Source: an optimization exercise on an open RTL-to-GDS flow (aim: small area and few clock cycles per item). Production flows keep margins and buffers that such runs may drop. In this exercise RTL edits were held to simulation tests only and were not proved equivalent to the original. Some runs may be left out. An edit can pass the tests and still lose a function that they never use.

Run 1, I/O nets highlighted:
Scale bar: 200 um.
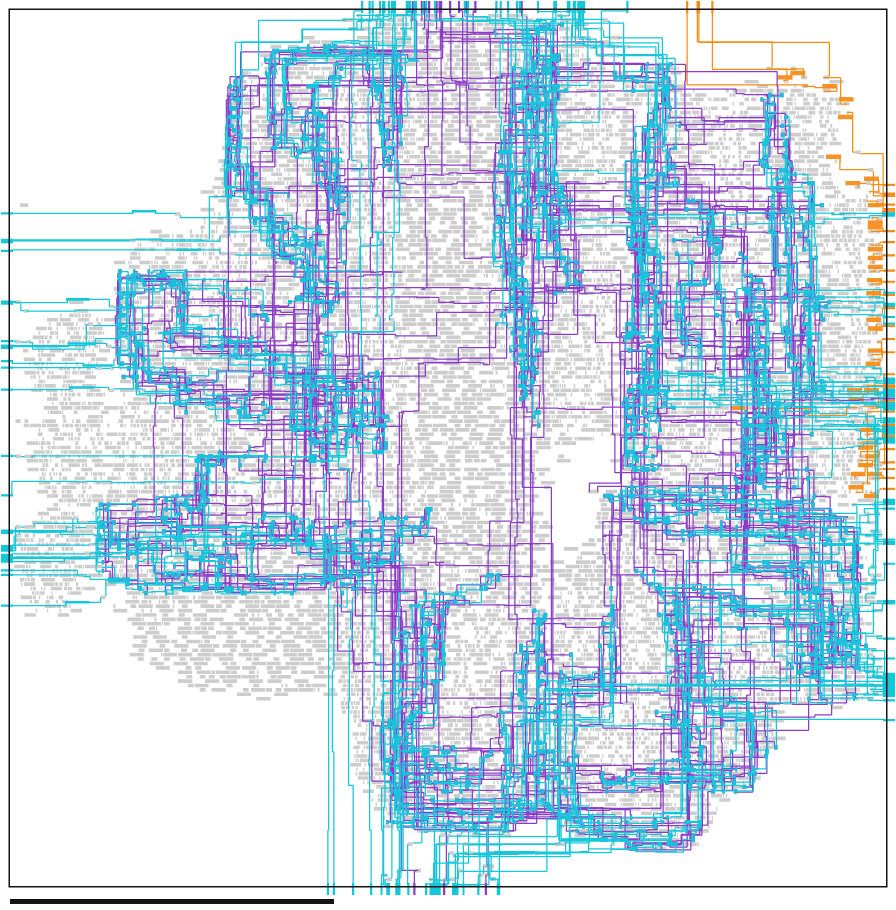
Run 1, congestion heat map:
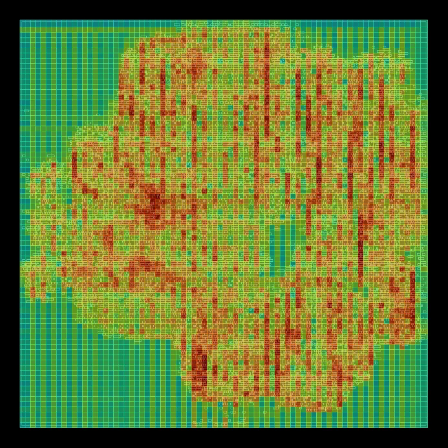
Run 1, placement by cell class:
Scale bar: 200 um. Fill, decap, tap and diode cells in gray.
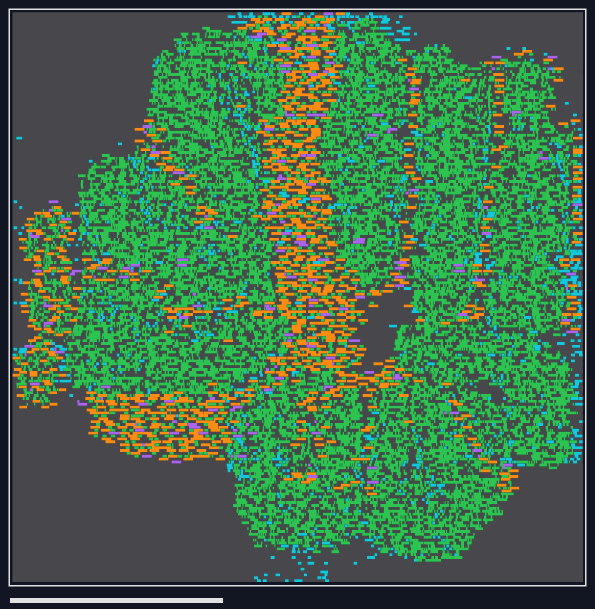
Run 1, clock distribution:
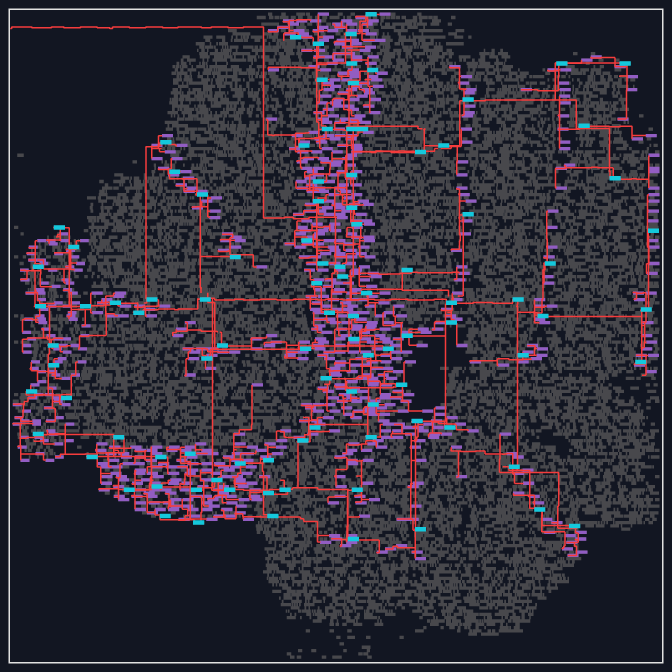
`design/flow/design.v`:
```
module mac #(
	parameter N = 16,  
	parameter Q = 12  
	)(
	input logic clk, sclr, ce,
	input logic [N-1:0] a_i, b_i, 
	input logic [N*2-1:0] c_i,
	output logic [N*2-1:0] r_o
	);
	always_ff @(posedge clk or posedge sclr) begin
		if (sclr) r_o <= 'd0;
		else if (ce) begin
				r_o <= (a_i * b_i + c_i);  
			end
	end
endmodule
module variable_shift_register #(parameter WIDTH = 8, parameter SIZE = 3)(
	input logic clk, rst, ce,
	input logic [WIDTH-1:0] data_i,
	output logic [WIDTH-1:0] data_o
	);
	logic [WIDTH-1:0] sh_r [SIZE-1:0];  
	generate 
	genvar i;
	for (i = 0; i < SIZE; i = i + 1) begin : for_loop
		always_ff @(posedge clk or posedge rst) begin
			if (rst) sh_r[i] <= 'd0; 
			else begin
				if (ce) begin
					if (i == 'd0) sh_r[i] <= data_i;
					else sh_r[i] <= sh_r[i - 1];
				end
			end
		end
	end : for_loop
	endgenerate
	assign data_o = sh_r[SIZE - 1];
endmodule
`timescale 1ns / 1ps
module convolver #(
	parameter n = 8'h0a,	 
	parameter k = 8'h03,  
	parameter s = 1,  
	parameter BL = 16,  
	parameter Q = 12  
	)(
	input logic clk,
	input logic rst,
	input logic ce,
	input logic [BL-1:0] activation,
	input logic [(k*k)*BL-1:0] weight1,
	output logic [31:0] conv_op,
	output logic valid_conv,
	output logic end_conv
	);
	logic [31:0] count1;  
	logic [31:0] count2;  
	logic [31:0] count3;  
	logic [31:0] row_count;  
	logic en1, en2, en3;  
	logic [BL-1:0] weight [0:k*k-1];
	generate
		genvar j;
		for (j = 0; j < k*k; j = j + 1) begin : for_loop
			assign weight[j][BL-1:0] = weight1[BL*j +: BL];
		end : for_loop
	endgenerate
	logic [BL*2-1:0] tmp [k*k+1:0];
	assign tmp[0] = 32'h00000000;
	generate
	genvar i;
	for (i = 0; i < k*k; i = i + 1) begin : for_loop1
		if ((i+1) % k == 0) begin 					 
			if (i == k*k - 1) begin 				 
				mac #(.N(BL), .Q(Q)) MAC0(
					.clk(clk),
					.sclr(rst),
					.ce(ce),
					.a_i(activation),
					.b_i(weight[i]),
					.c_i(tmp[i]),
					.r_o(conv_op)
				);
			end
			else begin
				logic [BL*2-1:0] tmp2;
				mac #(.N(BL), .Q(Q)) MAC1(
					.clk(clk),
					.sclr(rst),
					.ce(ce),
					.a_i(activation),
					.b_i(weight[i]),
					.c_i(tmp[i]),
					.r_o(tmp2)
				);
				variable_shift_register #(.WIDTH(BL*2), .SIZE(n-k)) SR(
					.clk(clk),
					.rst(rst),
					.ce(ce),
					.data_i(tmp2),
					.data_o(tmp[i+1])
					);
			end
		end
		else begin
			mac #(.N(BL), .Q(Q)) MAC2(
					.clk(clk),
					.sclr(rst),
					.ce(ce),
					.a_i(activation),
					.b_i(weight[i]),
					.c_i(tmp[i]),
					.r_o(tmp[i+1])
				);
		end
	end : for_loop1
	endgenerate
	always_ff @(posedge clk) begin
		if (rst) begin
			count1 <= 0;
			count2 <= 0;
			count3 <= 0;
			row_count <= 0;
			en1 <= 0;
			en2 <= 1;
			en3 <= 0;
		end
		else if (ce) begin
		if (ce) begin
			if (count1 == (k-1)*n + k - 1) begin  
				count1 <= count1 + 1'b1;
				en1 <= 1'b1;
			end
			else count1 <= count1 + 1'b1;
		end
		if (en1 && en2) begin
			if (count2 == n - k) begin
				count2 <= 0;
				en2 <= 0;
				row_count <= row_count + 1'b1;
			end
			else count2 <= count2 + 1'b1;
		end
		if(~en2) begin
			if(count3 == k-2) begin
				count3<=0;
				en2 <= 1'b1;
			end
		else
			count3 <= count3 + 1'b1;
		end
		if((((count2 + 1) % s == 0) && (row_count % s == 0))
			||(count3 == k-2)&&(row_count % s == 0)
			||(count1 == (k-1)*n+k-1))
		begin                                                                                                                        
			en3 <= 1;                                                                                                                             
		end
		else 
			en3 <= 0;
		end
	end
	assign end_conv = (count1>= n*n+2) ? 1'b1 : 1'b0;
	assign valid_conv = (en1&&en2&&en3);
endmodule
```
`design/flow/config.mk`:
```
export PLATFORM = sky130hd
export DESIGN_NAME = convolver
export DESIGN_NICKNAME = convolver
export VERILOG_FILES = /design/flow/design.v
export SDC_FILE = /design/flow/constraint.sdc
export NUM_CORES = 4
export LEC_CHECK = 0
export CAP_MARGIN = 20
export CORE_MARGIN = 2
export CORE_UTILIZATION = 40
export SLEW_MARGIN = 20
```
`design/flow/run.sh`:
```
#!/bin/bash
# synth_recipe.tcl (not shown) runs the flow's synth.tcl, then flattens the netlist and writes it again
# the make line also repeats each setting of config.mk as NAME=value (left out here)
make -C /OpenROAD-flow-scripts/flow DESIGN_CONFIG=/design/flow/config.mk WORK_HOME=/design/flow/orfs CLKGATE_MAP_FILE= SYNTH_SCRIPT=/design/flow/synth_recipe.tcl finish
```
`design/flow/constraint.sdc`:
```
create_clock -name core_clock -period 8.0 [get_ports {clk}]
set_input_delay 1.6000 -clock core_clock [delete_from_list [all_inputs] [get_ports {clk}]]
set_output_delay 1.6000 -clock core_clock [all_outputs]
set_load 0.01 [all_outputs]
```
==> results.json, run 1 <==
{
  "status": "finished clean",
  "worst_slew_pin_slew_ns": 1.02,
  "dp_hpwl_um": 237000,
  "grt_pass1_vias": 85950,
  "viasPerCell": 4.83,
  "antenna_found_initial": 28,
  "crit_path_max_incr_delay_ns": 0.59,
  "cts_tree": "yes",
  "crit_fanout": 14,
  "synth_top_family_by_area": "adder cells",
  "numCtsBuffers": 99,
  "drc": 0,
  "setup_violations": 0,
  "die_x_um": 541,
  "crit_slowest_cell": "a2111oi_0",
  "async_flop_share_pct": 88.1,
  "io_buffers": 196,
  "crit_top_cell": "fa_1",
  "netlist_instances": 12211,
  "dp_slack_ns": -0.608,
  "setup-tns-final_ns": 0,
  "synth_edf_count": 0,
  "synth_mux_area_share_pct": 5.59,
  "ys_ff_latch": 835,
  "drtAntennaViolNets": 0,
  "drive_gt1_share_pct": 12.0,
  "instances_no_fill": 16621,
  "cp-end-kind": "register",
  "setup_ws_ns": 0.463,
  "cts.sinks": 835,
  "root_buffer": "clkbuf_16",
  "first_iter_violations": 4085,
  "fin_skew_ns": 0.0452,
  "postCtsSetupBuffers": 0,
  "post-route-period-util_pct": 94.2,
  "clock_path_buffers": 3,
  "min_path_type": "reg -> reg",
  "hold_viol": 0,
  "dr.pass1.iters": 5,
  "ios": 197,
  "arrival_ns": 8.13,
  "path_clk_slew_ns": 0.06,
  "clock_latency_ns": 0.75,
  "cts.htree.levels": 3,
  "dp_cells": 16428,
  "crit_type": "in -> reg",
  "yosys.area_share.simple_pct": 13.6,
  "ys_types": 87,
  "synth_area_um2": 115000,
  "crit_buf_inv": 8,
  "grt_max_degree": 183,
  "synth-main-ff-cell": "dfrtp_1",
  "core-area_um2": 287000,
  "rows": 197,
  "synth_fa_ha_area_share_pct": 44.4,
  "start_util_pct": 40.1,
  "yosysSeqAreaShare_pct": 17.7,
  "maxSlewHeadroom_pct": 32.0,
  "max_freq_ghz": 0.133,
  "wl_per_cell_um": 17.5,
  "grt_usage_pct": 20.5,
  "routabilityCongestion": 0.878,
  "path_delay_family": "adder cells",
  "synth_xor_area_share_pct": 2.39,
  "grt_pass1_wl_um": 476000,
  "cap_viol_max_count": 0,
  "layout_common_cells": "inv_1, fa_1, nand2_1",
  "crit_required_ns": 8.59,
  "yosys_warnings": 8,
  "path_cells": "clkdlybuf4s50_1 > buf_12 > and2_1 > fa_1 > inv_1 > fa_1 > fa_1 > inv_1 > fa_1 > fa_1 > inv_1 > fa_1 > inv_1 > ha_1 > a21o_1 > a2111oi_0 > a31oi_1 > a41oi_1 > buf_4 > o311ai_1 > buf_4 > a31oi_1 > xnor2_1 > mux2_2",
  "die_h_um": 541,
  "dieArea_um2": 292000,
  "synth_compound_area_share_pct": 4.89,
  "drt-total-wl_um": 290000,
  "grt_overflow": 0,
  "syn2layout_area_growth_pct": 13.4,
  "start_kind": "primary input",
  "fin_crit_ns": 7.54,
  "nets": 15806,
  "syn_avg_cell_area_um2": 9.44,
  "vias": 80305,
  "final_common_cell": "inv_1",
  "rsz0062_at_grt": "false",
  "slew_violations": 0
}
Testbench counts for the RTL of run 1, summed over its fixed seeds: cycles 6,656, images 64.
Back to the opening pictures, 'I/O nets highlighted':
conv_op: drawn in orange, bits 32, direction output, end cells 32, buffers 32, wire 1270 um. weight1: drawn in cyan, bits 144, direction input, end cells 2304, buffers 400, wire 49.9 mm. activation: drawn in purple, bits 16, direction input, end cells 2304, buffers 256, wire 62.1 mm.

Back to the opening pictures, 'congestion heat map':
final core occ: 45.5%
GRT met1 Usage: 28.2%

Back to the opening pictures, 'placement by cell class':
combinational and other logic: drawn in green, cells 10826, share of their area 74%. other buffers and delay cells: drawn in cyan, cells 986, share of their area 7.4%. flops: drawn in orange, cells 835, share of their area 16%. clock drivers and dummy loads: drawn in purple, cells 183, share of their area 2.7%.

Back to the opening pictures, 'clock distribution':
clock wires: drawn in red, length 13500 um. clock drivers: drawn in cyan, count 99. flip-flops: drawn in purple, count 835.
Position of the flops: all over the die. There are 100 routed clock nets.

[run 1: synthesized netlist by cell type (all sizes together), types with 27 or more instances]
library cell,instances,area share [%]
inv,2932,9.6
fa,1994,35
nand2,1487,4.8
and2,1112,6.0
ha,901,9.8
dfrtp,736,16
mux2,546,5.3
clkbuf,535,1.8
a21oi,257,1.1
o21ai,255,1.1
nor2,221,0.72
xnor2,190,1.4
xor2,125,0.95
a21o,112,0.73
dfxtp,99,1.7
nand3,79,0.34
a31oi,55,0.31
nor3,47,0.20
and3,43,0.24
a211oi,39,0.26
o21bai,39,0.26
nand4,38,0.21
nand2b,36,0.20
nor2b,32,0.17
mux2i,29,0.25
or3,27,0.15
[run 1: tightest hold or removal path, stage by stage, from the launching register on]
cell and delay [ns]:
dfxtp_1 0.32, nor2_1 0.04, nor2_1 0.06
[run 1: metrics by stage]
stage	instance area (um2)	hold slack (ns)
2_1_floorplan	115000	0.428
3_3_place_gp	127000	0.443
3_5_place_dp	127000	0.446
4_1_cts	131000	0.462
5_1_grt	131000	0.481
6_report	131000	0.458
[run 1: repair_timing]
item / in CTS / in global routing
resized for setup: 0 / 1
setup endpoints to repair: 0 / 5
hold buffers: 0 / 0
[run 1: final timing paths]
path / startpoint / to / slack, ns / cells past startpoint
setup / recovery: weight1[20] / for_loop1[1].genblk1.MAC2.r_o[31] / 0.46 / 24
hold / removal: en3 / en3 / 0.46 / 2
min in group asynchronous: rst / for_loop1[3].genblk1.MAC2.r_o[11] / 1.51 / 3
setup reg to reg: for_loop1[5].genblk1.genblk1.SR.sh_r[6][9] / for_loop1[6].genblk1.MAC2.r_o[30] / 2.75 / 19
max in group asynchronous: rst / for_loop1[8].genblk1.genblk1.MAC0.r_o[10] / 4.52 / 5
hold reg to reg: en3 / en3 / 0.46 / 2
[run 1: state kept, by name (all words and copies together), names as in the netlist, 32 cells and up]
register,flops
count2,32
for_loop1.genblk1.genblk1.SR.sh_r,448
count3,32
for_loop1.genblk1.MAC2.r_o,192
count1,32
for_loop1.genblk1.genblk1.MAC1.r_o,64
for_loop1.genblk1.genblk1.MAC0.r_o,32
[run 1: per-layer routing]
layer / part of all wire (%) / vias up / wire [um] / GRT usage (%)
li1: - / 37623 / - / -
met1: 46 / 40699 / 132000 / 28.2
met2: 47 / 1581 / 136000 / 33.9
met3: 4.6 / 382 / 13400 / 2.57
met4: 2.8 / 20 / 8070 / 5.45
met5: 0.047 / - / 135 / 0
[run 1: cell type report]
| class | count | area (um2) |
|---|---|---|
| fillers | 27518 | 157000 |
| flip-flops and latches | 835 | 20400 |
| inverters | 2932 | 11000 |
| clock inverters | 54 | 721 |
| well taps | 3781 | 4730 |
| multi-input cells | 7894 | 81700 |
| repair buffers | 986 | 9370 |
| clock buffers | 129 | 2720 |
| diodes | 10 | 25.0 |
[run 1: kinds of logic (layout without fill, tap and decap cells)]
| group | after synthesis | count (layout) |
|---|---|---|
| and+or+nand+nor | 3198 | 3198 |
| DFF | 835 | 835 |
| AOI/OAI and AO/OA | 911 | 911 |
| buffers and inverters | 3482 | 4101 |
| adders and majority gates | 2895 | 2895 |
| muxes | 575 | 575 |
| xor gates and xnor gates | 315 | 315 |
| other | 0 | 10 |
==> inputs of run 2 (changes only) <==
==> design/flow/design.v (replaced) <==
module mac #(
	parameter N = 16
	)(
	input logic [9*N-1:0] a_i,
	input logic [9*N-1:0] w_i,
	output logic [31:0] r_o
	);
	always_comb begin
		r_o = 32'd0;
		for (int j = 0; j < 9; j++)
			r_o = r_o + a_i[N*j +: N] * w_i[N*j +: N];
	end
endmodule
module variable_shift_register #(parameter WIDTH = 16, parameter SIZE = 22)(
	input logic clk, ce,
	input logic [WIDTH-1:0] data_i,
	output logic [WIDTH-1:0] tap0, tap1, tap9, tap10, tap11, tap19, tap20, tap21
	);
	logic [WIDTH-1:0] sh_r [0:SIZE-1];
	always_ff @(posedge clk) begin
		if (ce) sh_r[0] <= data_i;
	end
	generate
		genvar i;
		for (i = 1; i < SIZE; i = i + 1) begin : stage
			always_ff @(posedge clk) begin
				if (ce) sh_r[i] <= sh_r[i-1];
			end
		end
	endgenerate
	assign tap0 = sh_r[0];
	assign tap1 = sh_r[1];
	assign tap9 = sh_r[9];
	assign tap10 = sh_r[10];
	assign tap11 = sh_r[11];
	assign tap19 = sh_r[19];
	assign tap20 = sh_r[20];
	assign tap21 = sh_r[21];
endmodule
`timescale 1ns / 1ps
module convolver #(
	parameter n = 8'h0a,	 
	parameter k = 8'h03,  
	parameter s = 1,  
	parameter BL = 16,  
	parameter Q = 12  
	)(
	input logic clk,
	input logic rst,
	input logic ce,
	input logic [BL-1:0] activation,
	input logic [(k*k)*BL-1:0] weight1,
	output logic [31:0] conv_op,
	output logic valid_conv,
	output logic end_conv
	);
	localparam LB = 2*n + 2;  
	logic [k*k*BL-1:0] win;
	logic [31:0] sum;
	variable_shift_register #(.WIDTH(BL), .SIZE(LB)) LBUF (
		.clk(clk), .ce(ce), .data_i(activation),
		.tap0(win[127:112]), .tap1(win[111:96]), .tap9(win[95:80]), .tap10(win[79:64]), .tap11(win[63:48]),
		.tap19(win[47:32]), .tap20(win[31:16]), .tap21(win[15:0])
	);
	assign win[143:128] = activation;
	mac #(.N(BL)) MAC (.a_i(win), .w_i(weight1), .r_o(sum));
	logic [3:0] col, row;
	logic done;
	always_ff @(posedge clk or posedge rst) begin
		if (rst) begin
			col <= 4'd0;
			row <= 4'd0;
			valid_conv <= 1'b0;
			done <= 1'b0;
		end else if (ce) begin
			if (row == n) begin
				done <= 1'b1;
				valid_conv <= 1'b0;
			end else begin
				valid_conv <= (row >= k-1) && (col >= k-1);
				if (col == n-1) begin
					col <= 4'd0;
					row <= row + 4'd1;
				end else begin
					col <= col + 4'd1;
				end
			end
		end
	end
	always_ff @(posedge clk) begin
		if (ce) conv_op <= sum;
	end
	assign end_conv = done;
endmodule
Run 2, congestion heat map:
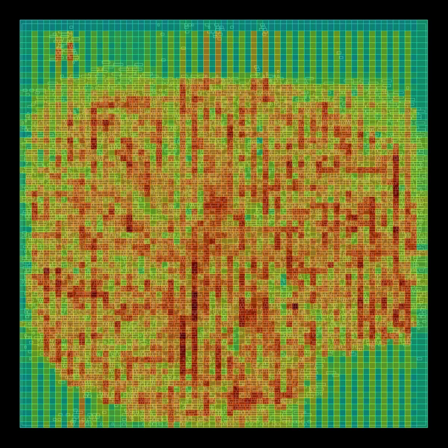
GRT met2 Usage: 42.3%
final core occ: 48.0%

Run 2, cells by drive strength:
Scale bar: 100 um.
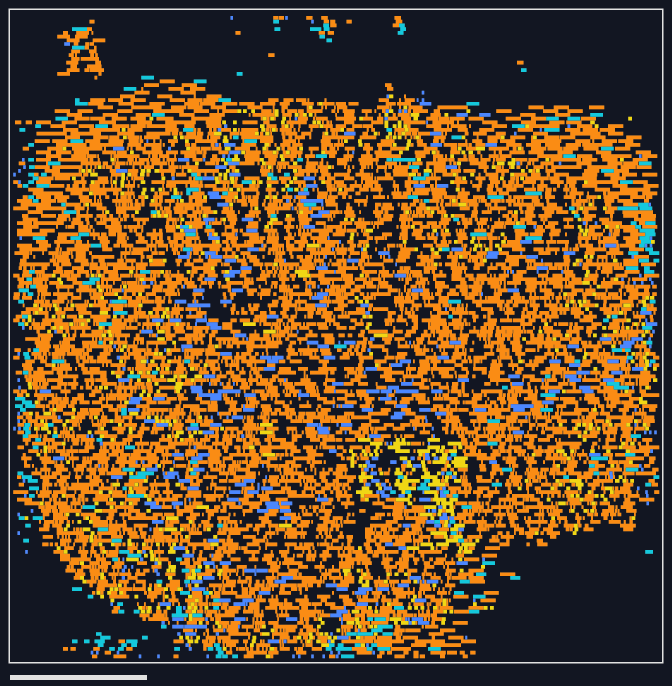
_6 and larger: drawn in cyan, cells 305. _2 cells: drawn in blue, cells 541. _0 and _1 cells: drawn in orange, cells 7664. _3 and _4 cells: drawn in yellow, cells 927.

Run 2, placement by cell class:
Scale bar: 100 um. Fill, decap, tap and diode cells in gray.
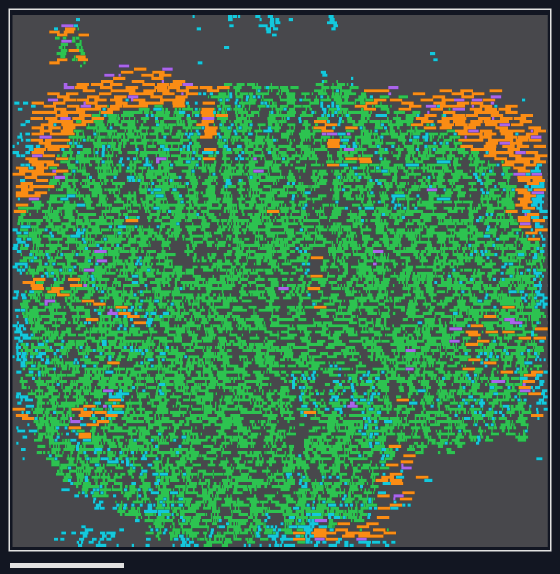
other buffers and delay cells: drawn in cyan, cells 1178, share of their area 10%. combinational and other logic: drawn in green, cells 7774, share of their area 76%. flops: drawn in orange, cells 394, share of their area 12%. clock drivers and dummy loads: drawn in purple, cells 91, share of their area 1.7%.
Row Count: 172
Core Region: 220000 um2
Final Instance Area: 106000 um2
Seq/total area: 11.1%

==> results.json, run 2 <==
{
  "cap_viol_max_count": 0,
  "grt_pass1_wl_um": 423000,
  "rr_worst_depth": 28,
  "start_kind": "primary input",
  "crit_buf_inv": 10,
  "numCtsBuffers": 50,
  "fin_skew_ns": 0.0485,
  "grt_overflow": 0,
  "cts_tree": "yes",
  "worstReg2RegStart": "LBUF.sh_r[19][7]",
  "post-route-period-util_pct": 126,
  "drc": 0,
  "dp_cells": 12172,
  "instances_no_fill": 12397,
  "crit_top_cell": "fa_1",
  "dieArea_um2": 226000,
  "max_freq_ghz": 0.0990,
  "viasPerCell": 4.82,
  "drtAntennaViolNets": 0,
  "status": "finished with violations",
  "post_dp_cell_area_um2": 101000,
  "start_util_pct": 40.3,
  "nets": 12522,
  "die_h_um": 475,
  "rrSetupSlack_ns": -1.60,
  "cp-end-kind": "register",
  "path_clk_slew_ns": 0.08,
  "io_buffers": 196,
  "cp-endpoint": "conv_op[30]",
  "reg.largest.list": "LBUF.sh_r: 352 flops, conv_op: 32 flops",
  "worst-path-stages": 32,
  "netlist_instances": 8456,
  "async_flop_share_pct": 2.54,
  "synth_area_um2": 88700,
  "yosys-top-cells-area": "fa_1, edfxtp_1, ha_1, and2_1, inv_1",
  "ios": 197,
  "synth-main-ff-cell": "edfxtp_1",
  "largest_reg_flops": 352,
  "ys_ff_latch": 394,
  "fill_cells": 20481,
  "worst_slew_pin_slew_ns": 0.929,
  "crit_required_ns": 8.42,
  "r2r-end": "conv_op[30]",
  "maxSlewHeadroom_pct": 38.1,
  "syn_avg_cell_area_um2": 10.5,
  "drt-total-wl_um": 282000,
  "cts.htree.levels": 2,
  "synth_edf_count": 384,
  "crit_type": "in -> reg",
  "hold_viol": 0,
  "yosysSeqAreaShare_pct": 13.3,
  "antenna_found_initial": 6,
  "min_path_type": "reg -> reg",
  "syn2layout_area_growth_pct": 19.1,
  "arrival_ns": 10.51,
  "vias": 59745,
  "violatedChecks": "negative setup slack",
  "grt_usage_pct": 25.6,
  "crit_path_max_incr_delay_ns": 0.61,
  "critPathLaunch": "weight1[52]",
  "holdWs_ns": 0.398,
  "clock_path_buffers": 3,
  "setup_ws_ns": -2.10,
  "synth_top_area_share_pct": 50.0,
  "setup-tns-final_ns": -43.47,
  "dr.pass1.iters": 6,
  "setup_violations": 28,
  "path_delay_family": "adder cells",
  "dp_hpwl_um": 245000,
  "crit_fanout": 5,
  "ys_top_cells_by_count": "inv_1, fa_1, and2_1",
  "die_x_um": 475,
  "post-synth-top-area-cell": "fa_1",
  "layout_common_cells": "inv_1, fa_1, and2_1"
}
Testbench counts for the RTL of run 2, summed over its fixed seeds: cycles 6,592, images 64.
run 2: cell types whose count changed in the layout (fill, tap and decap cells not counted), sizes merged, moves of 156 or more:
cell and delta:
a21oi -232, and2 +270, buf +179, dfrtp -726, edfxtp +384, fa +222, ha -156, inv -630
mux2 -545, nand2 -553, nor2 -202, o21ai -239
run 2: area by class of cell:
cell class              instances  area, um2  area share, %
multi-input cells            5471      69100           65.4
repair buffers               1178      10700           10.1
diodes                          2       5.00        0.00474
well taps                    2958       3700           3.50
flip-flops and latches        394      11800           11.1
inverters                    2303       8640           8.18
clock inverters                35        447          0.423
clock buffers                  56       1270           1.21
run 2: cell families (layout without fill, tap and decap cells):
group	count (synthesis)	after routing	synth area share [%]
other cells	0	2	0
fa+ha+maj	2961	2961	60.5
mux	1	1	0.0127
flops	394	394	13.3
simple gates	2366	2366	14.0
xor+xnor	67	67	0.662
compound gates	76	76	0.571
buf+inv	2591	3572	11.0
run 2: worst min path at each step:
stage | cells after the start | slack (ns) | start | end
final | 0 | 0.40 | LBUF.sh_r[17][0] | LBUF.sh_r[18][0]
after global routing | 0 | 0.41 | LBUF.sh_r[5][6] | LBUF.sh_r[6][6]
after CTS | 0 | 0.40 | LBUF.sh_r[17][0] | LBUF.sh_r[18][0]
after detailed placement | 0 | 0.40 | LBUF.sh_r[12][6] | LBUF.sh_r[13][6]
after global placement | 0 | 0.40 | LBUF.sh_r[15][11] | LBUF.sh_r[16][11]
after floorplan | 0 | 0.40 | LBUF.sh_r[12][0] | LBUF.sh_r[13][0]
run 2: per-layer routing:
metal / routed length [um] / vias up / GRT usage [%]
li1: - / 26026 / -
met1: 118000 / 31568 / 34.6
met2: 134000 / 1790 / 42.3
met3: 18900 / 359 / 4.19
met4: 10200 / 2 / 7.83
met5: 13 / - / 0
run 2: repair_timing:
item	4_1_cts	5_1_grt
resized for setup	446	678
hold endpoints to repair	0	0
setup buffers	45	79
endpoints found under the setup margin	28	28
cloned	17	8
pin swaps	202	371
--- run 3: outline of the changes from run 2 ---
design/flow/design.v: 94 -> 410 lines; modules unchanged: 0
  mac: edited, 13 -> 327 lines
  fa_vec: new, 7 lines
  ha_vec: new, 7 lines
  convolver: edited, 54 -> 68 lines
  removed: variable_shift_register
==> module fa_vec as of run 3 <==
module fa_vec #(parameter W = 1) (
	input logic [W-1:0] a, b, ci,
	output logic [W-1:0] s, co
	);
	assign s = a ^ b ^ ci;
	assign co = (a & b) | (ci & (a ^ b));
endmodule
==> module ha_vec as of run 3 <==
module ha_vec #(parameter W = 1) (
	input logic [W-1:0] a, b,
	output logic [W-1:0] s, co
	);
	assign s = a ^ b;
	assign co = a & b;
endmodule
==> module convolver as of run 3 <==
module convolver #(
	parameter n = 8'h0a,	 
	parameter k = 8'h03,  
	parameter s = 1,  
	parameter BL = 16,  
	parameter Q = 12  
	)(
	input logic clk,
	input logic rst,
	input logic ce,
	input logic [BL-1:0] activation,
	input logic [(k*k)*BL-1:0] weight1,
	output logic [31:0] conv_op,
	output logic valid_conv,
	output logic end_conv
	);
	localparam LB = 2*n + 2;  
	logic [BL-1:0] sh_r [0:LB-1];
	always_ff @(posedge clk) begin
		if (ce) sh_r[0] <= activation;
	end
	generate
		genvar m;
		for (m = 1; m < LB; m = m + 1) begin : stage
			always_ff @(posedge clk) begin
				if (ce) sh_r[m] <= sh_r[m-1];
			end
		end
	endgenerate
	logic [k*k*BL-1:0] win;
	assign win = {activation, sh_r[0], sh_r[1],
	              sh_r[n-1], sh_r[n], sh_r[n+1],
	              sh_r[2*n-1], sh_r[2*n], sh_r[2*n+1]};
	logic [31:0] sum0, sum1;
	mac #(.N(BL)) MAC (.a_i(win), .w_i(weight1), .r0_o(sum0), .r1_o(sum1));
	logic [3:0] col, row;
	logic done;
	always_ff @(posedge clk or posedge rst) begin
		if (rst) begin
			col <= 4'd0;
			row <= 4'd0;
			valid_conv <= 1'b0;
			done <= 1'b0;
		end else if (ce) begin
			if (row == n) begin
				done <= 1'b1;
				valid_conv <= 1'b0;
			end else begin
				valid_conv <= (row >= k-1) && (col >= k-1);
				if (col == n-1) begin
					col <= 4'd0;
					row <= row + 4'd1;
				end else begin
					col <= col + 4'd1;
				end
			end
		end
	end
	logic [31:0] cs0, cs1;
	always_ff @(posedge clk) begin
		if (ce) begin
			cs0 <= sum0;
			cs1 <= sum1;
		end
	end
	assign conv_op = ~(cs0 + cs1);
	assign end_conv = done;
endmodule
--- a/design/flow/config.mk
+++ b/design/flow/config.mk
@@ -9,3 +9,6 @@
 export CORE_MARGIN = 2
 export CORE_UTILIZATION = 40
+export GPL_TIMING_DRIVEN = 0
+export SETUP_SLACK_MARGIN = 0.2
 export SLEW_MARGIN = 20
+export SYNTH_HIERARCHICAL = 1
Run 3, placement by cell class:
Scale bar: 100 um. Fill, decap, tap and diode cells in gray.
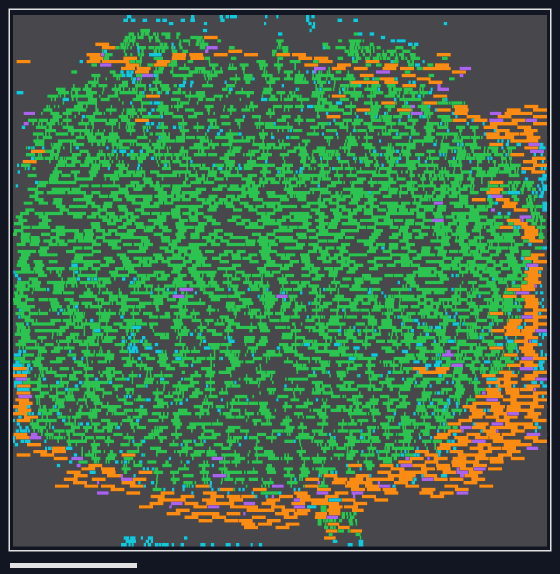
combinational and other logic: drawn in green, cells 4919, share of their area 75%. clock drivers and dummy loads: drawn in purple, cells 92, share of their area 2.3%. flops: drawn in orange, cells 426, share of their area 17%. other buffers and delay cells: drawn in cyan, cells 655, share of their area 5.7%.

Run 3, cells by drive strength:
Scale bar: 100 um.
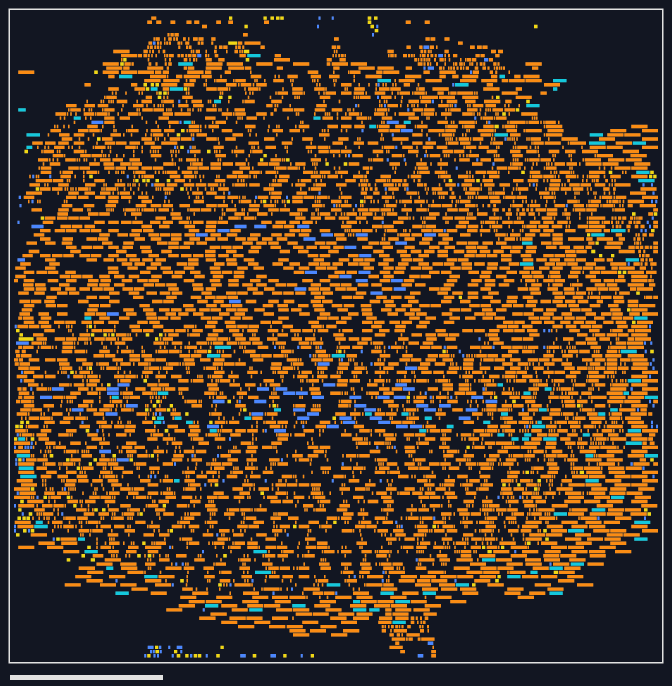
_6 and larger: drawn in cyan, cells 113. _3 and _4 cells: drawn in yellow, cells 195. _0 and _1 cells: drawn in orange, cells 5501. _2 cells: drawn in blue, cells 283.

Run 3, I/O nets highlighted:
Scale bar: 100 um.
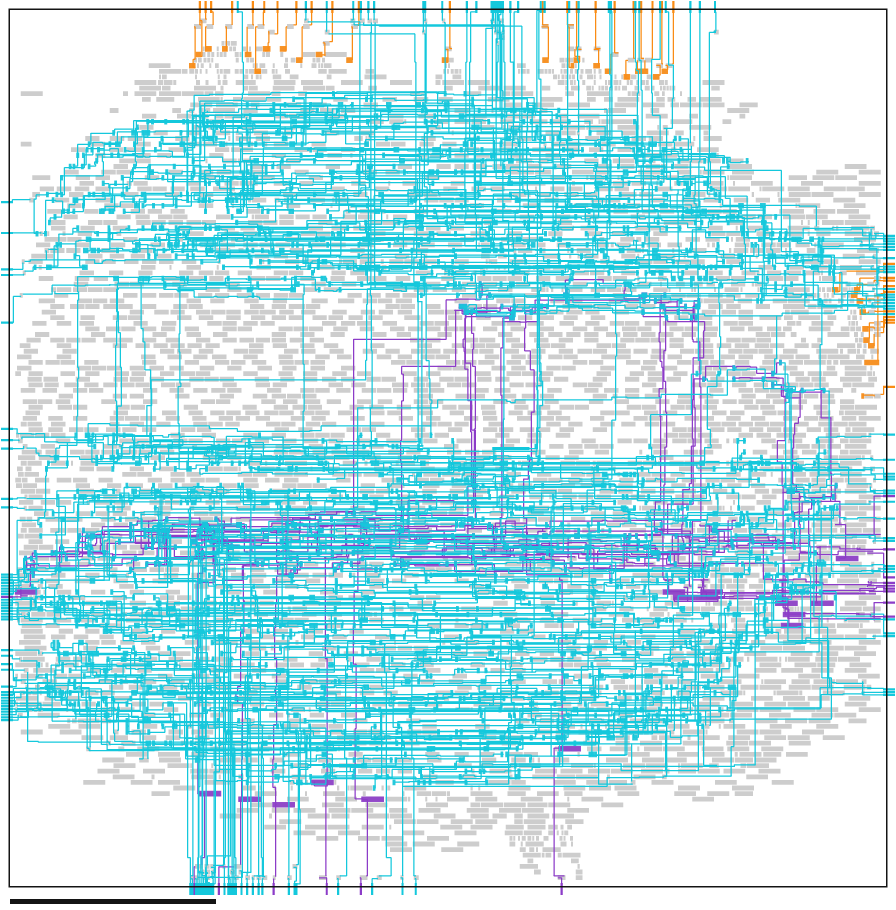
activation: drawn in purple, bits 16, direction input, end cells 272, buffers 54, wire 9250 um. conv_op: drawn in orange, bits 32, direction output, end cells 32, buffers 32, wire 772 um. weight1: drawn in cyan, bits 144, direction input, end cells 2304, buffers 288, wire 78.5 mm.

==> results.json, run 3 <==
{
  "syn_avg_cell_area_um2": 12.0,
  "dp_slack_ns": -2.34,
  "routabilityCongestion": 1.06,
  "maxSlewHeadroom_pct": 23.2,
  "syn2layout_area_growth_pct": 9.76,
  "regMostFlops": "sh_r",
  "instances_no_fill": 8441,
  "reg.largest.list": "sh_r: 352 flops, cs0: 32 flops, cs1: 32 flops",
  "cap_viol_max_count": 0,
  "grt-busiest-layer": "met2",
  "setup_ws_ns": 0.218,
  "die_x_um": 426,
  "post-route-period-util_pct": 97.3,
  "layout_common_cells": "nand2_1, fa_1, edfxtp_1",
  "crit_buf_inv": 2,
  "vias": 48758,
  "rsz0062_at_grt": "true",
  "slew_violations": 0,
  "gr-usage-met3_pct": 9.30,
  "viasPerCell": 5.78,
  "drt-total-wl_um": 305000,
  "yosysSeqAreaShare_pct": 17.9,
  "grt_max_degree": 108,
  "hold_viol": 0,
  "grt_pass1_vias": 53234,
  "synth.most_common_cell": "nand2_1",
  "crit_path_max_incr_delay_ns": 0.62,
  "cp-endpoint": "cs1[18]",
  "crit_slowest_cell": "fa_2",
  "grt_usage_pct": 34.9,
  "numCtsBuffers": 49,
  "cts.sinks": 426,
  "path_cells": "clkbuf_2 > clkbuf_2 > nand2_1 > fa_2 > fa_1 > fa_2 > fa_1 > fa_1 > fa_1 > fa_2 > fa_1 > fa_1 > fa_1 > fa_2 > ha_1",
  "setup_violations": 0,
  "crit_top_cell": "fa_1",
  "start_kind": "primary input",
  "status": "finished clean",
  "drtAntennaViolNets": 0,
  "grt_pass1_wl_um": 423000,
  "ys_top_cells_by_count": "nand2_1, fa_1, clkbuf_1",
  "crit_required_ns": 8.45,
  "max_freq_ghz": 0.129,
  "synth_top_area_share_pct": 62.7,
  "r2r-end": "cs1[19]",
  "worst_slew_pin_slew_ns": 1.14,
  "nets": 8520,
  "largest_reg_flops": 352,
  "netlist_instances": 5920,
  "final_core_util_pct": 44.2,
  "grt_overflow": 0,
  "fill_cells": 16544,
  "ys_types": 56,
  "dr.pass1.iters": 6,
  "clock_path_buffers": 3,
  "fin_skew_ns": 0.105,
  "wl_per_cell_um": 36.2,
  "drive_gt1_share_pct": 9.70,
  "worst-path-stages": 15
}
Testbench counts for the RTL of run 3, summed over its fixed seeds: cycles 6,592, images 64.
[run 3: changes by cell type after synthesis, moves of 27 or more]
cell / change
edfxtp_1: +32
and2_1: -1348
clkbuf_1: +265
inv_1: -2252
nand2_1: +1365
xnor2_1: -27
ha_1: -665
[run 3: logic make-up after synthesis]
| logic type | count (synthesis) | synth area share, % |
|---|---|---|
| mux | 1 | 0.0158 |
| compound gates | 107 | 0.991 |
| fa+ha+maj | 2306 | 64.1 |
| flops | 426 | 17.9 |
| xor+xnor | 44 | 0.562 |
| other cells | 1 | 0.00528 |
| buf+inv | 626 | 3.38 |
| simple gates | 2409 | 13.0 |
[run 3: worst min path at each step]
| stage | startpoint | endpoint | depth (start not counted) |
|---|---|---|---|
| detailed placement | sh_r[15][12] | sh_r[16][12] | 0 |
| finish | sh_r[2][13] | sh_r[3][13] | 0 |
| CTS | sh_r[2][13] | sh_r[3][13] | 0 |
| floorplan | sh_r[12][0] | sh_r[13][0] | 0 |
| global route | sh_r[2][13] | sh_r[3][13] | 0 |
| global placement | sh_r[2][6] | sh_r[3][6] | 0 |
[run 3: routing by layer]
layer  vias to the layer above  part of all wire [%]
li1                      18220                     -
met1                     26387                    33
met2                      3299                    45
met3                       848                    11
met4                         4                    11
met5                         -                 0.011
[run 3: metrics by stage]
step                hold slack, ns  area, um2
floorplan                    0.400      71100
global placement             0.400      74700
detailed placement           0.405      74900
CTS                          0.325      77700
global route                 0.350      78000
finish                       0.318      78000
[run 3: layout make-up]
type                            count  share of cell area (%)
Antenna cell                        9                  0.0289
Buffer                            575                    4.38
Clock buffer                       55                    1.63
Clock inverter                     37                   0.603
Inverter                           51                   0.245
Multi-Input combinational cell   4868                    72.0
Sequential cell                   426                    16.3
Tap cell                         2340                    3.75
Timing Repair Buffer               80                    1.06
[run 3: worst register-to-register path, stage by stage, from the launching register on]
cell and delay, ns:
edfxtp_1 0.47, clkbuf_1 0.36, clkbuf_1 0.70, nand2_1 0.18
fa_1 0.47, fa_1 0.52, fa_1 0.48, fa_1 0.47
fa_1 0.48, fa_1 0.52, fa_1 0.46, fa_1 0.52
fa_1 0.47, fa_1 0.48, fa_2 0.65, ha_1 0.26
[run 3: repair_timing]
item | CTS | global route
buffers inserted | 8 | 0
cloned | 0 | 0
setup endpoints to repair | 40 | 20
endpoints found under the hold margin | 0 | 0
pin swaps | 6 | 15
gates resized for setup | 592 | 358
==> inputs of run 4 (changes only) <==
--- a/design/flow/config.mk
+++ b/design/flow/config.mk
@@ -8,7 +8,5 @@
 export CAP_MARGIN = 20
 export CORE_MARGIN = 2
 export CORE_UTILIZATION = 40
-export GPL_TIMING_DRIVEN = 0
-export SETUP_SLACK_MARGIN = 0.2
 export SLEW_MARGIN = 20
 export SYNTH_HIERARCHICAL = 1
Run 4, cells by drive strength:
Scale bar: 100 um.
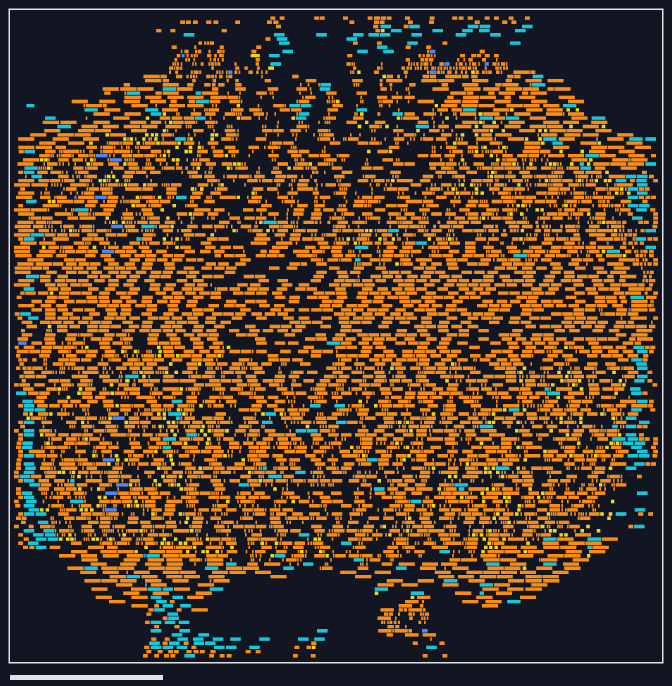
_6 and larger: drawn in cyan, cells 260. _2 cells: drawn in blue, cells 24. _0 and _1 cells: drawn in orange, cells 5535. _3 and _4 cells: drawn in yellow, cells 438.

Run 4, placement by cell class:
Scale bar: 100 um. Fill, decap, tap and diode cells in gray.
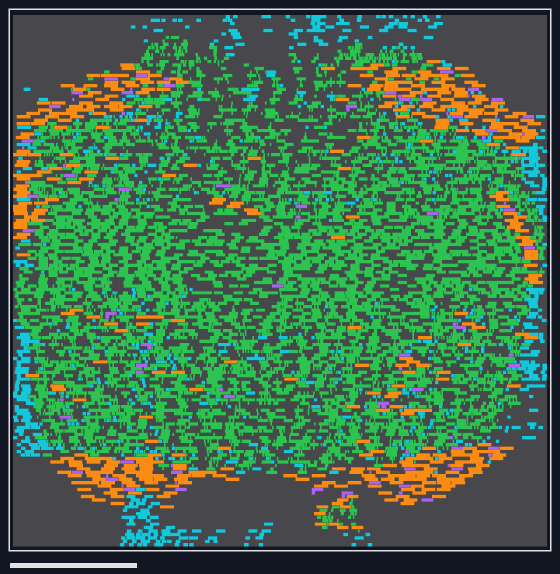
combinational and other logic: drawn in green, cells 4919, share of their area 71%. other buffers and delay cells: drawn in cyan, cells 816, share of their area 11%. flops: drawn in orange, cells 426, share of their area 16%. clock drivers and dummy loads: drawn in purple, cells 96, share of their area 2.0%.

Run 4, clock distribution:
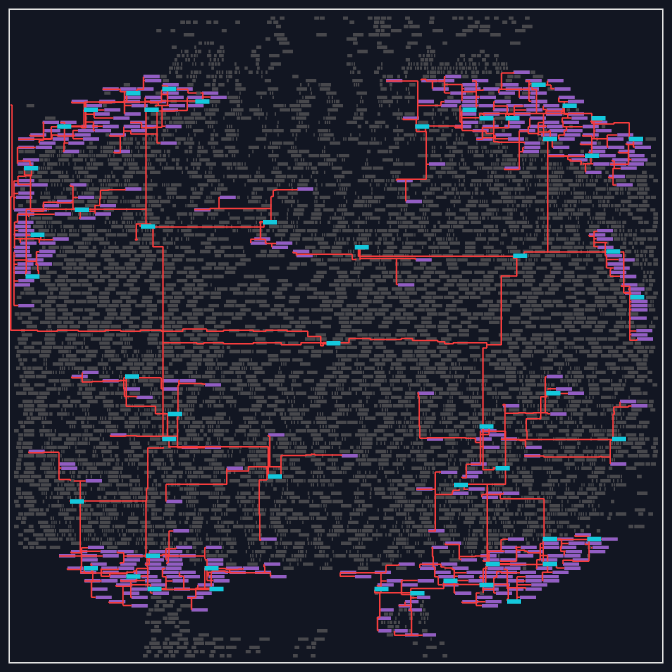
flip-flops: drawn in purple, count 426. clock drivers: drawn in cyan, count 52. clock wires: drawn in red, length 7470 um.
There are 53 routed clock nets.

==> results.json, run 4 <==
{
  "first_iter_violations": 6225,
  "yosys.area_share.simple_pct": 13.0,
  "async_flop_share_pct": 2.35,
  "start_util_pct": 40.3,
  "hold_viol": 0,
  "dr.pass1.iters": 6,
  "synth_top_family_by_area": "adder cells",
  "fin_area_um2": 82500,
  "post_dp_cell_area_um2": 80800,
  "regMostFlops": "sh_r",
  "max_freq_ghz": 0.127,
  "yosysSeqAreaShare_pct": 17.9,
  "crit_fanout": 9,
  "drt-total-wl_um": 289000,
  "synth_top_area_share_pct": 62.7,
  "die_h_um": 426,
  "path_cells": "clkdlybuf4s50_1 > buf_4 > buf_12 > nand2_1 > fa_1 > fa_1 > fa_1 > fa_1 > fa_1 > fa_1 > fa_1 > fa_1 > fa_1 > fa_1 > fa_1 > ha_1",
  "grt_pass1_wl_um": 409000,
  "fin_crit_ns": 7.87,
  "cts.htree.levels": 2,
  "cts_tree": "yes",
  "io_buffers": 196,
  "final_common_cell": "nand2_1",
  "core-area_um2": 176000,
  "root_buffer": "clkbuf_16",
  "postCtsSetupBuffers": 0,
  "rows": 154,
  "crit_top_cell": "fa_1",
  "fin_skew_ns": 0.0402,
  "instances_no_fill": 8599,
  "rsz0062_at_grt": "false",
  "vias": 49602,
  "wl_per_cell_um": 33.6,
  "grt_max_degree": 147,
  "post-route-period-util_pct": 98.4,
  "dp_hpwl_um": 256000,
  "antenna_found_initial": 2,
  "synth-main-ff-cell": "edfxtp_1",
  "cts.sinks": 426,
  "yosys_warnings": 8,
  "synth_mux_area_share_pct": 0.0158,
  "die_x_um": 426,
  "clock_path_buffers": 3,
  "critPathLaunch": "weight1[10]",
  "dp_cells": 8501,
  "crit_type": "in -> reg",
  "ios": 197,
  "path_clk_slew_ns": 0.07,
  "crit_slowest_cell": "fa_1",
  "holdWs_ns": 0.412,
  "synth_compound_area_share_pct": 0.991,
  "nets": 8684,
  "drive_gt1_share_pct": 11.5,
  "grt_overflow": 0,
  "viasPerCell": 5.77,
  "dieArea_um2": 181000,
  "ys_ff_latch": 426,
  "maxSlewHeadroom_pct": 20.8,
  "syn_avg_cell_area_um2": 12.0,
  "cap_viol_max_count": 0,
  "synth.most_common_cell": "nand2_1",
  "crit_path_max_incr_delay_ns": 0.68,
  "synth_xor_area_share_pct": 0.562,
  "drc": 0,
  "status": "finished clean",
  "numCtsBuffers": 52,
  "setup_violations": 0,
  "ys_types": 56,
  "drtAntennaViolNets": 0,
  "worstReg2RegStart": "sh_r[11][7]",
  "crit_required_ns": 8.41,
  "yosys-top-cells-area": "fa_1, edfxtp_1, nand2_1, clkbuf_1, ha_1",
  "synth_area_um2": 71100,
  "routabilityCongestion": 1.01,
  "synth_fa_ha_area_share_pct": 64.1,
  "netlist_instances": 5920,
  "synth_edf_count": 416,
  "start_kind": "primary input",
  "reg.largest.list": "sh_r: 352 flops, cs0: 32 flops, cs1: 32 flops",
  "min_path_type": "reg -> reg",
  "ys_top_cells_by_count": "nand2_1, fa_1, clkbuf_1",
  "worst_slew_pin_slew_ns": 1.19,
  "arrival_ns": 8.27,
  "hold_start": "sh_r[8][7]",
  "post-synth-top-area-cell": "fa_1"
}
[run 4: worst max-delay path: cells and delay by family]
kind                     cells  cell delay (ns)
AND/OR/NAND/NOR              1             0.07
adder cells (fa/ha/maj)     12             5.76
buffers and inverters        3             0.81
[run 4: stage by stage]
stage / utilization [%] / setup TNS (ns)
2_1_floorplan: - / 0
3_3_place_gp: 45.9 / -12.41
3_5_place_dp: 45.9 / -13.16
4_1_cts: 46.8 / 0
5_1_grt: 46.8 / 0
6_report: 46.8 / 0
[run 4: worst paths after layout]
path / slack, ns / endpoint / cells past startpoint
max reg2reg: 0.59 / cs1[23] / 13
max in group asynchronous: 6.50 / col[2] / 2
min reg2reg: 0.41 / sh_r[9][7] / 0
max: 0.13 / cs1[23] / 16
min: 0.41 / sh_r[9][7] / 0
min in group asynchronous: 1.23 / row[0] / 2
[run 4: kinds of logic (layout without fill, tap and decap cells)]
group,Yosys count,after routing
simple gates,2409,2409
xor+xnor,44,44
buf+inv,626,963
fa+ha+maj,2306,2306
mux,1,1
compound gates,107,107
flops,426,426
other cells,1,3
[run 4: repair_timing]
action	CTS	global route
endpoints found under the setup margin	1	1
hold buffers	0	0
gates resized for setup	1	11
pin swaps	0	1
[run 4: layer usage]
metal / wire length (um) / track usage [%]
met5: 12 / 0
met4: 35600 / 32.2
met2: 131000 / 50.6
met1: 93000 / 39.3
met3: 29700 / 5.91
[run 4: final cells by class]
type	count	area, um2
Antenna cell	2	5.00
Clock buffer	56	1320
Clock inverter	40	282
Fill cell	15883	93800
Inverter	51	191
Multi-Input combinational cell	4868	56000
Sequential cell	426	12700
Tap cell	2340	2930
Timing Repair Buffer	816	9050
==> inputs of run 5 (changes only) <==
==> design/flow/config.mk (replaced) <==
export PLATFORM = sky130hd
export DESIGN_NAME = convolver
export DESIGN_NICKNAME = convolver
export VERILOG_FILES = /design/flow/design.v
export SDC_FILE = /design/flow/constraint.sdc
export NUM_CORES = 4
export LEC_CHECK = 0
export CAP_MARGIN = 0
export CORE_MARGIN = 2
export CORE_UTILIZATION = 60
export SLEW_MARGIN = 0
export SYNTH_HIERARCHICAL = 1
==> results.json, run 5 <==
{
  "synth_top_area_share_pct": 62.7,
  "dp_slack_ns": -0.725,
  "synth.most_common_cell": "nand2_1",
  "rows": 126,
  "postCtsSetupBuffers": 0,
  "stop_error": "[ERROR GRT-0116] Global routing finished with congestion. Check the congestion regions in the DRC Viewer.",
  "grt_usage_pct": 54.1,
  "synth-main-ff-cell": "edfxtp_1",
  "cts.htree.levels": 2,
  "dp_hpwl_um": 244000,
  "yosysSeqAreaShare_pct": 17.9,
  "clock_path_buffers": 3,
  "grt_pass1_vias": 60766,
  "numCtsBuffers": 50,
  "cts.sinks": 426,
  "grt_overflow": 6,
  "cts_resized": 1,
  "root_buffer": "clkbuf_16",
  "synth_edf_count": 416,
  "post-synth-top-area-cell": "fa_1",
  "ys_top_cells_by_count": "nand2_1, fa_1, clkbuf_1",
  "async_flop_share_pct": 2.35,
  "cts_hold_buf": 0,
  "die_h_um": 348,
  "syn_avg_cell_area_um2": 12.0,
  "io_buffers": 196,
  "status": "did not finish",
  "ys_ff_latch": 426,
  "grt_max_degree": 145,
  "ios": 197,
  "netlist_instances": 5920,
  "yosys_warnings": 8,
  "routabilityCongestion": 1.07,
  "synth_area_um2": 71100,
  "post_dp_cell_area_um2": 79700,
  "die_x_um": 348,
  "start_util_pct": 60.4,
  "grt_pass1_wl_um": 446000,
  "yosys-top-cells-area": "fa_1, edfxtp_1, nand2_1, clkbuf_1, ha_1",
  "ys_types": 56,
  "stop_stage": "5_1_grt"
}
==> run 5: kinds of logic after synthesis <==
group,count (synthesis),share of synthesized area [%]
AO/OA/AOI/OAI,107,0.991
XOR/XNOR,44,0.562
adder cells (fa/ha/maj),2306,64.1
buffers and inverters,626,3.38
flip-flops,426,17.9
multiplexers,1,0.0158
other,1,0.00528
AND/OR/NAND/NOR,2409,13.0
==> run 5: layer usage <==
layer  GRT usage [%]  overflow
met4            54.6         3
met5            1.04         0
met1            59.9         0
met3            24.2         0
met2            75.9         3
==> run 5: worst min path at each step <==
stage                 start            to  slack [ns]
3_3_place_gp     sh_r[6][9]    sh_r[7][9]        0.40
4_1_cts        sh_r[13][14]  sh_r[14][14]        0.41
3_5_place_dp    sh_r[13][5]   sh_r[14][5]        0.40
2_1_floorplan   sh_r[12][0]   sh_r[13][0]        0.40
==> run 5: stage by stage <==
| stage | cells | TNS [ns] | util, % |
|---|---|---|---|
| 2_1_floorplan | 5920 | 0 | - |
| 3_3_place_gp | 7703 | -13.03 | 67.7 |
| 3_5_place_dp | 7703 | -13.68 | 67.7 |
| 4_1_cts | 7796 | 0 | 69.1 |
==> inputs of run 6 (changes only) <==
==> design/flow/config.mk (replaced) <==
export PLATFORM = sky130hd
export DESIGN_NAME = convolver
export DESIGN_NICKNAME = convolver
export VERILOG_FILES = /design/flow/design.v
export SDC_FILE = /design/flow/constraint.sdc
export NUM_CORES = 4
export LEC_CHECK = 0
export CAP_MARGIN = 20
export CORE_MARGIN = 2
export CORE_UTILIZATION = 45
export GPL_TIMING_DRIVEN = 0
export SETUP_SLACK_MARGIN = 0.1
export SLEW_MARGIN = 20
export SYNTH_HIERARCHICAL = 1
Run 6, I/O nets highlighted:
Scale bar: 100 um.
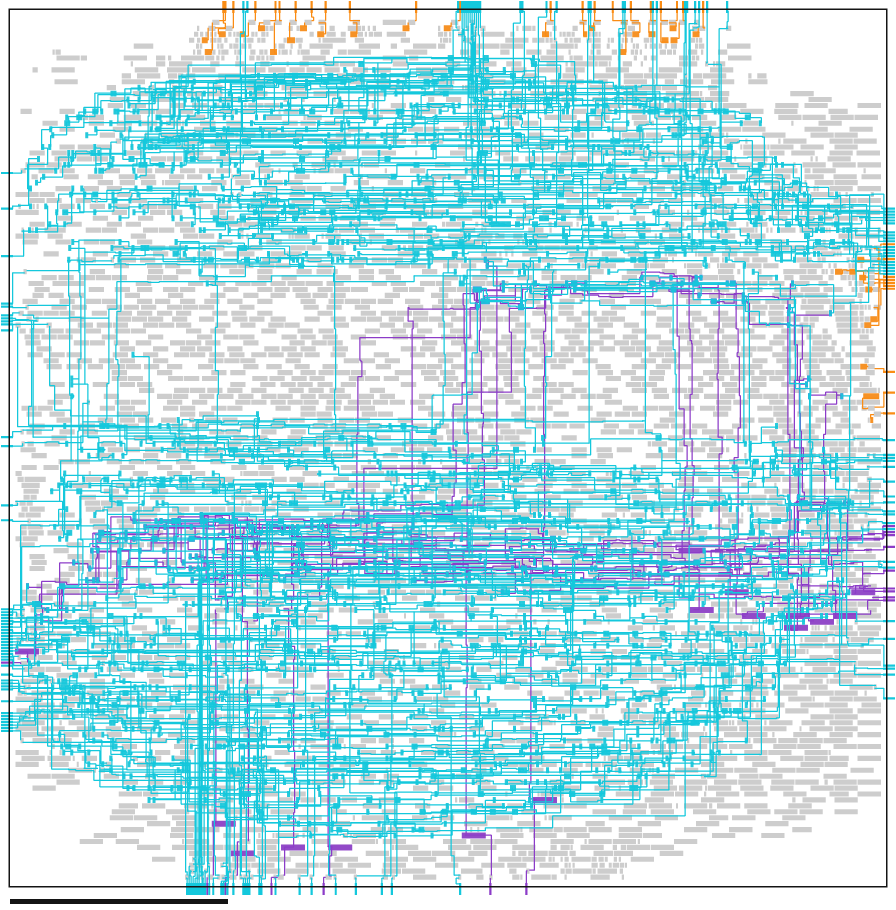
conv_op: drawn in orange, bits 32, direction output, end cells 32, buffers 32, wire 478 um. activation: drawn in purple, bits 16, direction input, end cells 272, buffers 50, wire 9110 um. weight1: drawn in cyan, bits 144, direction input, end cells 2304, buffers 261, wire 70.0 mm.
IO Port Bufs: 68
io pins: 197

Run 6, clock distribution:
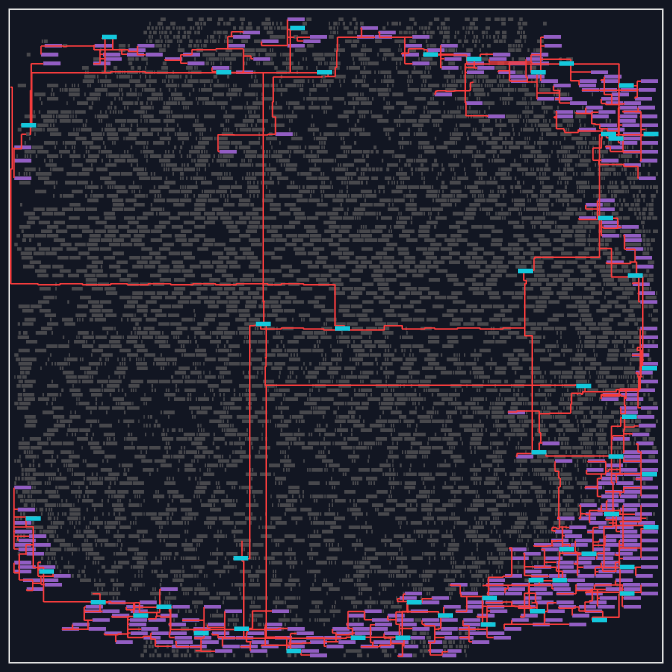
clock drivers: drawn in cyan, count 49. flip-flops: drawn in purple, count 426. clock wires: drawn in red, length 7150 um.
There are 50 routed clock nets.
worst skew pair latency: 0.74 ns
Final Skew: 0.0962 ns

Run 6, placement by cell class:
Scale bar: 100 um. Fill, decap, tap and diode cells in gray.
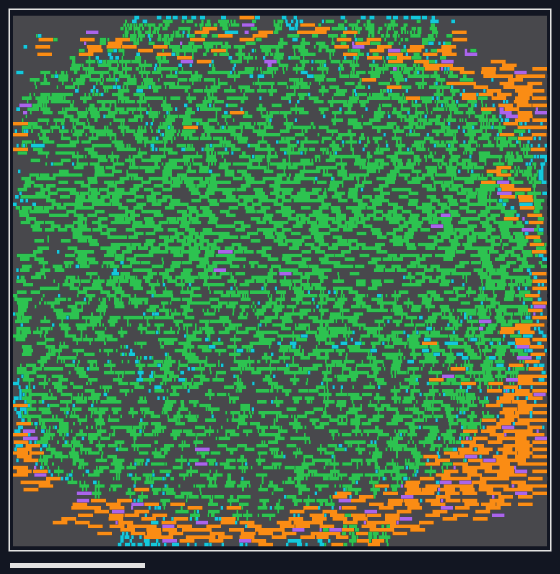
other buffers and delay cells: drawn in cyan, cells 622, share of their area 4.9%. combinational and other logic: drawn in green, cells 4919, share of their area 76%. flops: drawn in orange, cells 426, share of their area 17%. clock drivers and dummy loads: drawn in purple, cells 89, share of their area 2.2%.
final core occ: 49.1%
Final Instance Area: 76900 um2
Core Region: 157000 um2
Row Count: 145

==> results.json, run 6 <==
{
  "status": "finished clean",
  "die_h_um": 401,
  "hold_start": "sh_r[3][12]",
  "holdPathStages": 0,
  "synth-main-ff-cell": "edfxtp_1",
  "layout_common_cells": "nand2_1, fa_1, edfxtp_1",
  "regArea_um2": 12700,
  "ys_top_cells_by_count": "nand2_1, fa_1, clkbuf_1",
  "start_kind": "primary input",
  "path_clk_slew_ns": 0.06,
  "grt_max_degree": 110,
  "final_common_cell": "nand2_1",
  "rr_worst_depth": 15,
  "cp-end-kind": "register",
  "setup_ws_ns": 0.141,
  "setup-tns-final_ns": 0,
  "ys_ff_latch": 426,
  "synth_top_area_share_pct": 62.7,
  "root_buffer": "clkbuf_16",
  "max_freq_ghz": 0.127,
  "synth.most_common_cell": "nand2_1",
  "cts.sinks": 426,
  "async_flop_share_pct": 2.35,
  "first_iter_violations": 5671,
  "ys_types": 56,
  "crit_fanout": 10,
  "dp_slack_ns": -2.13,
  "netlist_instances": 5920,
  "holdPathEnd": "sh_r[4][12]",
  "clock_path_buffers": 3,
  "yosys-top-cells-area": "fa_1, edfxtp_1, nand2_1, clkbuf_1, ha_1",
  "setup_violations": 0,
  "rrSetupSlack_ns": 0.18,
  "maxSlewHeadroom_pct": 24.4,
  "min_path_type": "reg -> reg",
  "cts_tree": "yes",
  "drc": 0,
  "nets": 8487,
  "worst_slew_pin_slew_ns": 1.13,
  "cts.htree.levels": 2,
  "routabilityCongestion": 1.03,
  "syn2layout_area_growth_pct": 8.24,
  "arrival_ns": 8.33,
  "grt_pass1_vias": 52609,
  "multi_input_area_um2": 56100,
  "die_x_um": 401,
  "yosys_warnings": 8,
  "cap_viol_max_count": 0,
  "start_util_pct": 45.4,
  "synth_area_um2": 71100,
  "worstReg2RegStart": "sh_r[11][9]",
  "grt_overflow": 0,
  "crit_required_ns": 8.47,
  "r2r-end": "cs1[20]",
  "wl_per_cell_um": 37.3,
  "numCtsBuffers": 49,
  "dr.pass1.iters": 6,
  "vias": 48263,
  "hold_viol": 0,
  "drive_gt1_share_pct": 7.99,
  "antenna_found_initial": 13,
  "reg.largest.list": "sh_r: 352 flops, cs0: 32 flops, cs1: 32 flops",
  "regMostFlops": "sh_r",
  "syn_avg_cell_area_um2": 12.0,
  "critPathLaunch": "weight1[87]",
  "drtAntennaViolNets": 0,
  "drt-total-wl_um": 303000,
  "fin_crit_ns": 7.86,
  "post_dp_cell_area_um2": 74500,
  "dieArea_um2": 161000,
  "grt_pass1_wl_um": 420000,
  "fill_cells": 14142,
  "post-route-period-util_pct": 98.2,
  "synth_edf_count": 416,
  "grt_usage_pct": 38.9,
  "largest_reg_flops": 352,
  "slew_violations": 0,
  "viasPerCell": 5.95,
  "crit_type": "in -> reg",
  "dp_hpwl_um": 276000,
  "yosysSeqAreaShare_pct": 17.9,
  "rsz0062_at_grt": "true",
  "post-synth-top-area-cell": "fa_1"
}
==> run 6: worst max-delay path by stage <==
stage / endpoint / slack, ns / cells after the start
global placement: row[3] / -12.22 / 5
floorplan: cs1[21] / 0.14 / 15
finish: cs1[20] / 0.14 / 15
CTS: cs1[20] / 0.10 / 16
global route: cs1[20] / 0.07 / 15
detailed placement: cs0[31] / -2.13 / 19
==> run 6: through the flow <==
step / utilization (%) / hold slack, ns / std cells
2_1_floorplan: - / 0.400 / 5920
3_3_place_gp: 47.5 / 0.401 / 8046
3_5_place_dp: 47.6 / 0.405 / 8050
4_1_cts: 49.0 / 0.351 / 8114
5_1_grt: 49.1 / 0.379 / 8114
6_report: 49.1 / 0.350 / 8116
==> run 6: metal layers <==
metal / global-route usage [%] / vias up / wire (um)
li1: - / 18137 / -
met5: 0 / - / 0
met4: 37.3 / 0 / 37600
met2: 60.2 / 3225 / 139000
met3: 6.94 / 852 / 27700
met1: 46.0 / 26049 / 98900
==> run 6: cells by family (layout without fill, tap and decap cells) <==
group / Yosys count / in the layout / share of synthesized area (%)
buffers and inverters: 626 / 762 / 3.38
XOR/XNOR: 44 / 44 / 0.562
flip-flops: 426 / 426 / 17.9
AND/OR/NAND/NOR: 2409 / 2409 / 13.0
AO/OA/AOI/OAI: 107 / 107 / 0.991
other: 1 / 3 / 0.00528
adder cells (fa/ha/maj): 2306 / 2306 / 64.1
multiplexers: 1 / 1 / 0.0158
==> run 6: critical path, stage by stage <==
cell and delay (ns):
buf_2 0.32, clkbuf_4 0.35, nand2_1 0.11, fa_1 0.47
fa_1 0.43, fa_1 0.74, fa_1 0.52, fa_1 0.50
fa_1 0.48, fa_1 0.54, fa_1 0.44, fa_2 0.39
fa_1 0.52, fa_2 0.63, ha_1 0.25
==> run 6: final cells by class <==
| cell class | instances | area share, % |
|---|---|---|
| Buffer | 548 | 3.79 |
| Clock buffer | 55 | 1.62 |
| Tap cell | 2058 | 3.35 |
| Antenna cell | 2 | 0.00651 |
| Inverter | 51 | 0.249 |
| Multi-Input combinational cell | 4868 | 73.0 |
| Sequential cell | 426 | 16.6 |
| Clock inverter | 34 | 0.475 |
| Timing Repair Buffer | 74 | 0.977 |
==> run 6: repair_timing <==
action	CTS	global route
pin swaps	6	10
setup buffers	2	0
resized for setup	485	214
setup endpoints to repair	39	18
hold buffers	0	0
## Run 7: large edit since run 6, in outline
design/flow/design.v: 410 -> 455 lines; modules unchanged: 2
  mac: edited, 327 -> 287 lines
  cpa: new, 80 lines
  convolver: edited, 68 -> 73 lines
==> module cpa as of run 7 <==
module cpa (
	input logic [21:0] a, b,
	output logic [21:0] y
	);
	wire [21:0] p = a ^ b;
	wire [21:0] g0 = a & b;
	wire gg1 = g0[1] | (p[1] & g0[0]);
	wire pp1 = p[1] & p[0];
	wire gg2 = g0[3] | (p[3] & g0[2]);
	wire pp2 = p[3] & p[2];
	wire gg3 = g0[5] | (p[5] & g0[4]);
	wire pp3 = p[5] & p[4];
	wire gg4 = g0[7] | (p[7] & g0[6]);
	wire pp4 = p[7] & p[6];
	wire gg5 = g0[9] | (p[9] & g0[8]);
	wire pp5 = p[9] & p[8];
	wire gg6 = g0[11] | (p[11] & g0[10]);
	wire pp6 = p[11] & p[10];
	wire gg7 = g0[13] | (p[13] & g0[12]);
	wire pp7 = p[13] & p[12];
	wire gg8 = g0[15] | (p[15] & g0[14]);
	wire pp8 = p[15] & p[14];
	wire gg9 = g0[17] | (p[17] & g0[16]);
	wire pp9 = p[17] & p[16];
	wire gg10 = g0[19] | (p[19] & g0[18]);
	wire pp10 = p[19] & p[18];
	wire gg11 = g0[21] | (p[21] & g0[20]);
	wire pp11 = p[21] & p[20];
	wire gg12 = gg2 | (pp2 & gg1);
	wire pp12 = pp2 & pp1;
	wire gg13 = gg4 | (pp4 & gg3);
	wire pp13 = pp4 & pp3;
	wire gg14 = gg6 | (pp6 & gg5);
	wire pp14 = pp6 & pp5;
	wire gg15 = gg8 | (pp8 & gg7);
	wire pp15 = pp8 & pp7;
	wire gg16 = gg10 | (pp10 & gg9);
	wire pp16 = pp10 & pp9;
	wire gg17 = gg13 | (pp13 & gg12);
	wire pp17 = pp13 & pp12;
	wire gg18 = gg15 | (pp15 & gg14);
	wire pp18 = pp15 & pp14;
	wire gg19 = gg18 | (pp18 & gg17);
	wire pp19 = pp18 & pp17;
	wire gg20 = gg14 | (pp14 & gg17);
	wire pp20 = pp14 & pp17;
	wire gg21 = gg16 | (pp16 & gg19);
	wire pp21 = pp16 & pp19;
	wire gg22 = gg3 | (pp3 & gg12);
	wire pp22 = pp3 & pp12;
	wire gg23 = gg5 | (pp5 & gg17);
	wire pp23 = pp5 & pp17;
	wire gg24 = gg7 | (pp7 & gg20);
	wire pp24 = pp7 & pp20;
	wire gg25 = gg9 | (pp9 & gg19);
	wire pp25 = pp9 & pp19;
	wire gg26 = gg11 | (pp11 & gg21);
	wire pp26 = pp11 & pp21;
	wire gg27 = g0[2] | (p[2] & gg1);
	wire pp27 = p[2] & pp1;
	wire gg28 = g0[4] | (p[4] & gg12);
	wire pp28 = p[4] & pp12;
	wire gg29 = g0[6] | (p[6] & gg22);
	wire pp29 = p[6] & pp22;
	wire gg30 = g0[8] | (p[8] & gg17);
	wire pp30 = p[8] & pp17;
	wire gg31 = g0[10] | (p[10] & gg23);
	wire pp31 = p[10] & pp23;
	wire gg32 = g0[12] | (p[12] & gg20);
	wire pp32 = p[12] & pp20;
	wire gg33 = g0[14] | (p[14] & gg24);
	wire pp33 = p[14] & pp24;
	wire gg34 = g0[16] | (p[16] & gg19);
	wire pp34 = p[16] & pp19;
	wire gg35 = g0[18] | (p[18] & gg25);
	wire pp35 = p[18] & pp25;
	wire gg36 = g0[20] | (p[20] & gg21);
	wire pp36 = p[20] & pp21;
	assign y = {p[21] ^ gg36, p[20] ^ gg21, p[19] ^ gg35, p[18] ^ gg25, p[17] ^ gg34, p[16] ^ gg19, p[15] ^ gg33, p[14] ^ gg24, p[13] ^ gg32, p[12] ^ gg20, p[11] ^ gg31, p[10] ^ gg23, p[9] ^ gg30, p[8] ^ gg17, p[7] ^ gg29, p[6] ^ gg22, p[5] ^ gg28, p[4] ^ gg12, p[3] ^ gg27, p[2] ^ gg1, p[1] ^ g0[0], p[0]};
endmodule
==> module convolver as of run 7 <==
module convolver #(
	parameter n = 8'h0a,	 
	parameter k = 8'h03,  
	parameter s = 1,  
	parameter BL = 16,  
	parameter Q = 12  
	)(
	input logic clk,
	input logic rst,
	input logic ce,
	input logic [BL-1:0] activation,
	input logic [(k*k)*BL-1:0] weight1,
	output logic [31:0] conv_op,
	output logic valid_conv,
	output logic end_conv
	);
	localparam LB = 2*n + 2;  
	logic [BL-1:0] sh_r [0:LB-1];
	always_ff @(posedge clk) begin
		if (ce) sh_r[0] <= activation;
	end
	generate
		genvar m;
		for (m = 1; m < LB; m = m + 1) begin : stage
			always_ff @(posedge clk) begin
				if (ce) sh_r[m] <= sh_r[m-1];
			end
		end
	endgenerate
	logic [k*k*BL-1:0] win;
	assign win = {activation, sh_r[0], sh_r[1],
	              sh_r[n-1], sh_r[n], sh_r[n+1],
	              sh_r[2*n-1], sh_r[2*n], sh_r[2*n+1]};
	localparam RB = 10;
	logic [31:0] sum0;
	logic [30:RB] sum1;
	mac #(.N(BL)) MAC (.a_i(win), .w_i(weight1), .r0_o(sum0), .r1_o(sum1));
	logic [3:0] col, row;
	logic done;
	always_ff @(posedge clk or posedge rst) begin
		if (rst) begin
			col <= 4'd0;
			row <= 4'd0;
			valid_conv <= 1'b0;
			done <= 1'b0;
		end else if (ce) begin
			if (row == n) begin
				done <= 1'b1;
				valid_conv <= 1'b0;
			end else begin
				valid_conv <= (row >= k-1) && (col >= k-1);
				if (col == n-1) begin
					col <= 4'd0;
					row <= row + 4'd1;
				end else begin
					col <= col + 4'd1;
				end
			end
		end
	end
	logic [31:0] cs0;
	logic [30:RB] cs1;
	always_ff @(posedge clk) begin
		if (ce) begin
			cs0 <= sum0;
			cs1 <= sum1;
		end
	end
	logic [31:RB] hi;
	cpa ADD (.a(cs0[31:RB]), .b({1'b0, cs1}), .y(hi));
	assign conv_op = ~{hi, cs0[RB-1:0]};
	assign end_conv = done;
endmodule
--- a/design/flow/config.mk
+++ b/design/flow/config.mk
@@ -8,5 +8,5 @@
 export CAP_MARGIN = 20
 export CORE_MARGIN = 2
-export CORE_UTILIZATION = 45
+export CORE_UTILIZATION = 50
 export GPL_TIMING_DRIVEN = 0
 export SETUP_SLACK_MARGIN = 0.1
Run 7, cells by drive strength:
Scale bar: 100 um.
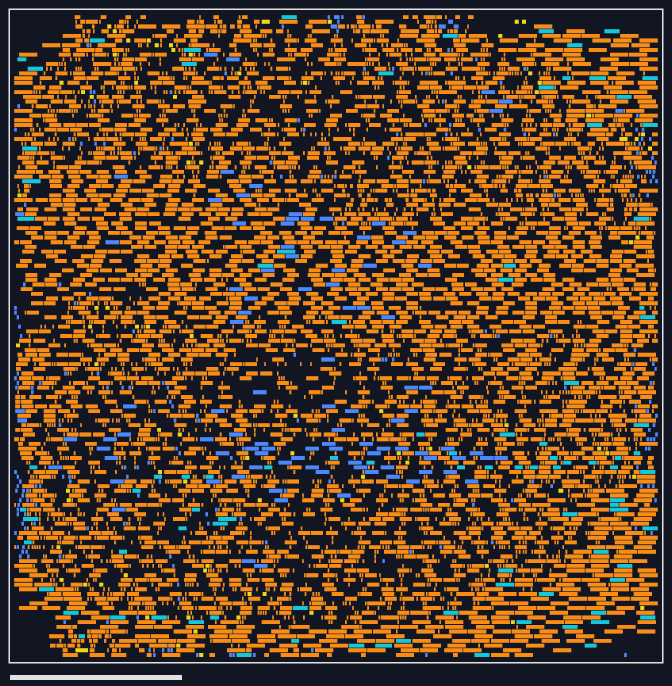
_2 cells: drawn in blue, cells 317. _0 and _1 cells: drawn in orange, cells 5411. _3 and _4 cells: drawn in yellow, cells 85. _6 and larger: drawn in cyan, cells 95.

Run 7, I/O nets highlighted:
Scale bar: 100 um.
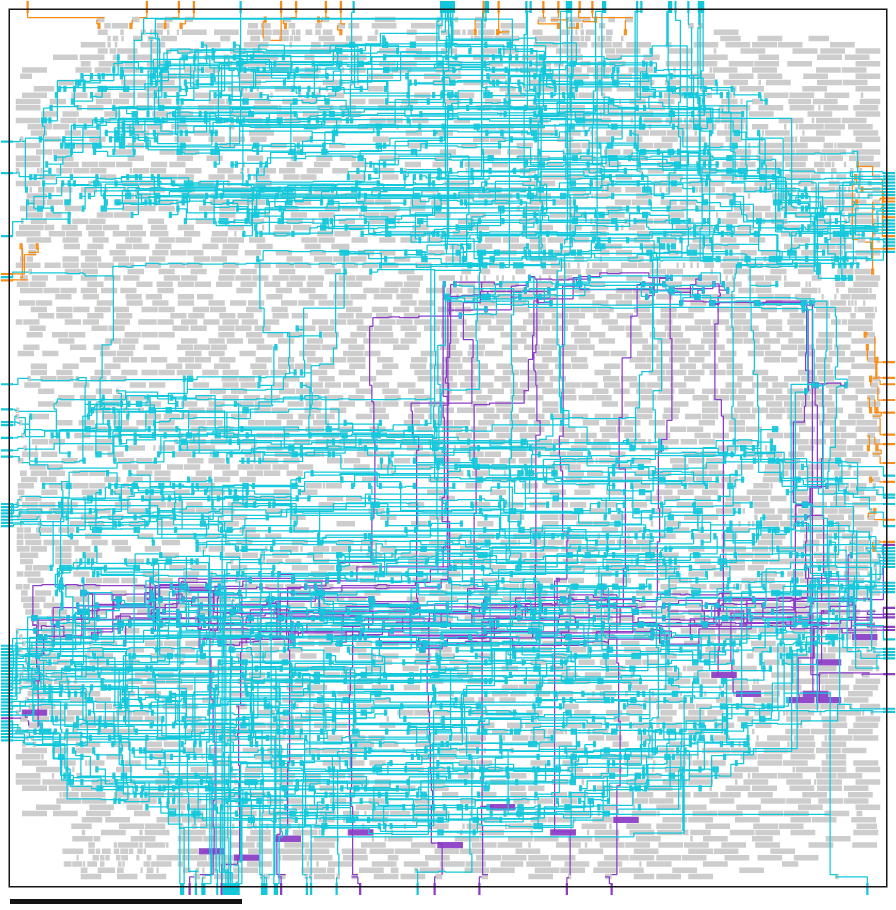
weight1: drawn in cyan, bits 144, direction input, end cells 2304, buffers 266, wire 68.0 mm. activation: drawn in purple, bits 16, direction input, end cells 272, buffers 51, wire 8770 um. conv_op: drawn in orange, bits 32, direction output, end cells 32, buffers 32, wire 524 um.

Run 7, clock distribution:
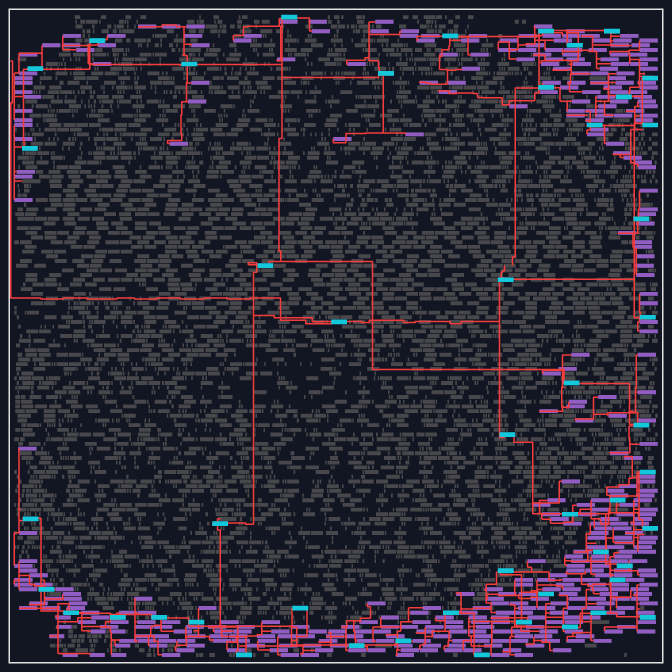
clock drivers: drawn in cyan, count 49. clock wires: drawn in red, length 6830 um. flip-flops: drawn in purple, count 415.
Position of the flops: all over the die.

==> results.json, run 7 <==
{
  "max_freq_ghz": 0.127,
  "nets": 8334,
  "ios": 197,
  "clock_latency_ns": 0.71,
  "core-area_um2": 139000,
  "post-route-period-util_pct": 98.7,
  "ys_top_cells_by_count": "nand2_1, fa_1, clkbuf_1",
  "fin_area_um2": 75700,
  "crit_path_max_incr_delay_ns": 0.67,
  "worst_slew_pin_slew_ns": 0.972,
  "antenna_found_initial": 17,
  "slew_violations": 0,
  "yosys-top-cells-area": "fa_1, edfxtp_1, nand2_1, clkbuf_1, ha_1",
  "hold_start": "sh_r[2][9]",
  "maxSlewHeadroom_pct": 35.2,
  "grt_usage_pct": 42.8,
  "syn2layout_area_growth_pct": 8.16,
  "synth-main-ff-cell": "edfxtp_1",
  "worstReg2RegStart": "sh_r[19][12]",
  "async_flop_share_pct": 2.41,
  "vias": 46947,
  "cts_tree": "yes",
  "start_util_pct": 50.3,
  "clock_path_buffers": 3,
  "grt_overflow": 0,
  "crit_required_ns": 8.57,
  "viasPerCell": 6.02,
  "dr.pass1.iters": 6,
  "setup_violations": 0,
  "routabilityCongestion": 1.03,
  "crit_type": "reg -> reg",
  "fin_skew_ns": 0.0609,
  "r2r-end": "cs0[31]",
  "min_path_type": "reg -> reg",
  "rr_worst_depth": 17,
  "ys_types": 48,
  "post_dp_cell_area_um2": 73100,
  "wl_per_cell_um": 37.2,
  "syn_avg_cell_area_um2": 12.1,
  "rows": 137,
  "path_clk_slew_ns": 0.06,
  "fill_cells": 12215,
  "hold_viol": 0,
  "reg.largest.list": "sh_r: 352 flops, cs0: 32 flops, cs1: 21 flops",
  "dp_hpwl_um": 263000,
  "crit_fanout": 10,
  "grt_pass1_vias": 51808,
  "start_kind": "register",
  "layout_common_cells": "nand2_1, fa_1, edfxtp_1",
  "synth_area_um2": 70000,
  "synth_top_area_share_pct": 64.2,
  "instances_no_fill": 7793,
  "grt_pass1_wl_um": 405000,
  "crit_slowest_cell": "edfxtp_1",
  "drc": 0,
  "yosysSeqAreaShare_pct": 17.7,
  "dp_cells": 7709,
  "drt-total-wl_um": 290000,
  "cp-end-kind": "register",
  "yosys_warnings": 8,
  "numCtsBuffers": 49,
  "final_common_cell": "nand2_1",
  "post-synth-top-area-cell": "fa_1",
  "crit_top_cell": "fa_1",
  "path_delay_family": "adder cells",
  "die_h_um": 378,
  "die_x_um": 378,
  "cap_viol_max_count": 0,
  "holdPathEnd": "sh_r[3][9]",
  "dieArea_um2": 143000,
  "synth_edf_count": 405,
  "netlist_instances": 5761,
  "cts.htree.levels": 2,
  "cts.sinks": 415,
  "root_buffer": "clkbuf_16",
  "rrSetupSlack_ns": 0.10,
  "first_iter_violations": 5405,
  "drive_gt1_share_pct": 8.41,
  "path_cells": "clkbuf_1 > clkbuf_1 > nand2_1 > fa_1 > fa_1 > fa_1 > fa_1 > fa_1 > fa_1 > fa_1 > fa_1 > fa_1 > xor2_1 > xnor2_1 > xnor3_1 > xnor2_2 > buf_4",
  "status": "finished clean",
  "regMostFlops": "sh_r",
  "synth.most_common_cell": "nand2_1",
  "holdPathStages": 0,
  "crit_buf_inv": 3,
  "rsz0062_at_grt": "true",
  "cts_hold_buf": 0,
  "largest_reg_flops": 352,
  "ys_ff_latch": 415,
  "grt_max_degree": 111,
  "io_buffers": 68,
  "drtAntennaViolNets": 0,
  "fin_crit_ns": 7.90,
  "arrival_ns": 8.47
}
Testbench counts for the RTL of run 7, summed over its fixed seeds: cycles 6,592, images 64.
## run 7: repair_timing
action	in CTS	in global routing
gates resized for setup	483	224
endpoints found under the setup margin	40	21
pin swaps	8	23
buffers inserted	5	0
## run 7: metal layers
layer,vias up,routed length (um),part of all wire [%],track usage (%)
met2,3169,130000,45,64.5
li1,17490,-,-,-
met5,-,0,0,0
met4,0,38900,13,43.9
met3,962,27000,9.3,8.63
met1,25326,93900,32,50.2
## run 7: kinds of logic after synthesis
| logic type | share of synthesized area [%] |
|---|---|
| mux | 0.0143 |
| other cells | 0.00536 |
| flops | 17.7 |
| simple gates | 12.7 |
| xor+xnor | 0.408 |
| fa+ha+maj | 65.3 |
| buf+inv | 3.50 |
| compound gates | 0.302 |
## run 7: Yosys stat by module (local to each module, per instance), a selection
module	area [um2]	flops+latches	cells
cpa	871	0	95
convolver	12800	415	485
## run 7: worst max-delay path by stage
stage | slack (ns) | start | endpoint | cells past startpoint
detailed placement | -1.90 | activation[7] | cs0[31] | 20
global route | 0.09 | weight1[30] | cs0[31] | 19
floorplan | 0.14 | weight1[60] | cs1[21] | 15
global placement | -11.83 | ce | col[1] | 4
finish | 0.10 | sh_r[19][12] | cs0[31] | 17
CTS | 0.08 | weight1[77] | cs0[31] | 18
## run 7: metrics by stage
stage                     worst slack (ns)  hold slack [ns]  setup TNS [ns]  util (%)
after CTS                           0.0798            0.408               0      54.2
after floorplan                      0.142            0.400               0         -
after detailed placement             -1.90            0.405          -53.09      52.5
final                                0.100            0.410               0      54.4
after global routing                0.0883            0.417               0      54.4
after global placement              -11.83            0.400        -3590.68      52.5
## run 7: cell type report
cell class | instances | area (um2) | area share [%]
inverter | 88 | 330 | 0.436
tap | 1876 | 2350 | 3.10
clock inverter | 28 | 325 | 0.430
buffer | 538 | 2800 | 3.70
timing repair buffer | 77 | 782 | 1.03
sequential | 415 | 12400 | 16.4
clock buffer | 64 | 1290 | 1.71
antenna | 9 | 22.5 | 0.0298
multi-input combinational | 4698 | 55400 | 73.2
## run 7: worst register-to-register path: stages, from the launching register on
cell and delay (ns):
edfxtp_1 0.67, clkbuf_1 0.47, clkbuf_1 0.56, nand2_1 0.20, fa_1 0.43, fa_1 0.52
fa_1 0.52, fa_1 0.53, fa_1 0.45, fa_1 0.50, fa_1 0.59, fa_1 0.48
fa_1 0.42, xor2_1 0.28, xnor2_1 0.21, xnor3_1 0.48, xnor2_2 0.34, buf_4 0.17
==> inputs of run 8 (changes only) <==
--- a/design/flow/config.mk
+++ b/design/flow/config.mk
@@ -7,7 +7,7 @@
 export LEC_CHECK = 0
 export CAP_MARGIN = 20
 export CORE_MARGIN = 2
-export CORE_UTILIZATION = 50
+export CORE_UTILIZATION = 45
 export GPL_TIMING_DRIVEN = 0
 export SETUP_SLACK_MARGIN = 0.1
 export SLEW_MARGIN = 20
Run 8, congestion heat map:
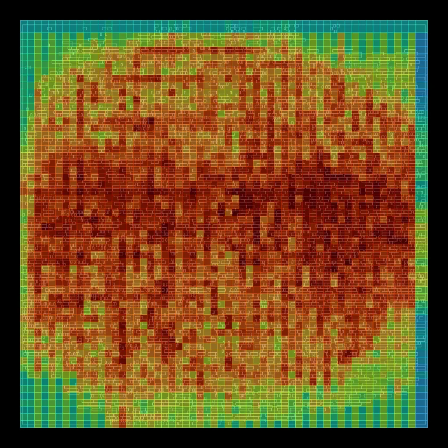
final core occ: 49.1%
GRT met2 Usage: 58.1%

Run 8, cells by drive strength:
Scale bar: 100 um.
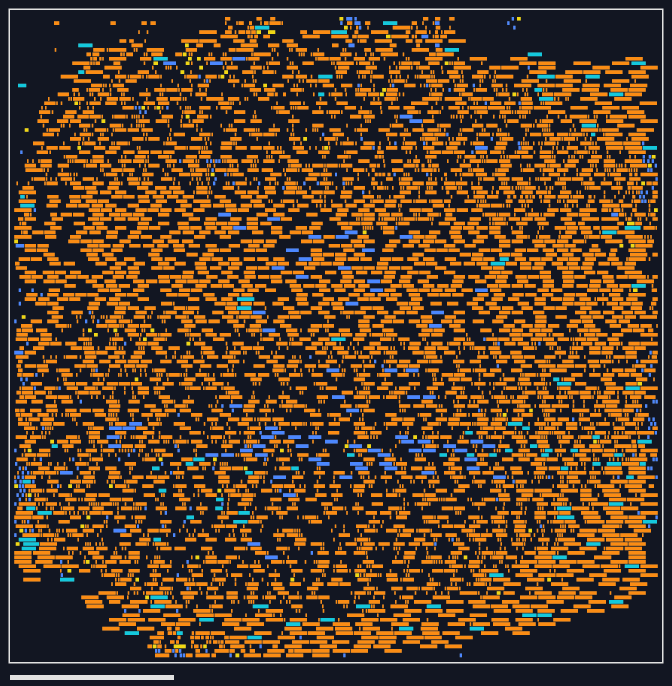
_2 cells: drawn in blue, cells 296. _3 and _4 cells: drawn in yellow, cells 86. _6 and larger: drawn in cyan, cells 97. _0 and _1 cells: drawn in orange, cells 5415.
Worst Setup Slack, final: 0.122 ns
Layout area overhead: 8.29%
Final Instance Area: 75800 um2
Signal buffers: 605

Run 8, clock distribution:
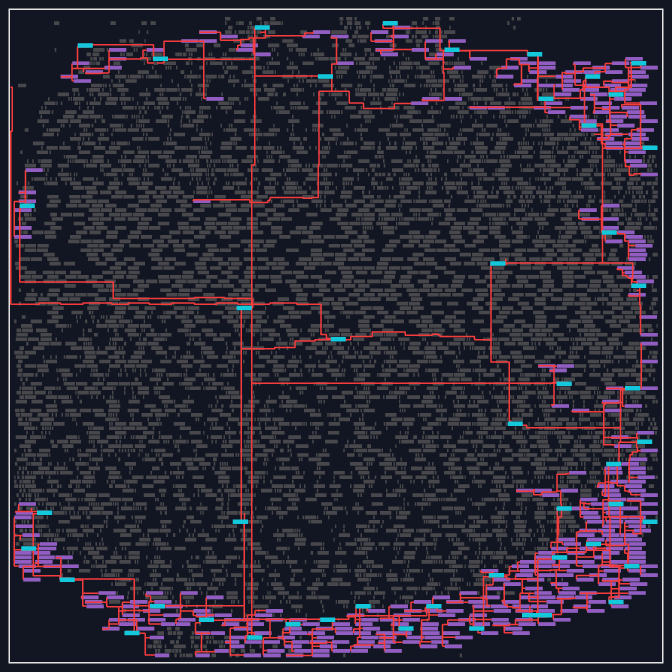
clock wires: drawn in red, length 7010 um. flip-flops: drawn in purple, count 415. clock drivers: drawn in cyan, count 48.
There are 49 routed clock nets.

==> results.json, run 8 <==
{
  "status": "finished clean",
  "synth_area_um2": 70000,
  "largest_reg_flops": 352,
  "synth_fa_ha_area_share_pct": 65.3,
  "synth_xor_area_share_pct": 0.408,
  "path_cells": "clkbuf_2 > clkbuf_4 > nand2_1 > fa_1 > fa_1 > fa_1 > fa_1 > fa_1 > fa_1 > fa_1 > fa_1 > fa_1 > fa_1 > fa_2 > ha_1",
  "fill_cells": 14035,
  "post-route-period-util_pct": 98.5,
  "synth_compound_area_share_pct": 0.302,
  "fin_skew_ns": 0.116,
  "holdWs_ns": 0.332,
  "min_path_type": "reg -> reg",
  "yosysSeqAreaShare_pct": 17.7,
  "crit_slowest_cell": "fa_1",
  "drtAntennaViolNets": 0,
  "rsz0062_at_grt": "true",
  "reg.largest.list": "sh_r: 352 flops, cs0: 32 flops, cs1: 21 flops",
  "max_freq_ghz": 0.127,
  "fin_crit_ns": 7.88,
  "setup_violations": 0,
  "crit_required_ns": 8.40,
  "ys_ff_latch": 415,
  "grt_usage_pct": 38.3,
  "wl_per_cell_um": 36.4,
  "cap_viol_max_count": 0,
  "cp-end-kind": "register",
  "drt-total-wl_um": 289000,
  "dp_slack_ns": -1.84,
  "grt_overflow": 0,
  "drc": 0,
  "die_x_um": 398,
  "drive_gt1_share_pct": 8.13,
  "nets": 8323,
  "post-synth-top-area-cell": "fa_1",
  "crit_path_max_incr_delay_ns": 0.70,
  "synth_top_area_share_pct": 64.2,
  "first_iter_violations": 5368,
  "synth_top_family_by_area": "adder cells",
  "yosys_warnings": 8,
  "synth_edf_count": 405,
  "start_kind": "primary input",
  "synth.most_common_cell": "nand2_1",
  "crit_top_cell": "fa_1",
  "io_buffers": 68,
  "root_buffer": "clkbuf_16",
  "final_common_cell": "nand2_1",
  "synth_mux_area_share_pct": 0.0143,
  "crit_fanout": 10,
  "cts.htree.levels": 2,
  "core-area_um2": 154000,
  "worst_slew_pin_slew_ns": 0.951,
  "vias": 46472,
  "rows": 144,
  "path_delay_family": "adder cells",
  "dieArea_um2": 159000,
  "yosys.area_share.simple_pct": 12.7,
  "netlist_instances": 5761,
  "layout_common_cells": "nand2_1, fa_1, edfxtp_1",
  "routabilityCongestion": 1.06,
  "ys_types": 48,
  "crit_buf_inv": 2,
  "grt_max_degree": 103,
  "instances_no_fill": 7940,
  "antenna_found_initial": 9,
  "syn_avg_cell_area_um2": 12.1,
  "yosys-top-cells-area": "fa_1, edfxtp_1, nand2_1, clkbuf_1, ha_1",
  "arrival_ns": 8.27,
  "start_util_pct": 45.4,
  "maxSlewHeadroom_pct": 36.6,
  "grt_pass1_wl_um": 405000,
  "slew_violations": 0,
  "cts_hold_buf": 0,
  "dr.pass1.iters": 6,
  "die_h_um": 398,
  "async_flop_share_pct": 2.41,
  "post_dp_cell_area_um2": 73300,
  "viasPerCell": 5.85,
  "crit_type": "in -> reg",
  "dp_hpwl_um": 265000,
  "ys_top_cells_by_count": "nand2_1, fa_1, clkbuf_1",
  "regMostFlops": "sh_r",
  "dp_cells": 7877,
  "grt_pass1_vias": 51643,
  "cts_tree": "yes",
  "numCtsBuffers": 48,
  "ios": 197,
  "cts.sinks": 415,
  "synth-main-ff-cell": "edfxtp_1",
  "hold_viol": 0,
  "path_clk_slew_ns": 0.06,
  "clock_path_buffers": 3,
  "clock_latency_ns": 0.75
}
==> run 8: cell counts after synthesis <==
No cell type changed its count.
==> run 8: cell type report <==
class,instances,area (um2),area share (%)
Antenna cell,2,5.00,0.00660
Clock buffer,54,1220,1.61
Sequential cell,415,12400,16.4
Buffer,528,2770,3.65
Inverter,88,330,0.436
Timing Repair Buffer,77,788,1.04
Tap cell,2044,2560,3.37
Clock inverter,34,368,0.485
Multi-Input combinational cell,4698,55300,73.0
==> run 8: per-module statistics from Yosys, one instance, submodules excluded, excerpt <==
module | cell area [um2] | times used
convolver | 12800 | 1
cpa | 871 | 1
==> run 8: cells by family (layout without fill, tap and decap cells) <==
family                     Yosys count  count (layout)
AOI/OAI and AO/OA                   29              29
xor gates and xnor gates            31              31
adders and majority gates         2304            2304
buffers and inverters              648             781
DFF                                415             415
muxes                                1               1
other                                1               3
and+or+nand+nor                   2332            2332
==> run 8: final timing paths <==
| kind | start | to | slack (ns) | cells after the start |
|---|---|---|---|---|
| worst max-delay path | weight1[56] | cs1[19] | 0.12 | 15 |
| worst min-delay path | sh_r[18][14] | sh_r[19][14] | 0.33 | 0 |
| worst max register to register | sh_r[11][0] | cs1[19] | 0.18 | 15 |
| worst min register to register | sh_r[18][14] | sh_r[19][14] | 0.33 | 0 |
| max in group asynchronous | rst | row[0] | 6.45 | 2 |
| min in group asynchronous | rst | done | 1.17 | 2 |
==> run 8: repair_timing <==
action	4_1_cts	5_1_grt
gates resized for setup	447	267
buffers inserted	3	2
pin swaps	8	18
setup endpoints to repair	39	20
==> run 8: per-layer routing <==
layer	routed length (um)	part of all wire, %	up-vias	track usage, %
met5	0	0	-	0
met4	36800	13	0	37.2
met3	26800	9.3	838	7.71
met2	130000	45	3009	58.1
met1	95200	33	25174	45.4
li1	-	-	17451	-
==> run 8: stage by stage <==
stage / TNS, ns / utilization, %
2_1_floorplan: 0 / -
3_3_place_gp: -3568.52 / 47.5
3_5_place_dp: -54.04 / 47.6
4_1_cts: 0 / 49.0
5_1_grt: 0 / 49.1
6_report: 0 / 49.1
==> run 9: too many edits to list; what changed since run 8 <==
design/flow/design.v: 455 -> 562 lines; modules unchanged: 2
  mac: edited, 287 -> 344 lines
  cpa: edited, 80 -> 82 lines
  psel: new, 7 lines
  rca: new, 16 lines
  rca0: new, 9 lines
  convolver: edited, 73 -> 89 lines
==> module rca as of run 9 <==
module rca #(parameter W = 1) (
	input logic [W-1:0] a, b,
	input logic ci,
	output logic [W-1:0] s,
	output logic co
	);
	logic [W:0] c;
	assign c[0] = ci;
	generate
		genvar i;
		for (i = 0; i < W; i = i + 1) begin : bit_
			fa_vec #(.W(1)) F (.a(a[i]), .b(b[i]), .ci(c[i]), .s(s[i]), .co(c[i+1]));
		end
	endgenerate
	assign co = c[W];
endmodule
==> module psel as of run 9 <==
module psel #(parameter W = 1) (
	input logic e1, e2, e3,
	input logic [W-1:0] u, v, s,
	output logic [W-1:0] pn
	);
	assign pn = ~(({W{e1}} & u) | ({W{e2}} & v) | ({W{e3}} & s));
endmodule
==> module convolver as of run 9 <==
module convolver #(
	parameter n = 8'h0a,	 
	parameter k = 8'h03,  
	parameter s = 1,  
	parameter BL = 16,  
	parameter Q = 12  
	)(
	input logic clk,
	input logic rst,
	input logic ce,
	input logic [BL-1:0] activation,
	input logic [(k*k)*BL-1:0] weight1,
	output logic [31:0] conv_op,
	output logic valid_conv,
	output logic end_conv
	);
	localparam LB = 2*n + 2;  
	logic [BL-1:0] sh_r [0:LB-1];
	always_ff @(posedge clk) begin
		if (ce) sh_r[0] <= activation;
	end
	generate
		genvar m;
		for (m = 1; m < LB; m = m + 1) begin : stage
			always_ff @(posedge clk) begin
				if (ce) sh_r[m] <= sh_r[m-1];
			end
		end
	endgenerate
	logic [k*k*BL-1:0] win;
	assign win = {activation, sh_r[0], sh_r[1],
	              sh_r[n-1], sh_r[n], sh_r[n+1],
	              sh_r[2*n-1], sh_r[2*n], sh_r[2*n+1]};
	localparam RB = 9;
	logic [31:0] sum0;
	logic [30:RB] sum1;
	logic [2*(BL+1)-1:0] wsum;
	logic [1:0] wcy;
	generate
		genvar q;
		for (q = 0; q < 2; q = q + 1) begin : wpair
			logic [8:0] lo;
			logic [6:0] hi;
			logic clo, chi;
			rca0 #(.W(9)) LO (.a(weight1[BL*2*q +: 9]), .b(weight1[BL*(2*q+1) +: 9]), .s(lo), .co(clo));
			rca #(.W(7)) HI (.a(weight1[BL*2*q+9 +: 7]), .b(weight1[BL*(2*q+1)+9 +: 7]), .ci(wcy[q]), .s(hi), .co(chi));
			always_ff @(posedge clk) begin
				wsum[(BL+1)*q +: BL+1] <= {chi, hi, lo};
				wcy[q] <= clo;
			end
		end
	endgenerate
	mac #(.N(BL)) MAC (.a_i(win), .w_i(weight1), .s_i({{(2*(BL+1)){1'b0}}, wsum}), .t_i({(BL+2){1'b0}}), .r0_o(sum0), .r1_o(sum1));
	logic [3:0] col, row;
	logic done;
	always_ff @(posedge clk or posedge rst) begin
		if (rst) begin
			col <= 4'd0;
			row <= 4'd0;
			valid_conv <= 1'b0;
			done <= 1'b0;
		end else if (ce) begin
			if (row == n) begin
				done <= 1'b1;
				valid_conv <= 1'b0;
			end else begin
				valid_conv <= (row >= k-1) && (col >= k-1);
				if (col == n-1) begin
					col <= 4'd0;
					row <= row + 4'd1;
				end else begin
					col <= col + 4'd1;
				end
			end
		end
	end
	logic [31:0] cs0;
	logic [30:RB] cs1;
	always_ff @(posedge clk) begin
		if (ce) begin
			cs0 <= sum0;
			cs1 <= sum1;
		end
	end
	logic [31:RB] hi;
	cpa ADD (.a(cs0[31:RB]), .b({1'b0, cs1}), .y(hi));
	assign conv_op = ~{hi, cs0[RB-1:0]};
	assign end_conv = done;
endmodule
==> module rca0 as of run 9 <==
module rca0 #(parameter W = 2) (
	input logic [W-1:0] a, b,
	output logic [W-1:0] s,
	output logic co
	);
	logic c1;
	ha_vec #(.W(1)) H (.a(a[0]), .b(b[0]), .s(s[0]), .co(c1));
	rca #(.W(W-1)) R (.a(a[W-1:1]), .b(b[W-1:1]), .ci(c1), .s(s[W-1:1]), .co(co));
endmodule
==> module cpa as of run 9 <==
module cpa (
	input logic [22:0] a, b,
	output logic [22:0] y
	);
	wire [22:0] p = a ^ b;
	wire [22:0] g0 = a & b;
	wire gg1 = g0[1] | (p[1] & g0[0]);
	wire pp1 = p[1] & p[0];
	wire gg2 = g0[3] | (p[3] & g0[2]);
	wire pp2 = p[3] & p[2];
	wire gg3 = g0[5] | (p[5] & g0[4]);
	wire pp3 = p[5] & p[4];
	wire gg4 = g0[7] | (p[7] & g0[6]);
	wire pp4 = p[7] & p[6];
	wire gg5 = g0[9] | (p[9] & g0[8]);
	wire pp5 = p[9] & p[8];
	wire gg6 = g0[11] | (p[11] & g0[10]);
	wire pp6 = p[11] & p[10];
	wire gg7 = g0[13] | (p[13] & g0[12]);
	wire pp7 = p[13] & p[12];
	wire gg8 = g0[15] | (p[15] & g0[14]);
	wire pp8 = p[15] & p[14];
	wire gg9 = g0[17] | (p[17] & g0[16]);
	wire pp9 = p[17] & p[16];
	wire gg10 = g0[19] | (p[19] & g0[18]);
	wire pp10 = p[19] & p[18];
	wire gg11 = g0[21] | (p[21] & g0[20]);
	wire pp11 = p[21] & p[20];
	wire gg12 = gg2 | (pp2 & gg1);
	wire pp12 = pp2 & pp1;
	wire gg13 = gg4 | (pp4 & gg3);
	wire pp13 = pp4 & pp3;
	wire gg14 = gg6 | (pp6 & gg5);
	wire pp14 = pp6 & pp5;
	wire gg15 = gg8 | (pp8 & gg7);
	wire pp15 = pp8 & pp7;
	wire gg16 = gg10 | (pp10 & gg9);
	wire pp16 = pp10 & pp9;
	wire gg17 = gg13 | (pp13 & gg12);
	wire pp17 = pp13 & pp12;
	wire gg18 = gg15 | (pp15 & gg14);
	wire pp18 = pp15 & pp14;
	wire gg19 = gg18 | (pp18 & gg17);
	wire pp19 = pp18 & pp17;
	wire gg20 = gg14 | (pp14 & gg17);
	wire pp20 = pp14 & pp17;
	wire gg21 = gg16 | (pp16 & gg19);
	wire pp21 = pp16 & pp19;
	wire gg22 = gg3 | (pp3 & gg12);
	wire pp22 = pp3 & pp12;
	wire gg23 = gg5 | (pp5 & gg17);
	wire pp23 = pp5 & pp17;
	wire gg24 = gg7 | (pp7 & gg20);
	wire pp24 = pp7 & pp20;
	wire gg25 = gg9 | (pp9 & gg19);
	wire pp25 = pp9 & pp19;
	wire gg26 = gg11 | (pp11 & gg21);
	wire pp26 = pp11 & pp21;
	wire gg27 = g0[2] | (p[2] & gg1);
	wire pp27 = p[2] & pp1;
	wire gg28 = g0[4] | (p[4] & gg12);
	wire pp28 = p[4] & pp12;
	wire gg29 = g0[6] | (p[6] & gg22);
	wire pp29 = p[6] & pp22;
	wire gg30 = g0[8] | (p[8] & gg17);
	wire pp30 = p[8] & pp17;
	wire gg31 = g0[10] | (p[10] & gg23);
	wire pp31 = p[10] & pp23;
	wire gg32 = g0[12] | (p[12] & gg20);
	wire pp32 = p[12] & pp20;
	wire gg33 = g0[14] | (p[14] & gg24);
	wire pp33 = p[14] & pp24;
	wire gg34 = g0[16] | (p[16] & gg19);
	wire pp34 = p[16] & pp19;
	wire gg35 = g0[18] | (p[18] & gg25);
	wire pp35 = p[18] & pp25;
	wire gg36 = g0[20] | (p[20] & gg21);
	wire pp36 = p[20] & pp21;
	wire gg37 = g0[22] | (p[22] & gg26);
	wire pp37 = p[22] & pp26;
	assign y = {p[22] ^ gg26, p[21] ^ gg36, p[20] ^ gg21, p[19] ^ gg35, p[18] ^ gg25, p[17] ^ gg34, p[16] ^ gg19, p[15] ^ gg33, p[14] ^ gg24, p[13] ^ gg32, p[12] ^ gg20, p[11] ^ gg31, p[10] ^ gg23, p[9] ^ gg30, p[8] ^ gg17, p[7] ^ gg29, p[6] ^ gg22, p[5] ^ gg28, p[4] ^ gg12, p[3] ^ gg27, p[2] ^ gg1, p[1] ^ g0[0], p[0]};
endmodule
Run 9, cells by drive strength:
Scale bar: 100 um.
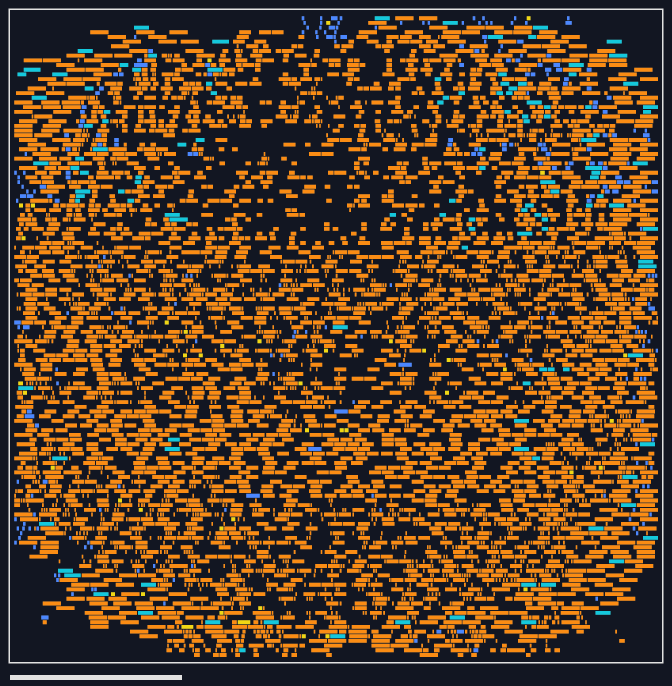
_6 and larger: drawn in cyan, cells 125. _2 cells: drawn in blue, cells 255. _0 and _1 cells: drawn in orange, cells 4667. _3 and _4 cells: drawn in yellow, cells 43.

Run 9, I/O nets highlighted:
Scale bar: 100 um.
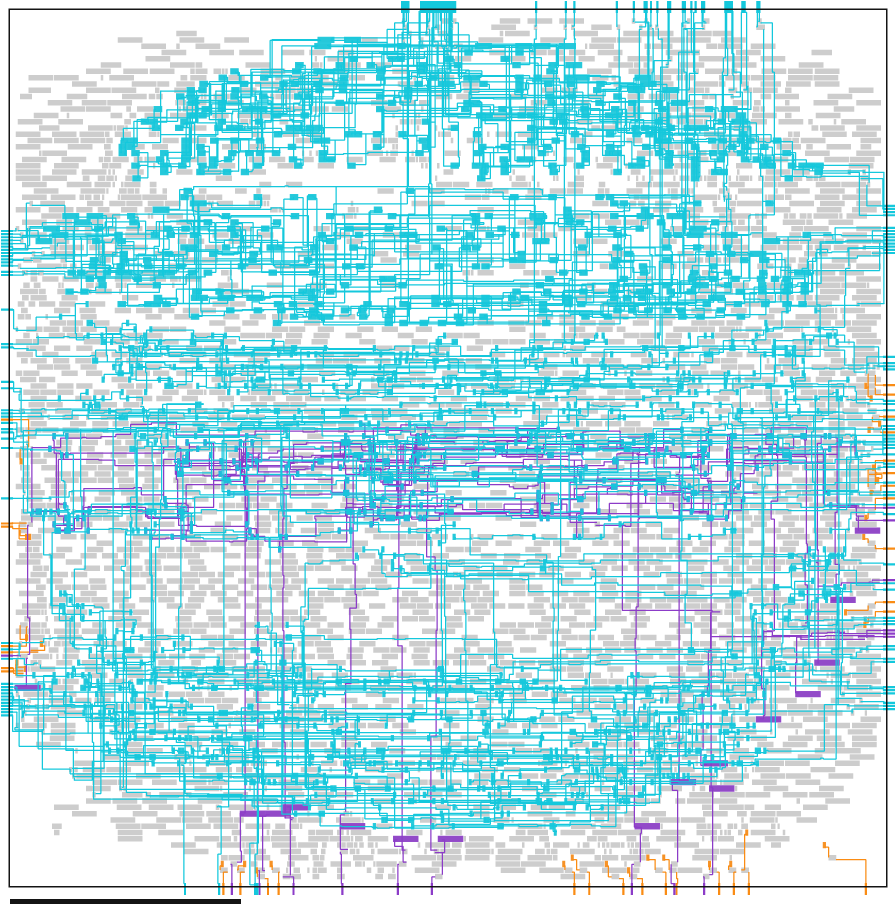
weight1: drawn in cyan, bits 144, direction input, end cells 1824, buffers 206, wire 63.7 mm. activation: drawn in purple, bits 16, direction input, end cells 272, buffers 47, wire 7820 um. conv_op: drawn in orange, bits 32, direction output, end cells 32, buffers 32, wire 436 um.

Run 9, clock distribution:
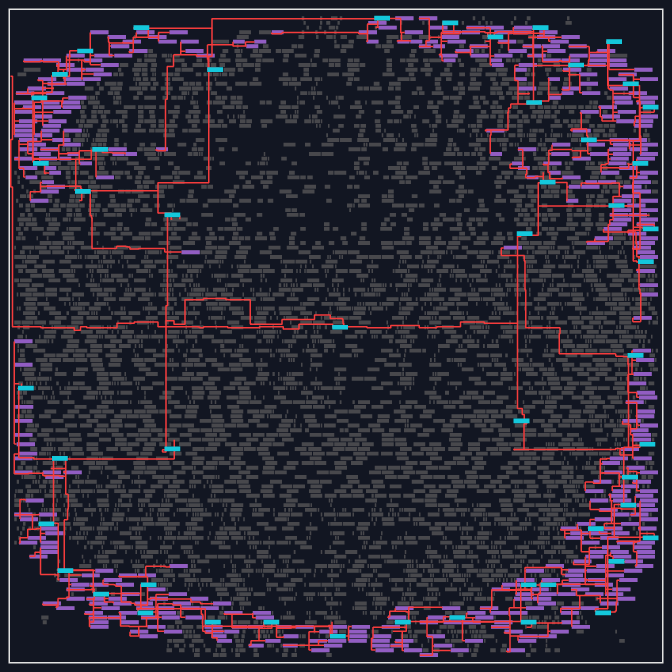
clock drivers: drawn in cyan, count 51. clock wires: drawn in red, length 7180 um. flip-flops: drawn in purple, count 452.
There are 52 routed clock nets. Position of the flops: all over the die.

==> results.json, run 9 <==
{
  "drt-total-wl_um": 282000,
  "worst_slew_pin_slew_ns": 1.20,
  "ys_types": 49,
  "min_path_type": "reg -> reg",
  "async_flop_share_pct": 2.21,
  "ys_ff_latch": 452,
  "grt_max_degree": 104,
  "grt_usage_pct": 40.5,
  "crit_path_max_incr_delay_ns": 0.77,
  "synth.most_common_cell": "fa_1",
  "dp_cells": 6892,
  "start_util_pct": 45.3,
  "die_x_um": 379,
  "hold_viol": 0,
  "routabilityCongestion": 1.03,
  "drtAntennaViolNets": 0,
  "crit_buf_inv": 2,
  "regArea_um2": 13200,
  "root_buffer": "clkbuf_16",
  "multi_input_area_um2": 48800,
  "fill_cells": 12460,
  "highest_layer": "met5",
  "yosysSeqAreaShare_pct": 20.8,
  "final_common_cell": "fa_1",
  "start_kind": "register",
  "layout_common_cells": "fa_1, nand2_1, a222oi_1",
  "regMostFlops": "sh_r",
  "core-area_um2": 140000,
  "synth-main-ff-cell": "edfxtp_1",
  "grt_pass1_vias": 50471,
  "post_dp_cell_area_um2": 67900,
  "path_delay_family": "adder cells",
  "maxSlewHeadroom_pct": 19.7,
  "dr.pass1.iters": 17,
  "fin_skew_ns": 0.0258,
  "grt_pass1_wl_um": 395000,
  "cap_viol_max_count": 0,
  "fin_area_um2": 69600,
  "syn2layout_area_growth_pct": 10.1,
  "wl_per_cell_um": 40.4,
  "path_clk_slew_ns": 0.07,
  "synth_top_area_share_pct": 56.9,
  "ys_top_cells_by_count": "fa_1, nand2_1, a222oi_1",
  "crit_type": "reg -> reg",
  "wl_met1_um": 95400,
  "synth_area_um2": 63200,
  "die_h_um": 379,
  "nets": 7072,
  "cts_hold_buf": 0,
  "grt_overflow": 0,
  "viasPerCell": 6.77,
  "yosys-top-cells-area": "fa_1, edfxtp_1, a222oi_1, nand2_1, clkbuf_1",
  "path_cells": "clkbuf_1 > clkbuf_1 > nand2_1 > fa_1 > fa_1 > fa_1 > fa_1 > fa_1 > fa_2 > fa_1 > fa_1 > fa_1 > fa_1 > fa_1 > ha_1",
  "cts.sinks": 452,
  "final_core_util_pct": 49.9,
  "reg.largest.list": "sh_r: 352 flops, wsum: 34 flops, cs0: 32 flops",
  "post-route-period-util_pct": 98.6,
  "wl_met2_um": 121000,
  "dp_hpwl_um": 238000,
  "status": "finished clean",
  "cts_tree": "yes",
  "numCtsBuffers": 51,
  "postCtsSetupBuffers": 0,
  "setup_violations": 0,
  "clock_latency_ns": 0.68,
  "yosys_warnings": 8,
  "crit_required_ns": 8.42,
  "crit_top_cell": "fa_1",
  "cp-end-kind": "register",
  "netlist_instances": 4779,
  "fin_crit_ns": 7.89,
  "io_buffers": 116,
  "crit_slowest_cell": "clkbuf_1",
  "synth_edf_count": 406,
  "max_freq_ghz": 0.127,
  "syn_avg_cell_area_um2": 13.2,
  "drc": 0,
  "met3_length_um": 33300,
  "dieArea_um2": 143000,
  "slew_violations": 0,
  "crit_fanout": 10,
  "rsz0062_at_grt": "false",
  "clock_path_buffers": 3,
  "largest_reg_flops": 352,
  "instances_no_fill": 6972,
  "ios": 197,
  "vias": 47194,
  "arrival_ns": 8.31,
  "post-synth-top-area-cell": "fa_1",
  "rows": 137,
  "first_iter_violations": 10221,
  "cts.htree.levels": 2,
  "holdWs_ns": 0.408,
  "antenna_found_initial": 6,
  "drive_gt1_share_pct": 8.31
}
Testbench counts for the RTL of run 9, summed over its fixed seeds: cycles 6,592, images 64.
[run 9: cell types whose count changed in the layout (fill, tap and decap cells not counted), sizes merged, moves of 20 or more]
cell	change
inv	+30
nor2b	+62
clkdlybuf4s15	+20
dfxtp	+36
nand2	-987
clkbuf	-200
buf	+62
a222oi	+544
fa	-451
conb	+64
[run 9: final timing paths]
path,startpoint,endpoint,slack [ns],cells after the start
max,sh_r[9][2],cs1[21],0.11,15
min,sh_r[7][14],sh_r[8][14],0.41,0
max reg2reg,sh_r[9][2],cs1[21],0.11,15
min reg2reg,sh_r[7][14],sh_r[8][14],0.41,0
max in group asynchronous,rst,row[1],6.54,2
min in group asynchronous,rst,valid_conv,1.20,2
[run 9: layer usage]
layer	GRT usage (%)	up-vias
met1	50.5	24830
met3	10.6	1028
li1	-	17179
met2	58.4	4151
met4	35.4	6
met5	0	-
[run 9: repair_timing]
action	CTS	global route
resized for setup	345	191
pin swaps	5	25
setup endpoints to repair	30	17
[run 9: kinds of logic after synthesis]
| logic type | count (synthesis) | synth area share [%] |
|---|---|---|
| adders and majority gates | 1859 | 58.1 |
| xor gates and xnor gates | 32 | 0.465 |
| and+or+nand+nor | 1412 | 8.88 |
| DFF | 452 | 20.8 |
| other | 2 | 0.0119 |
| AOI/OAI and AO/OA | 576 | 9.01 |
| muxes | 1 | 0.0158 |
| buffers and inverters | 445 | 2.66 |
[run 9: Yosys stat by module (local to each module, per instance), a selection]
module	flops+latches	copies in the design	cell area [um2]	cells
convolver	452	1	13600	522
cpa	0	1	953	107
[run 9: metrics by stage]
step                      setup WS (ns)   TNS, ns
after global placement           -11.91  -3628.93
after detailed placement          -1.49    -37.02
after floorplan                   0.380         0
final                             0.110         0
after CTS                        0.0925         0
after global routing              0.102         0
[run 9: cell type report]
class	instances	area share (%)
multi-input cells	3945	70.1
diodes	6	0.0216
well taps	1876	3.37
clock inverters	26	0.336
clock buffers	67	1.99
plain buffers	304	2.11
repair buffers	174	2.53
inverters	122	0.658
flip-flops and latches	452	18.9

-- re-timing with driven ports --
In the flow no input, the clock included, has a driving cell. The finished layouts below were timed again as built, in two steps.
Step 1 assumes that a clkbuf_16 drives the clock port and a buf_2 every other input.
Step 2 adds t to the input delays and takes it off the output delays; t is the mean of the earliest and latest rising clock arrival at the registers after step 1. Input paths then give back, and output paths get back, about the clock's delay inside the block.
Slacks: no drivers / after step 1 / after step 2; pairs: no drivers / after step 1.
run | t (ns) | slack for setup (ns) | worst hold slack (ns)
run 1 | 0.819 | 0.463 / 0.529 / -0.290 | 0.458 / 0.458 / 0.458
run 2 | 0.771 | -2.097 / -2.064 / -2.835 | 0.398 / 0.398 / 0.398
run 3 | 0.790 | 0.218 / 0.225 / -0.565 | 0.318 / 0.318 / 0.318
run 4 | 0.758 | 0.131 / 0.182 / -0.576 | 0.412 / 0.412 / 0.412
run 6 | 0.776 | 0.141 / 0.176 / -0.594 | 0.350 / 0.350 / 0.350
run 7 | 0.764 | 0.100 / 0.100 / -0.609 | 0.410 / 0.410 / 0.410
run 8 | 0.780 | 0.122 / 0.129 / -0.651 | 0.332 / 0.332 / 0.332
run 9 | 0.753 | 0.110 / 0.110 / -0.548 | 0.408 / 0.408 / 0.408
Met with ideal ports but missed after step 2: setup timing in 7 of these runs. For run 3, which loses most, drivers alone change the setup slack by +0.007 ns; drivers and shift together by -0.783 ns.
